This is an optimization exercise on Yosys and OpenROAD, whose aim is small area and a short achievable clock period, not a production implementation.
The RTL was checked by simulation tests, not by an equivalence proof against the original design.
Some runs may be left out. An edit can pass the tests and still lose a function that they never use.

Run 1, clock tree after CTS:
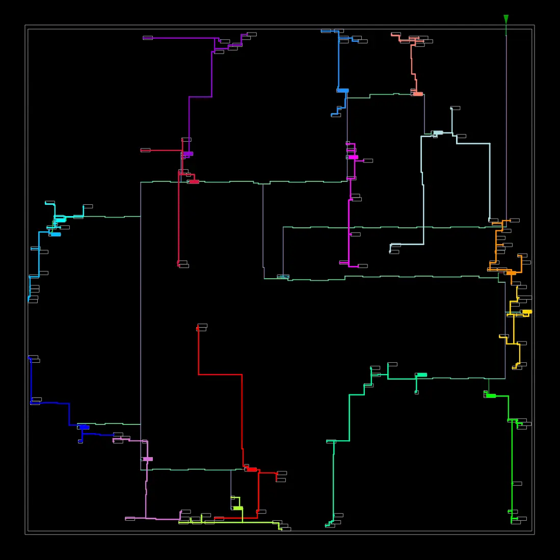
Run 1, placement view:
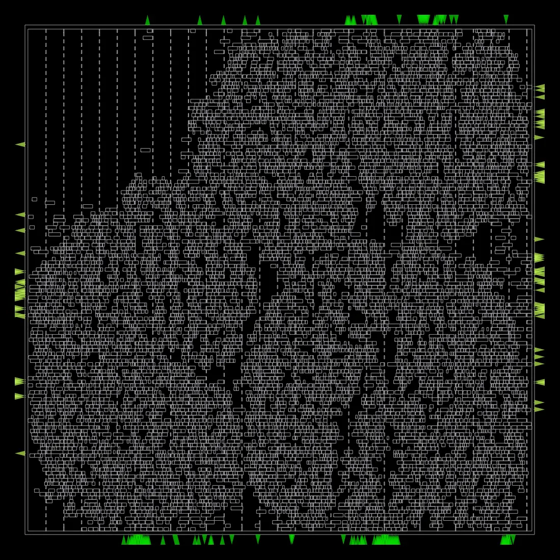
Run 1, the metal 3 layer:
Drawn at 1 px/um.
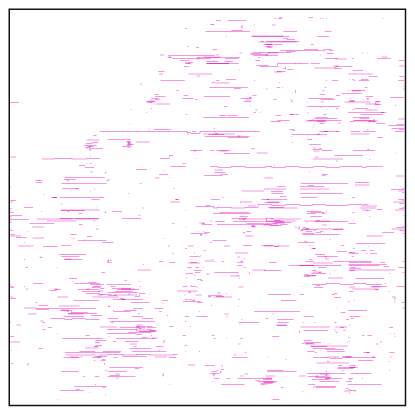
Run 1, a small window of the routed layout:
Window x 281 to 311, y 281 to 311 um. Cells in gray, sequential cells in the stronger gray; small squares are vias.
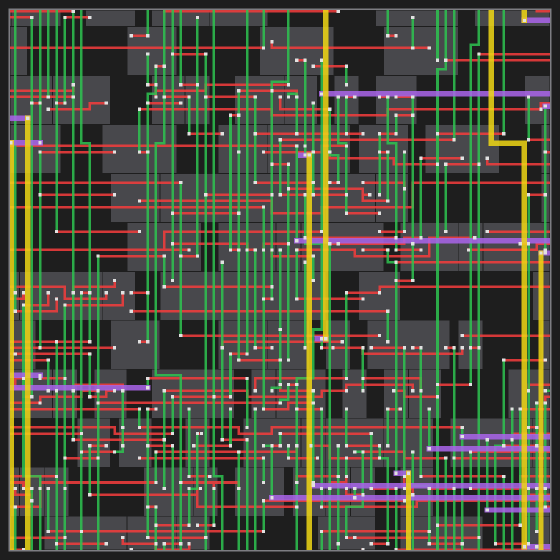
**run.sh**
```bash
#!/bin/bash
# synth_recipe.tcl (not shown) runs the flow's synth.tcl, then flattens the netlist and writes it again
# the make line also repeats each setting of config.mk as NAME=value (left out here)
make -C /OpenROAD-flow-scripts/flow DESIGN_CONFIG=/design/flow/config.mk WORK_HOME=/design/flow/orfs CLKGATE_MAP_FILE= SYNTH_SCRIPT=/design/flow/synth_recipe.tcl finish
```
**config.mk**
```make
export PLATFORM = sky130hd
export DESIGN_NAME = signed_vector_division
export DESIGN_NICKNAME = signed_vector_division
export VERILOG_FILES = /design/flow/design.v
export SDC_FILE = /design/flow/constraint.sdc
export NUM_CORES = 4
export LEC_CHECK = 0
export CAP_MARGIN = 20
export CORE_MARGIN = 2
export CORE_UTILIZATION = 40
export SLEW_MARGIN = 20
```
**constraint.sdc**
```tcl
create_clock -name core_clock -period 80.0 [get_ports {clk}]
set_input_delay 16.0000 -clock core_clock [delete_from_list [all_inputs] [get_ports {clk}]]
set_output_delay 16.0000 -clock core_clock [all_outputs]
set_load 0.01 [all_outputs]
```
**design.v**
```verilog
module signed_vector_division(in_vector_1, in_vector_2, clk, out_vector);
  parameter LEFT_SHIFT_RESOLUTION = 10;  
  input clk;
  input  [56:0] in_vector_1, in_vector_2;
  output [56:0] out_vector;
  reg [18:0] reg_x1, reg_x2;
  reg [18:0] reg_y1, reg_y2;   
  reg [18:0] reg_z1, reg_z2;
  reg [27:0] x1_left_shift, y1_left_shift, z1_left_shift;   
  reg x_sign_bit, y_sign_bit, z_sign_bit;
  reg [27:0] reg_x, reg_y, reg_z;      
  reg [56:0] reg_out_vector;           
  always @(posedge clk)
    begin : SIGNED_VECTOR_DIVISION
      reg_x1[18:0] = in_vector_1[56:38];             
      reg_x2[18:0] = in_vector_2[56:38];
      reg_y1[18:0] = in_vector_1[37:19];             
      reg_y2[18:0] = in_vector_2[37:19];
      reg_z1[18:0] = in_vector_1[18:0];              
      reg_z2[18:0] = in_vector_2[18:0];
      x1_left_shift[27:0] = reg_x1[17:0] << LEFT_SHIFT_RESOLUTION;  
      y1_left_shift[27:0] = reg_y1[17:0] << LEFT_SHIFT_RESOLUTION;   
      z1_left_shift[27:0] = reg_z1[17:0] << LEFT_SHIFT_RESOLUTION;  
      reg_x[27:0] <= x1_left_shift[27:0] / reg_x2[17:0]; 
      reg_y[27:0] <= y1_left_shift[27:0] / reg_y2[17:0];   
      reg_z[27:0] <= z1_left_shift[27:0] / reg_z2[17:0];
      x_sign_bit <= reg_x1[18] ^ reg_x2[18];
      y_sign_bit <= reg_y1[18] ^ reg_y2[18];
      z_sign_bit <= reg_z1[18] ^ reg_z2[18];
      reg_out_vector[56:0] <= { {x_sign_bit, reg_x[17:0]}, {y_sign_bit, reg_y[17:0]}, {z_sign_bit, reg_z[17:0]} };
    end
  assign out_vector[56:0] = reg_out_vector[56:0];
endmodule
```
==> results.py, run 1 <==
metrics = {
    "sta": {
        "timing.final.setup_violations": 0,
        "timing.hold.ws_ps": 318,
        "worst_clock_skew_ps": 24.3,
        "max_freq_ghz": 0.0129,
        "final.period_utilization": 0.968,
        "layout_setup_ws_ps": 2540,
    },
    "route": {
        "drt_first_pass_iters": 6,
        "per_cell_via_count_in_the_routed_design": 6.01,
        "routed_metal_1_wirelength_um": 101000,
        "met2_wirelength_um": 105000,
        "drt_first_iter_violations": 4274,
    },
    "global_route": {
        "busiest_layer_in_global_routing": "met2",
        "grt_max_degree": 36,
        "first_pass_grt_wire_length_um": 340000,
        "grt.met1_usage": 0.348,
        "first_global_vias": 63600,
    },
    "cells_and_area": {
        "commonest_cells_after_routing_fill_and_taps_aside": "ha_1 (960), nor2_1 (760), buf_4 (744), nand2_1 (683), a21oi_1 (610)",
        "num_antenna_cells": 0,
        "drive_gt1_frac": 0.197,
        "layout.cells.largest_class": "multi-input combinational cells",
        "multi_input_area_share": 0.800,
        "seqCellArea_um2": 2280,
        "layout.nets": 10500,
        "n_all_inverters": 356,
        "largest_reg_flops": 57,
        "signal_buffer_area_fraction": 0.110,
        "postLayoutCellArea_um2": 75100,
        "nMultiInputCombCells": 7864,
        "area_share_clock_buf_inv": 0.00762,
        "multi_input_area_um2": 60000,
        "clockBufferCount": 17,
        "area_grow_syn2layout_pct": 22.8,
        "layout.cells.most_common": "ha_1",
    },
    "worst_hold_path": {
        "min_delay_worst_endpoint": "reg_out_vector[36]",
        "worst_hold_launch": "reg_y[17]",
    },
    "worst_setup_path": {
        "reg2reg_depth": 0,
        "critical-path-top-cell-by-count": "o21a_1",
        "cpLargestDelayFamily": "compound AO/OA/AOI/OAI gates",
        "timing_worst_setup_path_type": "in2reg",
        "worst_ep_required_time_ps": 80470,
        "worstSetupPathDepth": 312,
        "critPathMaxStageDelay_ps": 560,
        "worstPathBufferInverterCount": 26,
    },
    "logic_synthesis": {
        "synth-seq-area-share": 0.0373,
        "synthArstFlopShare": 0,
        "syn_area_um2": 61100,
        "synthMuxAreaShare": 0.0694,
        "yosysMostFrequentCell": "ha_1",
        "ys_warn_count": 1,
        "adder_and_majority_cell_fraction_of_the_synthesized_area": 0.211,
        "number_of_flops_mapped_to_enable_cells_by_yosys": 0,
        "synth_simple_gate_area_share": 0.228,
        "synth_top_family_by_area": "compound AO/OA/AOI/OAI gates",
        "synth-compound-area-share": 0.328,
        "synthesized_area_per_cell_um2": 7.14,
        "number_of_nets_in_the_synthesized_netlist": 9709,
    },
    "floorplan": {
        "die_width_um": 395,
        "floorplan.io_pins": 172,
        "die_height_um": 395,
        "core_um2": 152000,
    },
    "clock_network": {
        "tritoncts": "built",
        "worst_setup_hold_path_clk_slew_ps": 80,
        "holdBufCountCts": 0,
        "clockBufferDepth": 2,
    },
    "placed_design": {
        "total_placed_cells_including_tap_cells": 11100,
        "port_buffers": 171,
        "detailed_place_hpwl_um": 171000,
        "last_weighted_congestion_value_of_the_routability_driven_placer": 0.956,
        "dp_worst_setup_slack_ps": -2020,
    },
    "run_status": {
        "outcome": "timing/DRC/antenna clean",
    },
}
About 'clock tree after CTS':
number of CTS-inserted buffers: 17
clk sinks: 114
cell at the root of the clock tree: clkbuf_16

About 'placement view':
# Taps: 2030
filler-free cell count of the finished design: 11400
num sequential: 114

About 'the metal 3 layer':
main direction = horizontal
longest straight run = 59.6 um
nets with wire on the layer = 674
share of all routed wire = 4.4%
wire length on this layer = 9860 um
GR Util met3: 0.0240
aggregate routed wire length: 222000 um
total number of vias: 68400

About 'a small window of the routed layout':
met3 -> purple
met4 -> yellow
met1 -> red
met2 -> green
cells with their middle in the window = 74
most frequent = ha_1 (8), nor2_1 (7)
sequential cells in the window = 0

==> inputs of run 2 (changes only) <==
==> design.v (replaced) <==
module vd_front (
  input  [17:0] m1,
  input  [17:0] m2,
  output [16:0] dn,      
  output [17:0] r0,      
  output [7:0]  feed     
);
  wire [9:0] a = m1[17:8];
  wire [9:0] r [0:10];
  assign r[0] = 10'd0;
  genvar j;
  generate
    for (j = 1; j <= 10; j = j + 1) begin : rs
      wire [j-1:0] t;
      if (j == 1) begin : t1
        assign t = a[9];
      end else begin : tn
        assign t = {r[j-1][j-2:0], a[10-j]};
      end
      wire hi_zero = ~|m2[17:j];
      wire ge = hi_zero & (t >= m2[j-1:0]);
      wire [j-1:0] d = t - m2[j-1:0];
      wire [j-1:0] n = ge ? d : t;
      if (j < 10) begin : pad
        assign r[j] = {{(10-j){1'b0}}, n};
      end else begin : nopad
        assign r[j] = n;
      end
    end
  endgenerate
  wire c4 = ~|m2[17:2];
  wire [17:0] u1 = c4 ? {m2[1:0], 16'd0} : m2;
  wire c3 = ~|u1[17:10];
  wire [17:0] u2 = c3 ? {u1[9:0], 8'd0} : u1;
  wire c2 = ~|u2[17:14];
  wire [17:0] u3 = c2 ? {u2[13:0], 4'd0} : u2;
  wire c1 = ~|u3[17:16];
  wire [17:0] u4 = c1 ? {u3[15:0], 2'd0} : u3;
  wire c0 = ~u4[17];
  wire [17:0] u5 = c0 ? {u4[16:0], 1'b0} : u4;
  assign dn = u5[16:0];
  wire [34:0] y0 = {17'd0, r[10], m1[7:0]};
  wire [34:0] y1 = c4 ? {y0[18:0], 16'd0} : y0;
  wire [34:0] y2 = c3 ? {y1[26:0], 8'd0} : y1;
  wire [34:0] y3 = c2 ? {y2[30:0], 4'd0} : y2;
  wire [34:0] y4 = c1 ? {y3[32:0], 2'd0} : y3;
  wire [34:0] y5 = c0 ? {y4[33:0], 1'b0} : y4;
  assign r0 = y5[25:8];
  assign feed = y5[7:0];
endmodule
module vd_back (
  input  [16:0] dn,
  input  [17:0] r0,
  input  [7:0]  feed,
  output [17:0] q
);
  wire [19:0] dp = {3'b001, dn};     
  wire [19:0] ws [0:18];
  wire [19:0] wc [0:18];
  wire [17:0] pd, nd;
  assign ws[0] = {2'b00, r0};
  assign wc[0] = 20'd0;
  genvar k;
  generate
    for (k = 0; k < 18; k = k + 1) begin : st
      wire b = (k < 8) ? feed[7-k] : 1'b0;
      wire [19:0] vs = {ws[k][18:0], b};
      wire [19:0] vc = {wc[k][18:0], 1'b0};
      wire [3:0] est = ws[k][19:16] + wc[k][19:16];
      wire pos = ~est[3];
      wire zer = &est;
      wire neg = est[3] & ~zer;
      wire [19:0] op = ({20{pos}} & ~dp) | ({20{neg}} & dp);
      wire [19:0] sm = vs ^ vc ^ op;
      wire [19:0] cy = (vs & vc) | (vs & op) | (vc & op);
      assign ws[k+1] = sm;
      assign wc[k+1] = {cy[18:0], pos};
      assign pd[17-k] = pos;
      assign nd[17-k] = neg;
    end
  endgenerate
  wire [19:0] rf = ws[18] + wc[18];
  assign q = pd - nd - {17'd0, rf[19]};
endmodule
module signed_vector_division(in_vector_1, in_vector_2, clk, out_vector);
  input clk;
  input  [56:0] in_vector_1, in_vector_2;
  output [56:0] out_vector;
  reg [2:0]  s_r;
  reg [16:0] dn_r [0:2];
  reg [17:0] r0_r [0:2];
  reg [7:0]  fd_r [0:2];
  reg [56:0] out_r;
  wire [16:0] dn [0:2];
  wire [17:0] r0 [0:2];
  wire [7:0]  fd [0:2];
  wire [17:0] q  [0:2];
  genvar i;
  generate
    for (i = 0; i < 3; i = i + 1) begin : c
      vd_front f (.m1(in_vector_1[19*i+17:19*i]), .m2(in_vector_2[19*i+17:19*i]),
                  .dn(dn[i]), .r0(r0[i]), .feed(fd[i]));
      vd_back b (.dn(dn_r[i]), .r0(r0_r[i]), .feed(fd_r[i]), .q(q[i]));
      always @(posedge clk) begin
        s_r[i]  <= in_vector_1[19*i+18] ^ in_vector_2[19*i+18];
        dn_r[i] <= dn[i];
        r0_r[i] <= r0[i];
        fd_r[i] <= fd[i];
        out_r[19*i+18:19*i] <= {s_r[i], q[i]};
      end
    end
  endgenerate
  assign out_vector = out_r;
endmodule
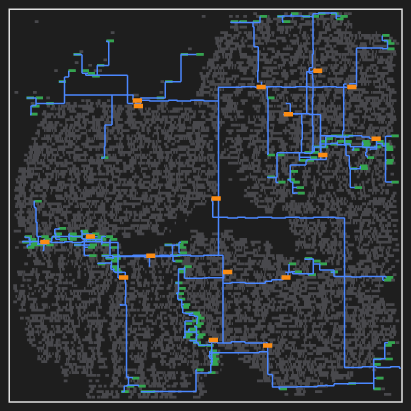
Run 2: clock wires, drivers and flops
Drawn at 1 px/um.
flip-flops -> green  # count 189
cells driving clock nets -> orange  # count 17
clock wires -> blue  # length 4550 um
routed clock nets = 18
flops lie = spread over the die

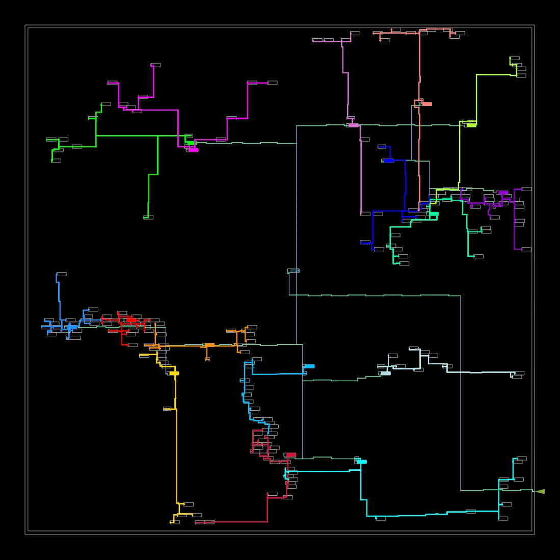
Run 2: clock tree after CTS
num sequential: 189
clk sinks: 189

==> run 2 against run 1 <==
  * Clock skew decreased by 4.1 ps
  * Register-to-register slack got worse by 55000 ps
  * Still clean on timing, DRC and antenna
  * Sequential share of layout area up 2.9 points
  * Area after synthesis decreased by 1.9%
  * Setup slack improved by 22000 ps
  * Via count fell by 23%
  * Worst hold slack gained 17 ps
  * Critical path depth is 103 lower
  * Critical endpoint is now out_r[36]
  * Synthesized cell count decreased by 12%
  * Core utilization fell by 6.4 points
  * Sequential cell count rose by 75
==> results.py, run 2 <==
metrics = {
    "run_status": {
        "outcome": "timing/DRC/antenna clean",
    },
    "worst_setup_path": {
        "critPathMaxStageDelay_ps": 870,
        "critical-path-top-cell-by-count": "a21oi_1",
        "worst_ep_required_time_ps": 80480,
        "timing_worst_setup_path_type": "reg2reg",
        "worstSetupPathDepth": 209,
        "worstPathBufferInverterCount": 44,
    },
    "floorplan": {
        "tapcell.inserted": 2016,
        "core_um2": 149000,
        "start_util": 0.401,
        "die_height_um": 391,
        "die_width_um": 391,
    },
    "logic_synthesis": {
        "syn_area_um2": 60000,
        "synthMuxAreaShare": 0.0213,
        "adder_and_majority_cell_fraction_of_the_synthesized_area": 0.422,
        "number_of_nets_in_the_synthesized_netlist": 9144,
        "synthArstFlopShare": 0,
        "number_of_flops_mapped_to_enable_cells_by_yosys": 0,
        "synthesized_area_per_cell_um2": 7.92,
        "synth_top_family_by_area": "adder cells",
        "synth-seq-area-share": 0.0631,
        "ys_top_cells_by_area": "fa_1 (32%), ha_1 (11%), dfxtp_1 (6.3%)",
        "yosysMostFrequentCell": "fa_1",
        "ys_warn_count": 9,
        "synth-compound-area-share": 0.200,
    },
    "cells_and_area": {
        "filler_free_cell_count_of_the_finished_design": 9482,
        "n_all_inverters": 959,
        "clockBufferCount": 17,
        "multi_input_area_share": 0.793,
        "layout.nets": 9024,
        "postLayoutCellArea_um2": 64200,
        "largest_reg_flops": 57,
        "drive_gt1_frac": 0.0379,
        "layout.cells.most_common": "fa_1",
        "area_grow_syn2layout_pct": 7.13,
        "seqCellArea_um2": 3790,
        "multi_input_area_um2": 50900,
        "nMultiInputCombCells": 5978,
        "signal_buffer_area_fraction": 0.0429,
        "layout.cells.largest_class": "multi-input combinational cells",
        "num_antenna_cells": 1,
    },
    "sta": {
        "timing.final.setup_violations": 0,
        "worst_clock_skew_ps": 20.2,
        "timing.hold.ws_ps": 334,
        "minimum_clock_period_after_layout_ps": 55860,
        "max_freq_ghz": 0.0179,
        "final.period_utilization": 0.698,
        "layout_setup_ws_ps": 24140,
    },
    "worst_hold_path": {
        "worst_hold_launch": "s_r[0]",
        "min_delay_worst_endpoint": "out_r[18]",
    },
    "route": {
        "per_cell_via_count_in_the_routed_design": 5.54,
        "drt_first_pass_iters": 6,
        "drt_first_iter_violations": 4101,
        "route.final.wire_length_um": 191000,
        "met2_wirelength_um": 90200,
    },
    "clock_network": {
        "tritoncts": "built",
        "clock_insertion_delay_worst_skew_ps": 560,
        "holdBufCountCts": 0,
        "clockRootBuffer": "clkbuf_16",
        "tritoncts.num_buffers": 17,
        "worst_setup_hold_path_clk_slew_ps": 90,
        "clockBufferDepth": 2,
    },
    "global_route": {
        "first_pass_grt_wire_length_um": 304000,
        "gr-usage-met3": 0.0306,
        "grt.met1_usage": 0.340,
        "busiest_layer_in_global_routing": "met2",
        "grt_max_degree": 57,
        "first_global_vias": 53000,
    },
    "placed_design": {
        "detailed_place_hpwl_um": 154000,
        "port_buffers": 171,
        "last_weighted_congestion_value_of_the_routability_driven_placer": 0.944,
        "dp_worst_setup_slack_ps": 23900,
    },
}
==> run 3: too many edits to list; what changed since run 2 <==
design.v: 114 -> 1251 lines; modules unchanged: 0
  vd_step1: new, 16 lines
  vd_step2: new, 19 lines
  vd_step3: new, 22 lines
  vd_step4: new, 27 lines
  vd_step5: new, 30 lines
  vd_step6: new, 35 lines
  vd_step7: new, 40 lines
  vd_step8: new, 47 lines
  vd_step9: new, 50 lines
  vd_step10: new, 55 lines
  vd_step11: new, 60 lines
  vd_step12: new, 67 lines
  vd_step13: new, 72 lines
  vd_step14: new, 79 lines
  vd_step15: new, 86 lines
  vd_step16: new, 95 lines
  vd_step17: new, 98 lines
  vd_step18: new, 103 lines
  vd_step19: new, 108 lines
  vd_s1: new, 29 lines
  vd_s2: new, 42 lines
  vd_s3: new, 34 lines
  signed_vector_division: edited, 30 -> 37 lines
  removed: vd_front, vd_back
==> module vd_step12 as of run 3 <==
module vd_step12 (
  input  [11:0] t,
  input  [17:0] m2,
  output [11:0] r,
  output        ge
);
  wire [11:0] m = m2[11:0];
  wire hz = ~|m2[17:12];
  wire [11:0] p = ~(t ^ m);
  wire [11:0] g = t & ~m;
  wire G_0_0 = t[0] | ~m[0];
  wire G_1_1 = g[1];
  wire P_1_1 = p[1];
  wire G_2_2 = g[2];
  wire P_2_2 = p[2];
  wire G_3_3 = g[3];
  wire P_3_3 = p[3];
  wire G_4_4 = g[4];
  wire P_4_4 = p[4];
  wire G_5_5 = g[5];
  wire P_5_5 = p[5];
  wire G_6_6 = g[6];
  wire P_6_6 = p[6];
  wire G_7_7 = g[7];
  wire P_7_7 = p[7];
  wire G_8_8 = g[8];
  wire P_8_8 = p[8];
  wire G_9_9 = g[9];
  wire P_9_9 = p[9];
  wire G_10_10 = g[10];
  wire P_10_10 = p[10];
  wire G_11_11 = g[11];
  wire P_11_11 = p[11];
  wire G_1_0 = G_1_1 | (P_1_1 & G_0_0);
  wire G_2_0 = G_2_2 | (P_2_2 & G_1_0);
  wire G_4_3 = G_4_4 | (P_4_4 & G_3_3);
  wire P_4_3 = P_4_4 & P_3_3;
  wire G_5_3 = G_5_5 | (P_5_5 & G_4_3);
  wire P_5_3 = P_5_5 & P_4_3;
  wire G_3_0 = G_3_3 | (P_3_3 & G_2_0);
  wire G_4_0 = G_4_3 | (P_4_3 & G_2_0);
  wire G_5_0 = G_5_3 | (P_5_3 & G_2_0);
  wire G_7_6 = G_7_7 | (P_7_7 & G_6_6);
  wire P_7_6 = P_7_7 & P_6_6;
  wire G_8_6 = G_8_8 | (P_8_8 & G_7_6);
  wire P_8_6 = P_8_8 & P_7_6;
  wire G_10_9 = G_10_10 | (P_10_10 & G_9_9);
  wire P_10_9 = P_10_10 & P_9_9;
  wire G_11_9 = G_11_11 | (P_11_11 & G_10_9);
  wire P_11_9 = P_11_11 & P_10_9;
  wire G_9_6 = G_9_9 | (P_9_9 & G_8_6);
  wire P_9_6 = P_9_9 & P_8_6;
  wire G_10_6 = G_10_9 | (P_10_9 & G_8_6);
  wire P_10_6 = P_10_9 & P_8_6;
  wire G_11_6 = G_11_9 | (P_11_9 & G_8_6);
  wire P_11_6 = P_11_9 & P_8_6;
  wire G_6_0 = G_6_6 | (P_6_6 & G_5_0);
  wire G_7_0 = G_7_6 | (P_7_6 & G_5_0);
  wire G_8_0 = G_8_6 | (P_8_6 & G_5_0);
  wire G_9_0 = G_9_6 | (P_9_6 & G_5_0);
  wire G_10_0 = G_10_6 | (P_10_6 & G_5_0);
  wire G_11_0 = G_11_6 | (P_11_6 & G_5_0);
  wire [12:0] c = {G_11_0, G_10_0, G_9_0, G_8_0, G_7_0, G_6_0, G_5_0, G_4_0, G_3_0, G_2_0, G_1_0, G_0_0, 1'b1};
  wire [11:0] d = p ^ c[11:0];
  assign ge = hz & c[12];
  assign r = ge ? d : t;
endmodule
==> module vd_step5 as of run 3 <==
module vd_step5 (
  input  [4:0] t,
  input  [17:0] m2,
  output [4:0] r,
  output        ge
);
  wire [4:0] m = m2[4:0];
  wire hz = ~|m2[17:5];
  wire [4:0] p = ~(t ^ m);
  wire [4:0] g = t & ~m;
  wire G_0_0 = t[0] | ~m[0];
  wire G_1_1 = g[1];
  wire P_1_1 = p[1];
  wire G_2_2 = g[2];
  wire P_2_2 = p[2];
  wire G_3_3 = g[3];
  wire P_3_3 = p[3];
  wire G_4_4 = g[4];
  wire P_4_4 = p[4];
  wire G_1_0 = G_1_1 | (P_1_1 & G_0_0);
  wire G_2_0 = G_2_2 | (P_2_2 & G_1_0);
  wire G_4_3 = G_4_4 | (P_4_4 & G_3_3);
  wire P_4_3 = P_4_4 & P_3_3;
  wire G_3_0 = G_3_3 | (P_3_3 & G_2_0);
  wire G_4_0 = G_4_3 | (P_4_3 & G_2_0);
  wire [5:0] c = {G_4_0, G_3_0, G_2_0, G_1_0, G_0_0, 1'b1};
  wire [4:0] d = p ^ c[4:0];
  assign ge = hz & c[5];
  assign r = ge ? d : t;
endmodule
==> module vd_step19 as of run 3 <==
module vd_step19 (
  input  [18:0] t,
  input  [17:0] m2,
  output [18:0] r,
  output        ge
);
  wire [18:0] m = {1'b0, m2};
  wire hz = 1'b1;
  wire [18:0] p = ~(t ^ m);
  wire [18:0] g = t & ~m;
  wire G_0_0 = t[0] | ~m[0];
  wire G_1_1 = g[1];
  wire P_1_1 = p[1];
  wire G_2_2 = g[2];
  wire P_2_2 = p[2];
  wire G_3_3 = g[3];
  wire P_3_3 = p[3];
  wire G_4_4 = g[4];
  wire P_4_4 = p[4];
  wire G_5_5 = g[5];
  wire P_5_5 = p[5];
  wire G_6_6 = g[6];
  wire P_6_6 = p[6];
  wire G_7_7 = g[7];
  wire P_7_7 = p[7];
  wire G_8_8 = g[8];
  wire P_8_8 = p[8];
  wire G_9_9 = g[9];
  wire P_9_9 = p[9];
  wire G_10_10 = g[10];
  wire P_10_10 = p[10];
  wire G_11_11 = g[11];
  wire P_11_11 = p[11];
  wire G_12_12 = g[12];
  wire P_12_12 = p[12];
  wire G_13_13 = g[13];
  wire P_13_13 = p[13];
  wire G_14_14 = g[14];
  wire P_14_14 = p[14];
  wire G_15_15 = g[15];
  wire P_15_15 = p[15];
  wire G_16_16 = g[16];
  wire P_16_16 = p[16];
  wire G_17_17 = g[17];
  wire P_17_17 = p[17];
  wire G_18_18 = g[18];
  wire P_18_18 = p[18];
  wire G_1_0 = G_1_1 | (P_1_1 & G_0_0);
  wire G_2_0 = G_2_2 | (P_2_2 & G_1_0);
  wire G_4_3 = G_4_4 | (P_4_4 & G_3_3);
  wire P_4_3 = P_4_4 & P_3_3;
  wire G_3_0 = G_3_3 | (P_3_3 & G_2_0);
  wire G_4_0 = G_4_3 | (P_4_3 & G_2_0);
  wire G_6_5 = G_6_6 | (P_6_6 & G_5_5);
  wire P_6_5 = P_6_6 & P_5_5;
  wire G_7_5 = G_7_7 | (P_7_7 & G_6_5);
  wire P_7_5 = P_7_7 & P_6_5;
  wire G_9_8 = G_9_9 | (P_9_9 & G_8_8);
  wire P_9_8 = P_9_9 & P_8_8;
  wire G_8_5 = G_8_8 | (P_8_8 & G_7_5);
  wire P_8_5 = P_8_8 & P_7_5;
  wire G_9_5 = G_9_8 | (P_9_8 & G_7_5);
  wire P_9_5 = P_9_8 & P_7_5;
  wire G_5_0 = G_5_5 | (P_5_5 & G_4_0);
  wire G_6_0 = G_6_5 | (P_6_5 & G_4_0);
  wire G_7_0 = G_7_5 | (P_7_5 & G_4_0);
  wire G_8_0 = G_8_5 | (P_8_5 & G_4_0);
  wire G_9_0 = G_9_5 | (P_9_5 & G_4_0);
  wire G_11_10 = G_11_11 | (P_11_11 & G_10_10);
  wire P_11_10 = P_11_11 & P_10_10;
  wire G_12_10 = G_12_12 | (P_12_12 & G_11_10);
  wire P_12_10 = P_12_12 & P_11_10;
  wire G_14_13 = G_14_14 | (P_14_14 & G_13_13);
  wire P_14_13 = P_14_14 & P_13_13;
  wire G_13_10 = G_13_13 | (P_13_13 & G_12_10);
  wire P_13_10 = P_13_13 & P_12_10;
  wire G_14_10 = G_14_13 | (P_14_13 & G_12_10);
  wire P_14_10 = P_14_13 & P_12_10;
  wire G_16_15 = G_16_16 | (P_16_16 & G_15_15);
  wire P_16_15 = P_16_16 & P_15_15;
  wire G_18_17 = G_18_18 | (P_18_18 & G_17_17);
  wire P_18_17 = P_18_18 & P_17_17;
  wire G_17_15 = G_17_17 | (P_17_17 & G_16_15);
  wire P_17_15 = P_17_17 & P_16_15;
  wire G_18_15 = G_18_17 | (P_18_17 & G_16_15);
  wire P_18_15 = P_18_17 & P_16_15;
  wire G_15_10 = G_15_15 | (P_15_15 & G_14_10);
  wire P_15_10 = P_15_15 & P_14_10;
  wire G_16_10 = G_16_15 | (P_16_15 & G_14_10);
  wire P_16_10 = P_16_15 & P_14_10;
  wire G_17_10 = G_17_15 | (P_17_15 & G_14_10);
  wire P_17_10 = P_17_15 & P_14_10;
  wire G_18_10 = G_18_15 | (P_18_15 & G_14_10);
  wire P_18_10 = P_18_15 & P_14_10;
  wire G_10_0 = G_10_10 | (P_10_10 & G_9_0);
  wire G_11_0 = G_11_10 | (P_11_10 & G_9_0);
  wire G_12_0 = G_12_10 | (P_12_10 & G_9_0);
  wire G_13_0 = G_13_10 | (P_13_10 & G_9_0);
  wire G_14_0 = G_14_10 | (P_14_10 & G_9_0);
  wire G_15_0 = G_15_10 | (P_15_10 & G_9_0);
  wire G_16_0 = G_16_10 | (P_16_10 & G_9_0);
  wire G_17_0 = G_17_10 | (P_17_10 & G_9_0);
  wire G_18_0 = G_18_10 | (P_18_10 & G_9_0);
  wire [19:0] c = {G_18_0, G_17_0, G_16_0, G_15_0, G_14_0, G_13_0, G_12_0, G_11_0, G_10_0, G_9_0, G_8_0, G_7_0, G_6_0, G_5_0, G_4_0, G_3_0, G_2_0, G_1_0, G_0_0, 1'b1};
  wire [18:0] d = p ^ c[18:0];
  assign ge = hz & c[19];
  assign r = ge ? d : t;
endmodule
==> module vd_step7 as of run 3 <==
module vd_step7 (
  input  [6:0] t,
  input  [17:0] m2,
  output [6:0] r,
  output        ge
);
  wire [6:0] m = m2[6:0];
  wire hz = ~|m2[17:7];
  wire [6:0] p = ~(t ^ m);
  wire [6:0] g = t & ~m;
  wire G_0_0 = t[0] | ~m[0];
  wire G_1_1 = g[1];
  wire P_1_1 = p[1];
  wire G_2_2 = g[2];
  wire P_2_2 = p[2];
  wire G_3_3 = g[3];
  wire P_3_3 = p[3];
  wire G_4_4 = g[4];
  wire P_4_4 = p[4];
  wire G_5_5 = g[5];
  wire P_5_5 = p[5];
  wire G_6_6 = g[6];
  wire P_6_6 = p[6];
  wire G_1_0 = G_1_1 | (P_1_1 & G_0_0);
  wire G_3_2 = G_3_3 | (P_3_3 & G_2_2);
  wire P_3_2 = P_3_3 & P_2_2;
  wire G_2_0 = G_2_2 | (P_2_2 & G_1_0);
  wire G_3_0 = G_3_2 | (P_3_2 & G_1_0);
  wire G_5_4 = G_5_5 | (P_5_5 & G_4_4);
  wire P_5_4 = P_5_5 & P_4_4;
  wire G_6_4 = G_6_6 | (P_6_6 & G_5_4);
  wire P_6_4 = P_6_6 & P_5_4;
  wire G_4_0 = G_4_4 | (P_4_4 & G_3_0);
  wire G_5_0 = G_5_4 | (P_5_4 & G_3_0);
  wire G_6_0 = G_6_4 | (P_6_4 & G_3_0);
  wire [7:0] c = {G_6_0, G_5_0, G_4_0, G_3_0, G_2_0, G_1_0, G_0_0, 1'b1};
  wire [6:0] d = p ^ c[6:0];
  assign ge = hz & c[7];
  assign r = ge ? d : t;
endmodule
==> module vd_step8 as of run 3 <==
module vd_step8 (
  input  [7:0] t,
  input  [17:0] m2,
  output [7:0] r,
  output        ge
);
  wire [7:0] m = m2[7:0];
  wire hz = ~|m2[17:8];
  wire [7:0] p = ~(t ^ m);
  wire [7:0] g = t & ~m;
  wire G_0_0 = t[0] | ~m[0];
  wire G_1_1 = g[1];
  wire P_1_1 = p[1];
  wire G_2_2 = g[2];
  wire P_2_2 = p[2];
  wire G_3_3 = g[3];
  wire P_3_3 = p[3];
  wire G_4_4 = g[4];
  wire P_4_4 = p[4];
  wire G_5_5 = g[5];
  wire P_5_5 = p[5];
  wire G_6_6 = g[6];
  wire P_6_6 = p[6];
  wire G_7_7 = g[7];
  wire P_7_7 = p[7];
  wire G_1_0 = G_1_1 | (P_1_1 & G_0_0);
  wire G_3_2 = G_3_3 | (P_3_3 & G_2_2);
  wire P_3_2 = P_3_3 & P_2_2;
  wire G_2_0 = G_2_2 | (P_2_2 & G_1_0);
  wire G_3_0 = G_3_2 | (P_3_2 & G_1_0);
  wire G_5_4 = G_5_5 | (P_5_5 & G_4_4);
  wire P_5_4 = P_5_5 & P_4_4;
  wire G_7_6 = G_7_7 | (P_7_7 & G_6_6);
  wire P_7_6 = P_7_7 & P_6_6;
  wire G_6_4 = G_6_6 | (P_6_6 & G_5_4);
  wire P_6_4 = P_6_6 & P_5_4;
  wire G_7_4 = G_7_6 | (P_7_6 & G_5_4);
  wire P_7_4 = P_7_6 & P_5_4;
  wire G_4_0 = G_4_4 | (P_4_4 & G_3_0);
  wire G_5_0 = G_5_4 | (P_5_4 & G_3_0);
  wire G_6_0 = G_6_4 | (P_6_4 & G_3_0);
  wire G_7_0 = G_7_4 | (P_7_4 & G_3_0);
  wire [8:0] c = {G_7_0, G_6_0, G_5_0, G_4_0, G_3_0, G_2_0, G_1_0, G_0_0, 1'b1};
  wire [7:0] d = p ^ c[7:0];
  assign ge = hz & c[8];
  assign r = ge ? d : t;
endmodule
==> module vd_step10 as of run 3 <==
module vd_step10 (
  input  [9:0] t,
  input  [17:0] m2,
  output [9:0] r,
  output        ge
);
  wire [9:0] m = m2[9:0];
  wire hz = ~|m2[17:10];
  wire [9:0] p = ~(t ^ m);
  wire [9:0] g = t & ~m;
  wire G_0_0 = t[0] | ~m[0];
  wire G_1_1 = g[1];
  wire P_1_1 = p[1];
  wire G_2_2 = g[2];
  wire P_2_2 = p[2];
  wire G_3_3 = g[3];
  wire P_3_3 = p[3];
  wire G_4_4 = g[4];
  wire P_4_4 = p[4];
  wire G_5_5 = g[5];
  wire P_5_5 = p[5];
  wire G_6_6 = g[6];
  wire P_6_6 = p[6];
  wire G_7_7 = g[7];
  wire P_7_7 = p[7];
  wire G_8_8 = g[8];
  wire P_8_8 = p[8];
  wire G_9_9 = g[9];
  wire P_9_9 = p[9];
  wire G_1_0 = G_1_1 | (P_1_1 & G_0_0);
  wire G_2_0 = G_2_2 | (P_2_2 & G_1_0);
  wire G_4_3 = G_4_4 | (P_4_4 & G_3_3);
  wire P_4_3 = P_4_4 & P_3_3;
  wire G_3_0 = G_3_3 | (P_3_3 & G_2_0);
  wire G_4_0 = G_4_3 | (P_4_3 & G_2_0);
  wire G_6_5 = G_6_6 | (P_6_6 & G_5_5);
  wire P_6_5 = P_6_6 & P_5_5;
  wire G_7_5 = G_7_7 | (P_7_7 & G_6_5);
  wire P_7_5 = P_7_7 & P_6_5;
  wire G_9_8 = G_9_9 | (P_9_9 & G_8_8);
  wire P_9_8 = P_9_9 & P_8_8;
  wire G_8_5 = G_8_8 | (P_8_8 & G_7_5);
  wire P_8_5 = P_8_8 & P_7_5;
  wire G_9_5 = G_9_8 | (P_9_8 & G_7_5);
  wire P_9_5 = P_9_8 & P_7_5;
  wire G_5_0 = G_5_5 | (P_5_5 & G_4_0);
  wire G_6_0 = G_6_5 | (P_6_5 & G_4_0);
  wire G_7_0 = G_7_5 | (P_7_5 & G_4_0);
  wire G_8_0 = G_8_5 | (P_8_5 & G_4_0);
  wire G_9_0 = G_9_5 | (P_9_5 & G_4_0);
  wire [10:0] c = {G_9_0, G_8_0, G_7_0, G_6_0, G_5_0, G_4_0, G_3_0, G_2_0, G_1_0, G_0_0, 1'b1};
  wire [9:0] d = p ^ c[9:0];
  assign ge = hz & c[10];
  assign r = ge ? d : t;
endmodule
==> module vd_s2 as of run 3 <==
module vd_s2 (
  input  [9:0] rin,
  input  [7:0] din,
  input  [17:0] m2,
  output [17:0] rout,
  output [11:0] qout
);
  wire [10:0] r11; wire g11;
  vd_step11 s11 (.t({rin, din[7]}), .m2(m2), .r(r11), .ge(g11));
  wire [11:0] r12; wire g12;
  vd_step12 s12 (.t({r11, din[6]}), .m2(m2), .r(r12), .ge(g12));
  wire [12:0] r13; wire g13;
  vd_step13 s13 (.t({r12, din[5]}), .m2(m2), .r(r13), .ge(g13));
  wire [13:0] r14; wire g14;
  vd_step14 s14 (.t({r13, din[4]}), .m2(m2), .r(r14), .ge(g14));
  wire [14:0] r15; wire g15;
  vd_step15 s15 (.t({r14, din[3]}), .m2(m2), .r(r15), .ge(g15));
  wire [15:0] r16; wire g16;
  vd_step16 s16 (.t({r15, din[2]}), .m2(m2), .r(r16), .ge(g16));
  wire [16:0] r17; wire g17;
  vd_step17 s17 (.t({r16, din[1]}), .m2(m2), .r(r17), .ge(g17));
  wire [17:0] r18; wire g18;
  vd_step18 s18 (.t({r17, din[0]}), .m2(m2), .r(r18), .ge(g18));
  wire [17:0] r19; wire g19;
  wire [18:0] x19;
  vd_step19 s19 (.t({r18, 1'b0}), .m2(m2), .r(x19), .ge(g19));
  assign r19 = x19[17:0];
  wire [17:0] r20; wire g20;
  wire [18:0] x20;
  vd_step19 s20 (.t({r19, 1'b0}), .m2(m2), .r(x20), .ge(g20));
  assign r20 = x20[17:0];
  wire [17:0] r21; wire g21;
  wire [18:0] x21;
  vd_step19 s21 (.t({r20, 1'b0}), .m2(m2), .r(x21), .ge(g21));
  assign r21 = x21[17:0];
  wire [17:0] r22; wire g22;
  wire [18:0] x22;
  vd_step19 s22 (.t({r21, 1'b0}), .m2(m2), .r(x22), .ge(g22));
  assign r22 = x22[17:0];
  assign rout = r22;
  assign qout = {g11, g12, g13, g14, g15, g16, g17, g18, g19, g20, g21, g22};
endmodule
==> module vd_step1 as of run 3 <==
module vd_step1 (
  input  [0:0] t,
  input  [17:0] m2,
  output [0:0] r,
  output        ge
);
  wire [0:0] m = m2[0:0];
  wire hz = ~|m2[17:1];
  wire [0:0] p = ~(t ^ m);
  wire [0:0] g = t & ~m;
  wire G_0_0 = t[0] | ~m[0];
  wire [1:0] c = {G_0_0, 1'b1};
  wire [0:0] d = p ^ c[0:0];
  assign ge = hz & c[1];
  assign r = ge ? d : t;
endmodule
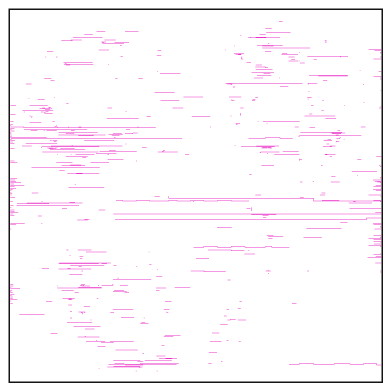
Run 3: the metal 3 layer
Drawn at 1 px/um.
main direction = horizontal
nets with wire on the layer = 378
wire length on this layer = 6150 um
aggregate routed wire length: 153000 um
total number of vias: 47200
GR Util met3: 0.0225

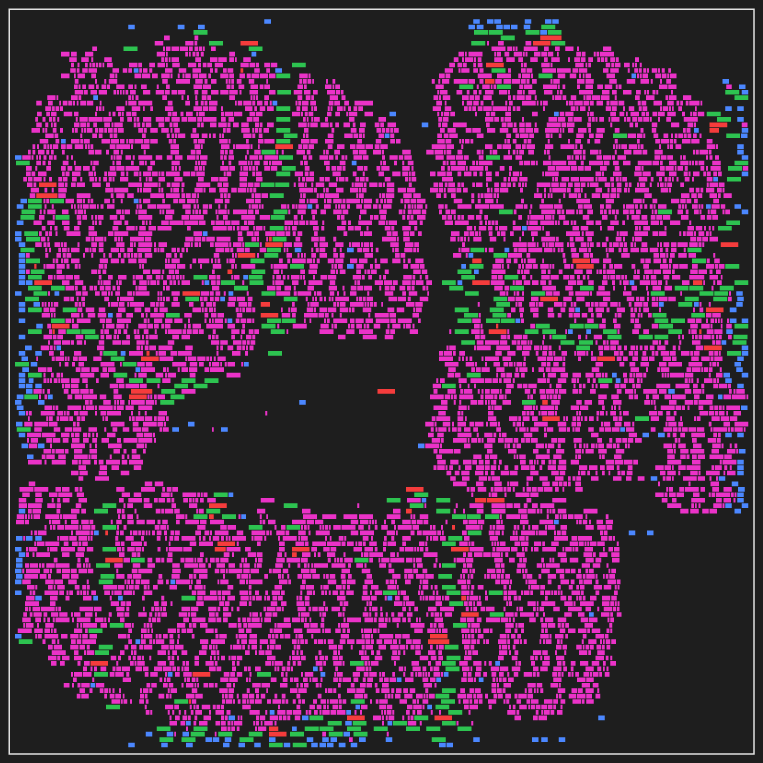
Run 3: placed cells, one color a class
Drawn at 2 px/um.
flip-flops -> green  # cells 258
all other logic -> magenta  # cells 6070
clock drivers and dummy loads -> red  # cells 67
other buffers and delay cells -> blue  # cells 244

==> run 3 against run 2 <==
  * Clock-buffer cell count grew 33
  * Core utilization grew 1.3 points
  * Critical path type unchanged
  * Non-clock buffer count shrank 63
  * Critical endpoint is now c[1].r_b[16]
  * Still clean
  * Design area shrank 7.8%
  * Worst hold slack lost 8.8 ps
  * Register-to-register slack gained 17000 ps
  * Sequential cell count grew 69
  * Wire length shrank 20%
==> results.py, run 3 <==
metrics = {
    "cells_and_area": {
        "area_grow_syn2layout_pct": 9.51,
        "signal_buffer_area_fraction": 0.0382,
        "multi_input_area_um2": 46200,
        "area_share_clock_buf_inv": 0.0220,
        "drive_gt1_frac": 0.0869,
        "layout.cells.largest_class": "multi-input combinational cells",
        "n_all_inverters": 555,
        "num_antenna_cells": 2,
        "filler_free_cell_count_of_the_finished_design": 8409,
    },
    "clock_network": {
        "clockBufferDepth": 3,
        "holdBufCountCts": 0,
        "worst_setup_hold_path_clk_slew_ps": 60,
    },
    "sta": {
        "final.period_utilization": 0.484,
        "timing.final.setup_violations": 0,
        "worst_clock_skew_ps": 37.3,
        "minimum_clock_period_after_layout_ps": 38760,
        "layout_setup_ws_ps": 41250,
    },
    "logic_synthesis": {
        "synth_simple_gate_area_share": 0.148,
        "number_of_nets_in_the_synthesized_netlist": 7792,
        "adder_and_majority_cell_fraction_of_the_synthesized_area": 0.318,
        "synthesized_area_per_cell_um2": 8.35,
        "syn_area_um2": 54100,
        "synth-seq-area-share": 0.0956,
        "ys_top_cells_by_area": "ha_1 (21%), fa_1 (11%), dfxtp_1 (9.6%)",
        "ys_warn_count": 1,
    },
    "route": {
        "drt_first_iter_violations": 2464,
        "routed_metal_1_wirelength_um": 71900,
        "per_cell_via_count_in_the_routed_design": 5.62,
    },
    "worst_setup_path": {
        "cpLargestDelayFamily": "compound AO/OA/AOI/OAI gates",
        "worstSetupPathDepth": 135,
        "critPathMaxStageDelay_ps": 830,
        "critical-path-top-cell-by-count": "a21oi_1",
        "worstPathBufferInverterCount": 17,
        "worst_ep_required_time_ps": 80460,
    },
    "global_route": {
        "first_pass_grt_wire_length_um": 247000,
    },
    "run_status": {
        "outcome": "timing/DRC/antenna clean",
    },
    "worst_hold_path": {
        "min_delay_worst_endpoint": "c[0].s_b",
    },
    "floorplan": {
        "die_width_um": 372,
        "die_height_um": 372,
    },
}
==> inputs of run 4 (changes only) <==
--- a/config.mk
+++ b/config.mk
@@ -7,5 +7,6 @@
 export LEC_CHECK = 0
+export ABC_AREA = 1
 export CAP_MARGIN = 20
 export CORE_MARGIN = 2
-export CORE_UTILIZATION = 40
-export SLEW_MARGIN = 20
+export CORE_UTILIZATION = 60
+export SLEW_MARGIN = 80
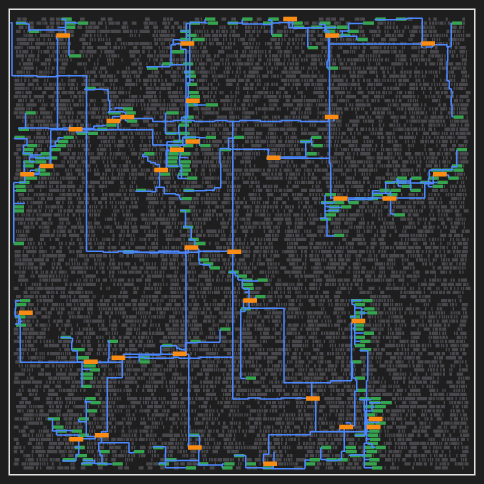
Run 4: clock wires, drivers and flops
Drawn at 1.5 px/um.
cells driving clock nets -> orange  # count 35
clock wires -> blue  # length 4900 um
flip-flops -> green  # count 258
routed clock nets = 36
flops lie = spread over the die
insertion delay of the later-clocked pin in the worst-skew pair: 610 ps

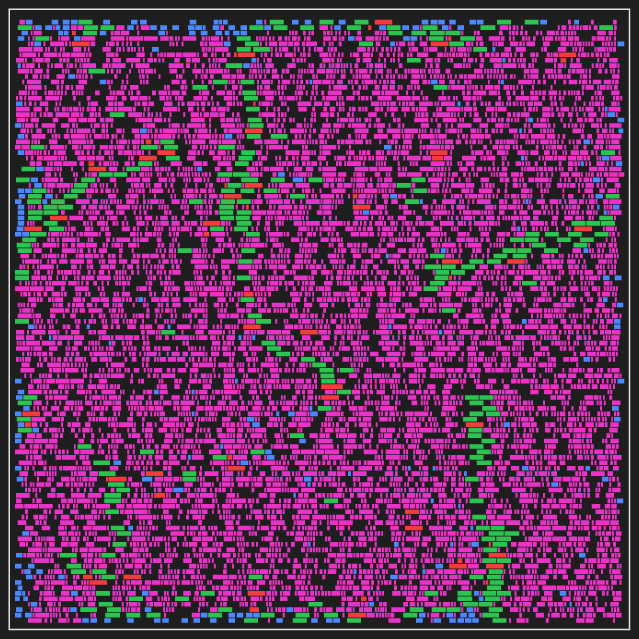
Run 4: placed cells, one color a class
Drawn at 2 px/um.
clock drivers and dummy loads -> red  # cells 63
other buffers and delay cells -> blue  # cells 261
all other logic -> magenta  # cells 7868
flip-flops -> green  # cells 258
post-route core utilization: 0.666
number of placement rows: 111
area of the placeable core: 92100 um^2
Final Instance Area: 61400 um^2

==> run 4 against run 3 <==
  * Synthesized cell count rose by 28%
  * Area after synthesis grew 3.5%
  * Setup slack better by 7900 ps
  * Register-to-register slack gained 11000 ps
  * Maximum frequency rose by 26%
==> results.py, run 4 <==
metrics = {
    "run_status": {
        "outcome": "timing/DRC/antenna clean",
    },
    "global_route": {
        "first_global_vias": 49800,
        "gr-usage-met3": 0.0268,
        "grt.met1_usage": 0.416,
        "busiest_layer_in_global_routing": "met2",
        "grt_max_degree": 32,
        "first_pass_grt_wire_length_um": 245000,
    },
    "worst_hold_path": {
        "worst_hold_launch": "c[2].s_a",
        "min_delay_worst_endpoint": "c[2].s_b",
    },
    "logic_synthesis": {
        "synth_simple_gate_area_share": 0.317,
        "synth-compound-area-share": 0.111,
        "number_of_nets_in_the_synthesized_netlist": 9616,
        "syn_area_um2": 55900,
        "ys_top_cells_by_area": "ha_1 (20%), nand2_1 (15%), fa_1 (10%)",
        "yosysMostFrequentCell": "nand2_1",
        "adder_and_majority_cell_fraction_of_the_synthesized_area": 0.307,
        "number_of_flops_mapped_to_enable_cells_by_yosys": 0,
        "synth-seq-area-share": 0.0923,
        "synth_top_family_by_area": "simple AND/OR/NAND/NOR gates",
        "synthArstFlopShare": 0,
        "synthMuxAreaShare": 0.00179,
        "ys_warn_count": 1,
        "synthesized_area_per_cell_um2": 6.74,
    },
    "floorplan": {
        "tapcell.inserted": 1243,
        "floorplan.io_pins": 172,
        "start_util": 0.608,
        "die_width_um": 309,
        "die_height_um": 309,
    },
    "cells_and_area": {
        "filler_free_cell_count_of_the_finished_design": 9695,
        "area_share_clock_buf_inv": 0.0184,
        "commonest_cells_after_routing_fill_and_taps_aside": "nand2_1 (2283), inv_1 (1019), ha_1 (909), nand3_1 (852), a21oi_1 (337)",
        "layout.nets": 9739,
        "num_antenna_cells": 2,
        "clockBufferCount": 44,
        "signal_buffer_area_fraction": 0.0381,
        "multi_input_area_share": 0.758,
        "layout.cells.most_common": "nand2_1",
        "nMultiInputCombCells": 6700,
        "n_all_inverters": 1168,
        "seqCellArea_um2": 5280,
        "multi_input_area_um2": 46500,
        "drive_gt1_frac": 0.0987,
        "area_grow_syn2layout_pct": 9.68,
        "layout.cells.largest_class": "multi-input combinational cells",
        "layout.sequential_cells": 258,
    },
    "placed_design": {
        "dp_worst_setup_slack_ps": 48300,
        "detailed_place_hpwl_um": 123000,
        "total_placed_cells_including_tap_cells": 9615,
        "last_weighted_congestion_value_of_the_routability_driven_placer": 0.914,
        "port_buffers": 171,
    },
    "clock_network": {
        "post-cts-setup-buffers": 0,
        "tritoncts.num_buffers": 35,
        "cts_max_level": 2,
        "clockBufferDepth": 3,
        "numClockSinks": 258,
        "clockRootBuffer": "clkbuf_16",
        "tritoncts": "built",
        "holdBufCountCts": 0,
        "worst_setup_hold_path_clk_slew_ps": 60,
        "cts_repair_resize_count": 0,
    },
    "worst_setup_path": {
        "worst_ep_arrival_time_ps": 31310,
        "cpLargestDelayFamily": "simple AND/OR/NAND/NOR gates",
        "worst_ep_required_time_ps": 80490,
        "critical-path-top-cell-by-count": "nand2_1",
        "worstSetupPathDepth": 90,
        "critPathMaxStageDelay_ps": 470,
        "worstPathBufferInverterCount": 10,
        "reg2reg_depth": 177,
        "cp-endpoint": "c[1].r_a[5]",
        "cp-startpoint": "in_vector_2[29]",
        "timing_worst_setup_path_type": "in2reg",
        "rr_endpoint": "c[0].r_b[3]",
    },
    "route": {
        "drt_first_pass_iters": 6,
        "route.final.wire_length_um": 148000,
        "met3_length_um": 6060,
        "drt_first_iter_violations": 3144,
        "met2_wirelength_um": 69800,
        "per_cell_via_count_in_the_routed_design": 5.43,
        "routed_metal_1_wirelength_um": 68600,
        "vias": 52600,
    },
    "sta": {
        "final.period_utilization": 0.385,
        "timing.hold.ws_ps": 327,
        "final_hold_viol_count": 0,
        "minimum_clock_period_after_layout_ps": 30820,
        "final-max-slew-violation-count": 0,
        "layout_setup_ws_ps": 49180,
        "timing.final.setup_violations": 0,
        "worst_pin_slew_ps": 303,
        "max_freq_ghz": 0.0324,
        "setup_repair_after_global_routing_missed_its_margin": "no",
        "worst_clock_skew_ps": 20.0,
    },
}
==> inputs of run 5 (changes only) <==
==> flow/run.sh (new file) <==
#!/bin/bash
# The standard layout (standard.sh: standard synthesis, floorplan,
# placement, CTS, routing, finish) with only one change: ORFS's timing
# repair is asked to keep 50 ns of setup slack instead of 0, so that it sizes
# up the critical cells of the divider array.  Synthesis, constraints, clock
# period and every other setting are the standard flow's.
set -e
export SETUP_SLACK_MARGIN=50
bash standard.sh > standard.log 2>&1
==> standard.sh (new file) <==
#!/bin/bash
# synth_recipe.tcl (not shown) runs the flow's synth.tcl, then flattens the netlist and writes it again
# the make line also repeats each setting of config.mk as NAME=value (left out here)
make -C /OpenROAD-flow-scripts/flow DESIGN_CONFIG=/design/flow/config.mk WORK_HOME=/design/flow/orfs CLKGATE_MAP_FILE= SYNTH_SCRIPT=/design/flow/synth_recipe.tcl "${@:-finish}"
--- a/config.mk
+++ b/config.mk
@@ -11,2 +11,2 @@
 export CORE_UTILIZATION = 60
-export SLEW_MARGIN = 80
+export SLEW_MARGIN = 20
removed: run.sh
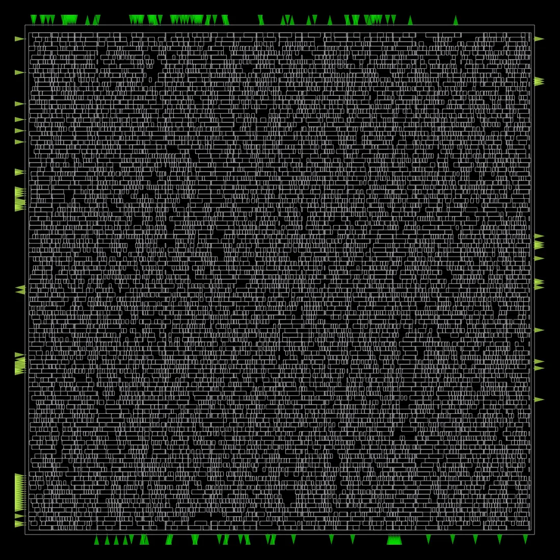
Run 5: placement view
filler-free cell count of the finished design: 9881
fill count: 8298
proportion of cell area occupied by registers: 0.0827
num sequential: 258
post-route core utilization: 0.686

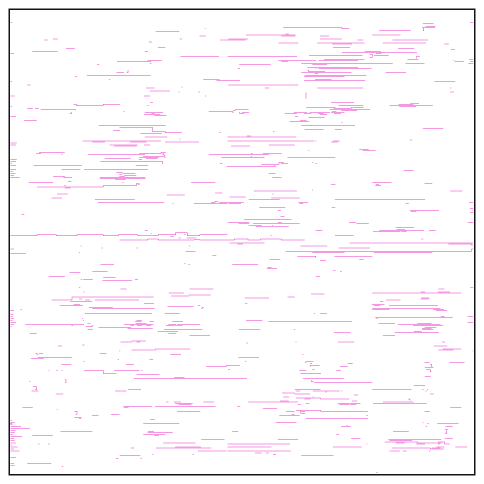
Run 5: the metal 3 layer
Drawn at 1.5 px/um.
longest straight run = 124 um
share of all routed wire = 4.7%
wire length on this layer = 7190 um

==> run 5 against run 4 <==
  * Still clean on timing, DRC and antenna
  * Area after synthesis is the same
  * Sequential cell count unchanged
  * Critical endpoint is now out_vector[0]
  * Highest routed layer unchanged
==> results.py, run 5 <==
metrics = {
    "run_status": {
        "outcome": "timing/DRC/antenna clean",
    },
    "logic_synthesis": {
        "syn_area_um2": 55900,
        "number_of_nets_in_the_synthesized_netlist": 9616,
        "synthArstFlopShare": 0,
        "synth_simple_gate_area_share": 0.317,
        "synthMuxAreaShare": 0.00179,
        "yosysMostFrequentCell": "nand2_1",
        "number_of_flops_mapped_to_enable_cells_by_yosys": 0,
        "synth-seq-area-share": 0.0923,
    },
    "worst_setup_path": {
        "worstSetupPathDepth": 84,
        "critPathMaxStageDelay_ps": 520,
        "cp-startpoint": "c[0].m2_b[0]",
        "worst_ep_arrival_time_ps": 13200,
        "cpLargestDelayFamily": "simple AND/OR/NAND/NOR gates",
        "worst_ep_required_time_ps": 64000,
    },
    "cells_and_area": {
        "area_share_clock_buf_inv": 0.0192,
        "nMultiInputCombCells": 6715,
        "layout.cells.most_common": "nand2_1",
        "multi_input_area_share": 0.741,
        "clockBufferCount": 43,
        "n_all_inverters": 1183,
        "multi_input_area_um2": 46800,
        "area_grow_syn2layout_pct": 12.8,
    },
    "floorplan": {
        "die_height_um": 309,
        "die_width_um": 309,
    },
    "global_route": {
        "grt_max_degree": 29,
        "grt.met1_usage": 0.413,
        "busiest_layer_in_global_routing": "met2",
    },
    "route": {
        "route.final.wire_length_um": 154000,
        "drt_first_iter_violations": 3156,
        "per_cell_via_count_in_the_routed_design": 5.46,
        "met3_length_um": 7190,
        "routed_metal_1_wirelength_um": 69700,
    },
    "placed_design": {
        "port_buffers": 171,
    },
    "clock_network": {
        "cts_max_level": 2,
        "clockBufferDepth": 3,
        "post-cts-setup-buffers": 42,
        "holdBufCountCts": 0,
    },
    "sta": {
        "minimum_clock_period_after_layout_ps": 29200,
        "timing.hold.ws_ps": 328,
    },
}
==> inputs of run 6 (changes only) <==
--- a/design.v
+++ b/design.v
@@ -1112,4 +1112,4 @@
   input  [17:0] m2,
-  output [9:0] rout,
-  output [7:0] dout
+  output [8:0] rout,
+  output [8:0] dout
 );
@@ -1133,10 +1133,8 @@
   vd_step9 s9 (.t({r8, din[9]}), .m2(m2), .r(r9), .ge(g9));
-  wire [9:0] r10; wire g10;
-  vd_step10 s10 (.t({r9, din[8]}), .m2(m2), .r(r10), .ge(g10));
-  assign rout = r10;
-  assign dout = din[7:0];
+  assign rout = r9;
+  assign dout = din[8:0];
 endmodule
 module vd_s2 (
-  input  [9:0] rin,
-  input  [7:0] din,
+  input  [8:0] rin,
+  input  [8:0] din,
   input  [17:0] m2,
@@ -1145,4 +1143,6 @@
 );
+  wire [9:0] r10; wire g10;
+  vd_step10 s10 (.t({rin, din[8]}), .m2(m2), .r(r10), .ge(g10));
   wire [10:0] r11; wire g11;
-  vd_step11 s11 (.t({rin, din[7]}), .m2(m2), .r(r11), .ge(g11));
+  vd_step11 s11 (.t({r10, din[7]}), .m2(m2), .r(r11), .ge(g11));
   wire [11:0] r12; wire g12;
@@ -1225,6 +1225,6 @@
       reg [17:0] m2_a, m2_b;
-      reg [9:0] r_a;
-      reg [7:0] d_a;
-      wire [9:0] r_an;
-      wire [7:0] d_an;
+      reg [8:0] r_a;
+      reg [8:0] d_a;
+      wire [8:0] r_an;
+      wire [8:0] d_an;
       reg [17:0] r_b;
==> run.sh (new file) <==
#!/bin/bash
# synth_recipe.tcl (not shown) runs the flow's synth.tcl, then flattens the netlist and writes it again
# the make line also repeats each setting of config.mk as NAME=value (left out here)
make -C /OpenROAD-flow-scripts/flow DESIGN_CONFIG=/design/flow/config.mk WORK_HOME=/design/flow/orfs CLKGATE_MAP_FILE= SYNTH_SCRIPT=/design/flow/synth_recipe.tcl finish
--- a/config.mk
+++ b/config.mk
@@ -10,3 +10,3 @@
 export CORE_MARGIN = 2
-export CORE_UTILIZATION = 60
+export CORE_UTILIZATION = 55
 export SLEW_MARGIN = 20
removed: flow/run.sh
removed: standard.sh
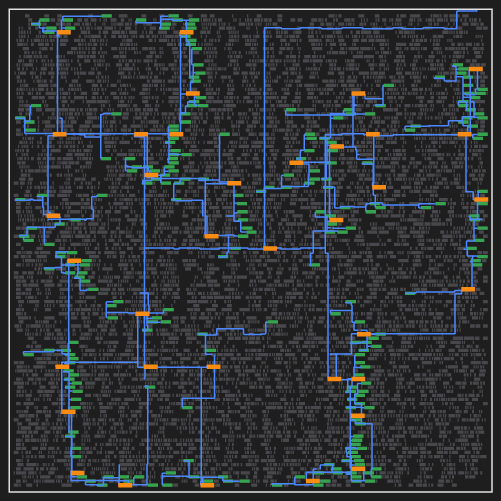
Run 6: clock wires, drivers and flops
Drawn at 1.5 px/um.
cells driving clock nets -> orange  # count 36
flip-flops -> green  # count 258
clock wires -> blue  # length 5030 um
routed clock nets = 37
flops lie = spread over the die

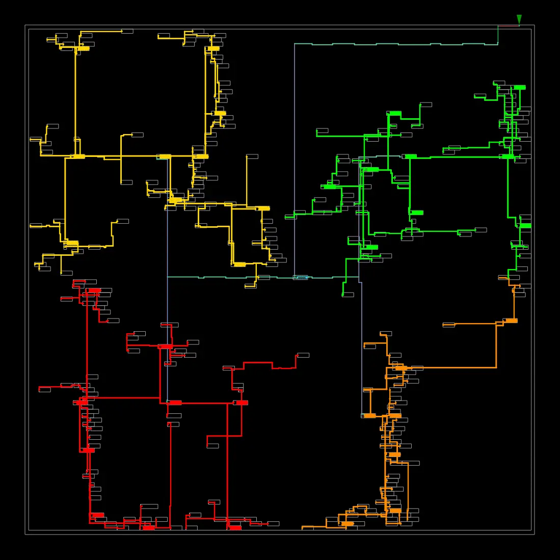
Run 6: clock tree after CTS
htree depth: 2
clk sinks: 258
number of CTS-inserted buffers: 36

==> run 6 against run 5 <==
  * Die area grew 7.6%
  * First-iteration DRC count shrank 5.2%
  * Design area decreased by 6.3%
  * Still clean
  * Area after synthesis is 1.3% lower
  * Setup slack worse by 4700 ps
  * Sequential cell count stayed put
  * Maximum frequency down 14%
  * Clock-buffer cell count down 2
  * Synthesized cell count is 0.86% lower
  * Highest routed layer is now met5
  * Wire length fell by 5.1%
==> results.py, run 6 <==
metrics = {
    "logic_synthesis": {
        "synth-seq-area-share": 0.0936,
        "synth_simple_gate_area_share": 0.318,
        "number_of_flops_mapped_to_enable_cells_by_yosys": 0,
        "synthArstFlopShare": 0,
        "syn_area_um2": 55200,
        "yosysMostFrequentCell": "nand2_1",
        "ys_warn_count": 1,
        "adder_and_majority_cell_fraction_of_the_synthesized_area": 0.312,
        "synthesized_area_per_cell_um2": 6.71,
        "synth_top_family_by_area": "simple AND/OR/NAND/NOR gates",
        "number_of_nets_in_the_synthesized_netlist": 9545,
    },
    "cells_and_area": {
        "area_share_clock_buf_inv": 0.0225,
        "drive_gt1_frac": 0.0454,
        "fillerInstances": 9710,
        "layout.nets": 9613,
        "commonest_cells_after_routing_fill_and_taps_aside": "nand2_1 (2365), inv_1 (1097), ha_1 (909), nand3_1 (887), a21oi_1 (367)",
        "layout.cells.largest_class": "multi-input combinational cells",
        "n_all_inverters": 1117,
        "layout.sequential_cells": 258,
        "area_grow_syn2layout_pct": 7.19,
    },
    "worst_setup_path": {
        "timing_worst_setup_path_type": "reg2out",
        "critPathMaxStageDelay_ps": 840,
        "worstSetupPathDepth": 81,
        "cpLargestDelayFamily": "compound AO/OA/AOI/OAI gates",
        "worst_ep_arrival_time_ps": 17920,
        "cp-startpoint": "c[1].m2_b[0]",
    },
    "floorplan": {
        "core_um2": 99900,
        "die_width_um": 321,
        "row_count": 116,
        "start_util": 0.553,
        "tapcell.inserted": 1298,
    },
    "global_route": {
        "grt.met1_usage": 0.387,
        "gr-usage-met3": 0.0302,
        "busiest_layer_in_global_routing": "met2",
        "first_pass_grt_wire_length_um": 242000,
        "first_global_vias": 48600,
    },
    "clock_network": {
        "clock_insertion_delay_worst_skew_ps": 610,
        "clockRootBuffer": "clkbuf_16",
        "worst_setup_hold_path_clk_slew_ps": 70,
        "tritoncts": "built",
        "post-cts-setup-buffers": 0,
        "cts_repair_resize_count": 0,
    },
    "sta": {
        "layout_setup_ws_ps": 46080,
        "timing.hold.ws_ps": 312,
        "max_freq_ghz": 0.0295,
        "final_hold_viol_count": 0,
        "worst_clock_skew_ps": 36.9,
        "final-max-slew-violation-count": 0,
        "timing.final.setup_violations": 0,
        "minimum_clock_period_after_layout_ps": 33920,
    },
    "placed_design": {
        "last_weighted_congestion_value_of_the_routability_driven_placer": 0.935,
        "dp_worst_setup_slack_ps": 46210,
        "detailed_place_hpwl_um": 122000,
        "total_placed_cells_including_tap_cells": 9558,
    },
    "run_status": {
        "outcome": "timing/DRC/antenna clean",
    },
    "route": {
        "routed_metal_1_wirelength_um": 69100,
        "drt_first_pass_iters": 8,
    },
    "worst_hold_path": {
        "worst_hold_launch": "c[2].s_a",
    },
}
==> inputs of run 7 (changes only) <==
--- a/config.mk
+++ b/config.mk
@@ -10,3 +10,3 @@
 export CORE_MARGIN = 2
-export CORE_UTILIZATION = 55
-export SLEW_MARGIN = 20
+export CORE_UTILIZATION = 60
+export SLEW_MARGIN = 80
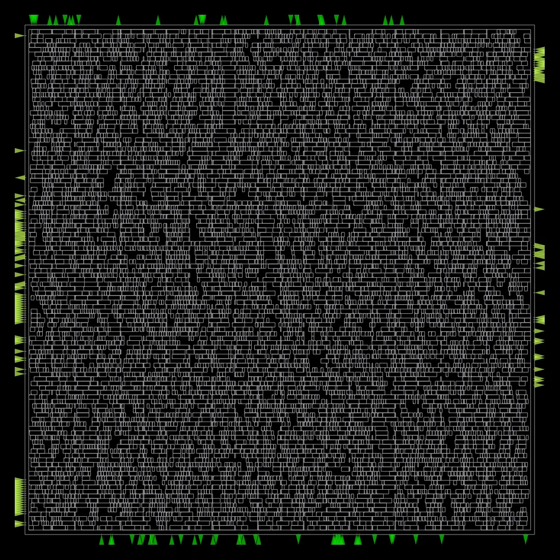
Run 7: placement view
proportion of cell area occupied by registers: 0.0863
area of the placeable core: 91400 um^2
filler-free cell count of the finished design: 9592
fill count: 8323

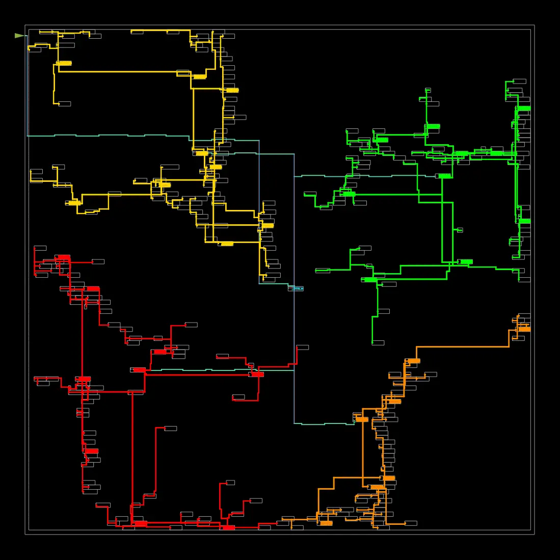
Run 7: clock tree after CTS

==> run 7 against run 6 <==
  * Non-clock buffer count rose by 78
  * Final cell count decreased by 0.34%
  * Worst hold slack gained 14 ps
  * Clock skew down 4.3 ps
  * Critical path type is now reg2reg
==> results.py, run 7 <==
metrics = {
    "worst_setup_path": {
        "worstPathBufferInverterCount": 32,
        "cp-startpoint": "c[1].m2_a[0]",
        "timing_worst_setup_path_type": "reg2reg",
        "cpLargestDelayFamily": "simple AND/OR/NAND/NOR gates",
    },
    "route": {
        "route.final.wire_length_um": 143000,
        "per_cell_via_count_in_the_routed_design": 5.46,
        "met3_length_um": 6750,
    },
    "global_route": {
        "first_pass_grt_wire_length_um": 240000,
        "gr-usage-met3": 0.0376,
        "first_global_vias": 49900,
    },
    "logic_synthesis": {
        "number_of_nets_in_the_synthesized_netlist": 9545,
        "syn_area_um2": 55200,
        "synth-compound-area-share": 0.107,
        "synth_simple_gate_area_share": 0.318,
        "adder_and_majority_cell_fraction_of_the_synthesized_area": 0.312,
        "synthesized_area_per_cell_um2": 6.71,
    },
    "cells_and_area": {
        "clockBufferCount": 50,
        "num_antenna_cells": 2,
        "layout.core_utilization": 0.667,
        "multi_input_area_share": 0.757,
    },
    "sta": {
        "timing.hold.ws_ps": 326,
        "worst_clock_skew_ps": 32.6,
        "worst_pin_slew_ps": 300,
        "setup_repair_after_global_routing_missed_its_margin": "no",
    },
    "placed_design": {
        "port_buffers": 171,
        "last_weighted_congestion_value_of_the_routability_driven_placer": 0.922,
        "dp_worst_setup_slack_ps": 49130,
    },
    "clock_network": {
        "clockRootBuffer": "clkbuf_16",
        "post-cts-setup-buffers": 0,
        "cts_max_level": 2,
        "numClockSinks": 258,
    },
    "floorplan": {
        "floorplan.io_pins": 172,
        "row_count": 111,
    },
    "worst_hold_path": {
        "min_delay_worst_endpoint": "c[2].s_b",
    },
    "run_status": {
        "outcome": "timing/DRC/antenna clean",
    },
}
==> inputs of run 8 (changes only) <==
--- a/config.mk
+++ b/config.mk
@@ -10,3 +10,3 @@
 export CORE_MARGIN = 2
-export CORE_UTILIZATION = 60
+export CORE_UTILIZATION = 70
 export SLEW_MARGIN = 80
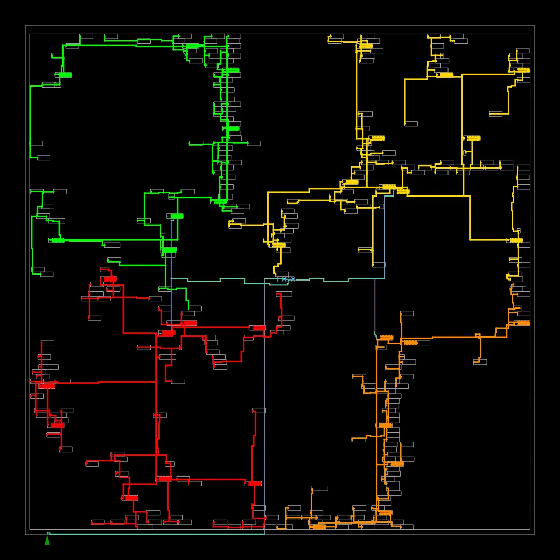
Run 8: clock tree after CTS
number of CTS-inserted buffers: 35

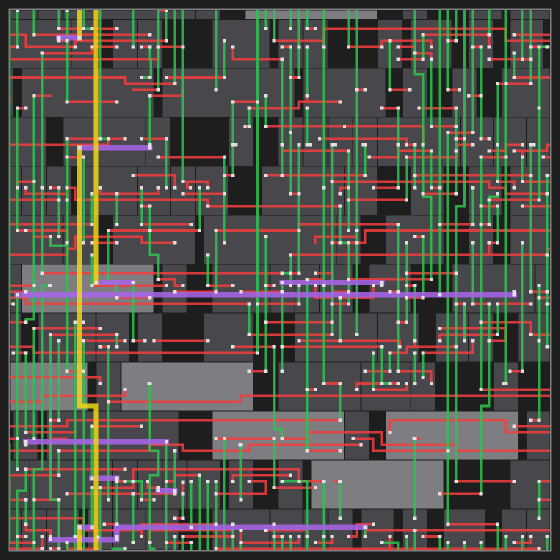
Run 8: a small window of the routed layout
Window x 199 to 229, y 199 to 229 um. Cells in gray, sequential cells in the stronger gray; small squares are vias.
met2 -> green
met1 -> red
met3 -> purple
met4 -> yellow
netlist names of flops here include = c.r_b (6)
most frequent = nand2_1 (29), inv_1 (12), ha_1 (9)
sequential cells in the window = 6
cells with their middle in the window = 100

==> run 8 against run 7 <==
  * Register-to-register slack got worse by 670 ps
  * Final cell count decreased by 1.5%
  * Setup slack worse by 670 ps
  * Critical endpoint is now c[1].r_b[3]
  * Sequential share of layout area about the same
  * Largest cell class unchanged
  * Die area fell by 14%
  * Global-route usage is 5.2 points higher
  * Design area fell by 0.56%
  * Clock-buffer cell count decreased by 1
  * Critical path depth grew 2
  * Highest routed layer unchanged
==> results.py, run 8 <==
metrics = {
    "run_status": {
        "outcome": "timing/DRC/antenna clean",
    },
    "clock_network": {
        "clockRootBuffer": "clkbuf_16",
        "numClockSinks": 258,
        "worst_setup_hold_path_clk_slew_ps": 60,
        "tritoncts": "built",
        "cts_max_level": 2,
        "post-cts-setup-buffers": 0,
        "clock_insertion_delay_worst_skew_ps": 580,
    },
    "floorplan": {
        "die_height_um": 285,
        "start_util": 0.710,
        "tapcell.inserted": 1040,
        "floorplan.io_pins": 172,
        "core_um2": 77700,
        "row_count": 102,
    },
    "placed_design": {
        "total_placed_cells_including_tap_cells": 9363,
        "detailed_place_hpwl_um": 121000,
    },
    "cells_and_area": {
        "n_all_inverters": 1117,
        "filler_free_cell_count_of_the_finished_design": 9446,
        "layout.cells.most_common": "nand2_1",
        "seqCellArea_um2": 5240,
        "layout.core_utilization": 0.780,
        "commonest_cells_after_routing_fill_and_taps_aside": "nand2_1 (2340), inv_1 (1011), ha_1 (909), nand3_1 (880), a21oi_1 (339)",
    },
    "sta": {
        "final-max-slew-violation-count": 0,
        "worst_pin_slew_ps": 325,
        "final_hold_viol_count": 0,
        "final.period_utilization": 0.400,
    },
    "route": {
        "routed_metal_1_wirelength_um": 63400,
        "per_cell_via_count_in_the_routed_design": 5.72,
        "route.final.wire_length_um": 147000,
        "met2_wirelength_um": 67800,
        "drt_first_iter_violations": 3209,
    },
    "global_route": {
        "first_pass_grt_wire_length_um": 243000,
        "busiest_layer_in_global_routing": "met2",
    },
    "logic_synthesis": {
        "ys_warn_count": 1,
        "adder_and_majority_cell_fraction_of_the_synthesized_area": 0.312,
        "synthArstFlopShare": 0,
        "number_of_flops_mapped_to_enable_cells_by_yosys": 0,
        "synthMuxAreaShare": 0.00301,
        "number_of_nets_in_the_synthesized_netlist": 9545,
        "syn_area_um2": 55200,
    },
    "worst_setup_path": {
        "cp-endpoint": "c[1].r_b[3]",
        "reg2reg_depth": 198,
        "timing_worst_setup_path_type": "reg2reg",
        "critPathMaxStageDelay_ps": 500,
        "cp-startpoint": "c[1].m2_a[0]",
        "worstPathBufferInverterCount": 34,
        "worst_ep_required_time_ps": 80520,
        "worstSetupPathDepth": 198,
    },
    "worst_hold_path": {
        "min_delay_worst_endpoint": "c[1].s_b",
    },
}

==> gallery <==
Clock tree after CTS.
image #1
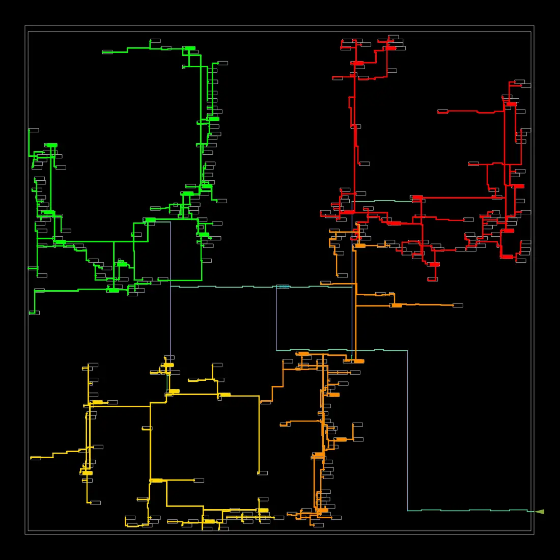
image #2
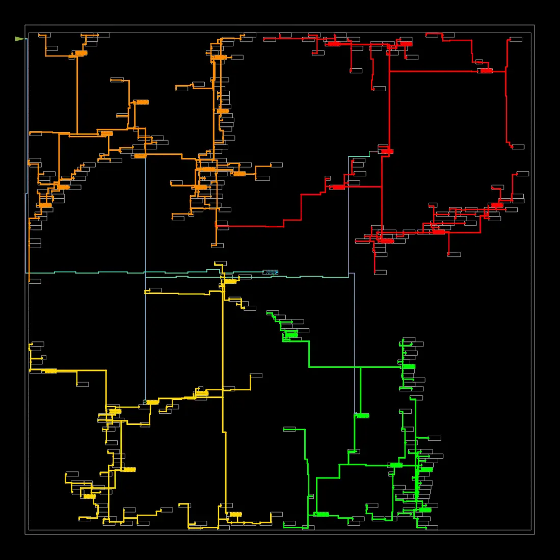
For run 3, see image #1.
For run 5, see image #2.


==> layout pictures side by side <==
Placed cells, one color a class.
panel A
Drawn at 2 px/um.
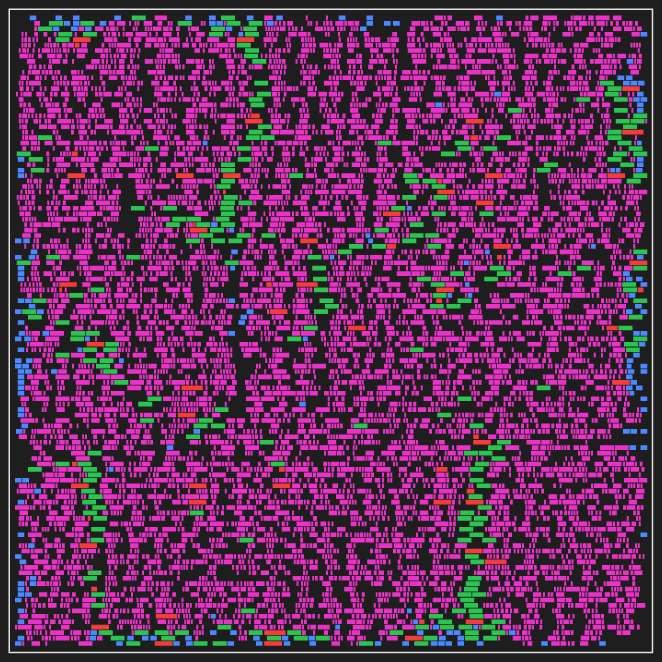
panel B
Drawn at 1.5 px/um.
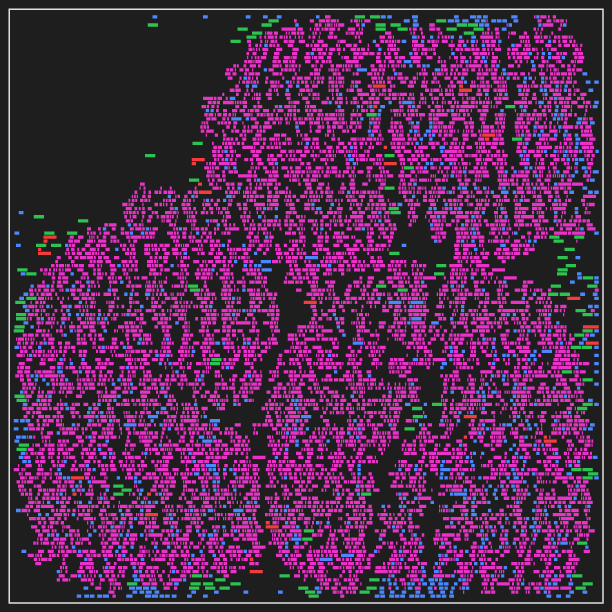
panel C
Drawn at 2 px/um.
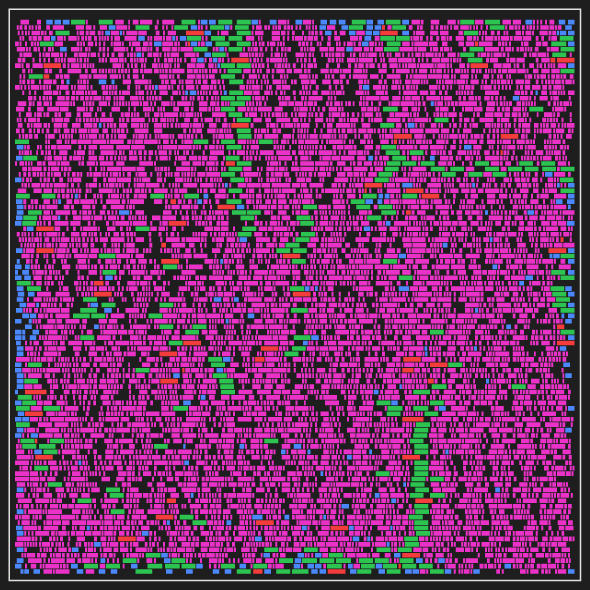
panel D
Drawn at 2 px/um.
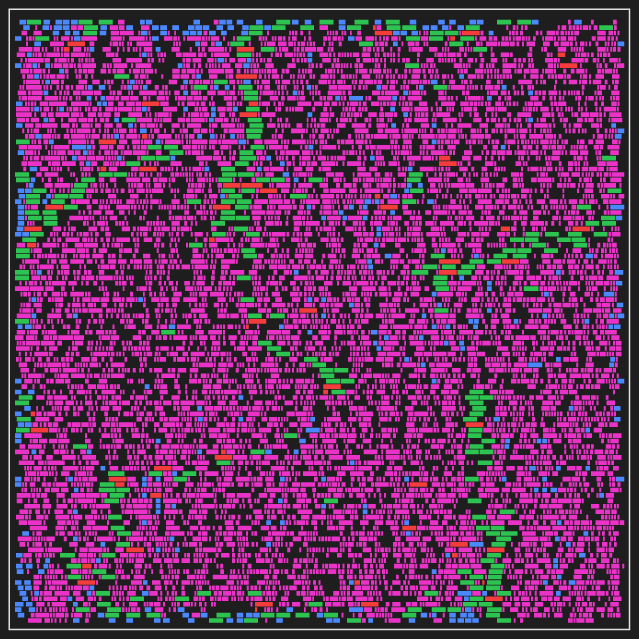
panel E
Drawn at 1.5 px/um.
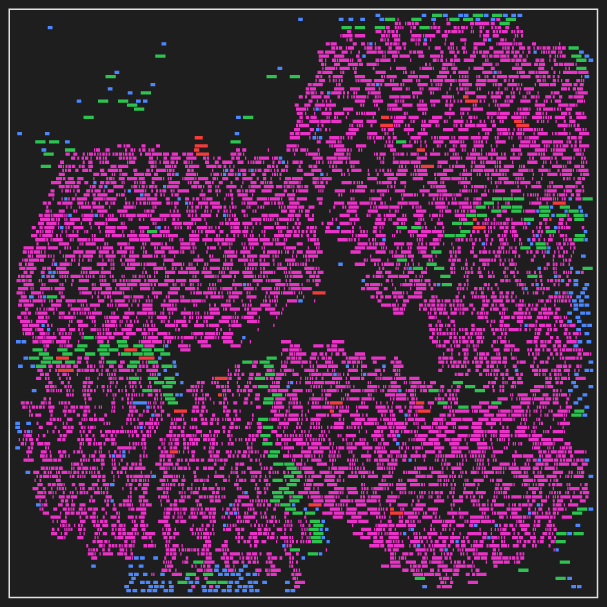
- panel A = run 6
- panel B = run 1
- panel E = run 2
- panel D = run 5
- panel C = run 8

[afterwards: timing with drivers on the ports]
Ports are ideal in the flow. The routed layouts listed here were re-timed in OpenROAD. Step 1 assumes that a clkbuf_16 drives the clock port and a buf_2 every other input. Step 2, shift: input delay + t, output delay - t, t = (earliest + latest rising clock arrival at the registers) / 2. This alone moves slack from input paths to output paths. Slacks: ideal ports / drivers / drivers and shift; pairs: ideal ports / drivers.
run	shift t [ns]	setup slack, ns	worst setup path at the end	worst slew at a driven data input, ns	pins driven straight from the clock port
run 1	0.672	2.543 / 2.604 / 1.932	input to register	0.12	1
run 2	0.628	24.139 / 24.139 / 24.139	register to register	0.19	1
run 3	0.668	41.245 / 41.245 / 41.245	register to register	0.23	1
run 4	0.669	49.177 / 49.229 / 48.560	input to register	0.06	1
run 5	0.667	50.798 / 50.732 / 50.263	input to register	0.07	1
run 6	0.670	46.079 / 46.004 / 46.147	register to register	0.13	1
run 7	0.665	48.710 / 48.710 / 48.710	register to register	0.14	1
run 8	0.628	48.038 / 48.038 / 48.038	register to register	0.14	1
After both steps setup and hold are still met in every run listed. The setup slack of run 4, which loses most, moves by +0.052 ns with the drivers and by -0.617 ns with both steps.
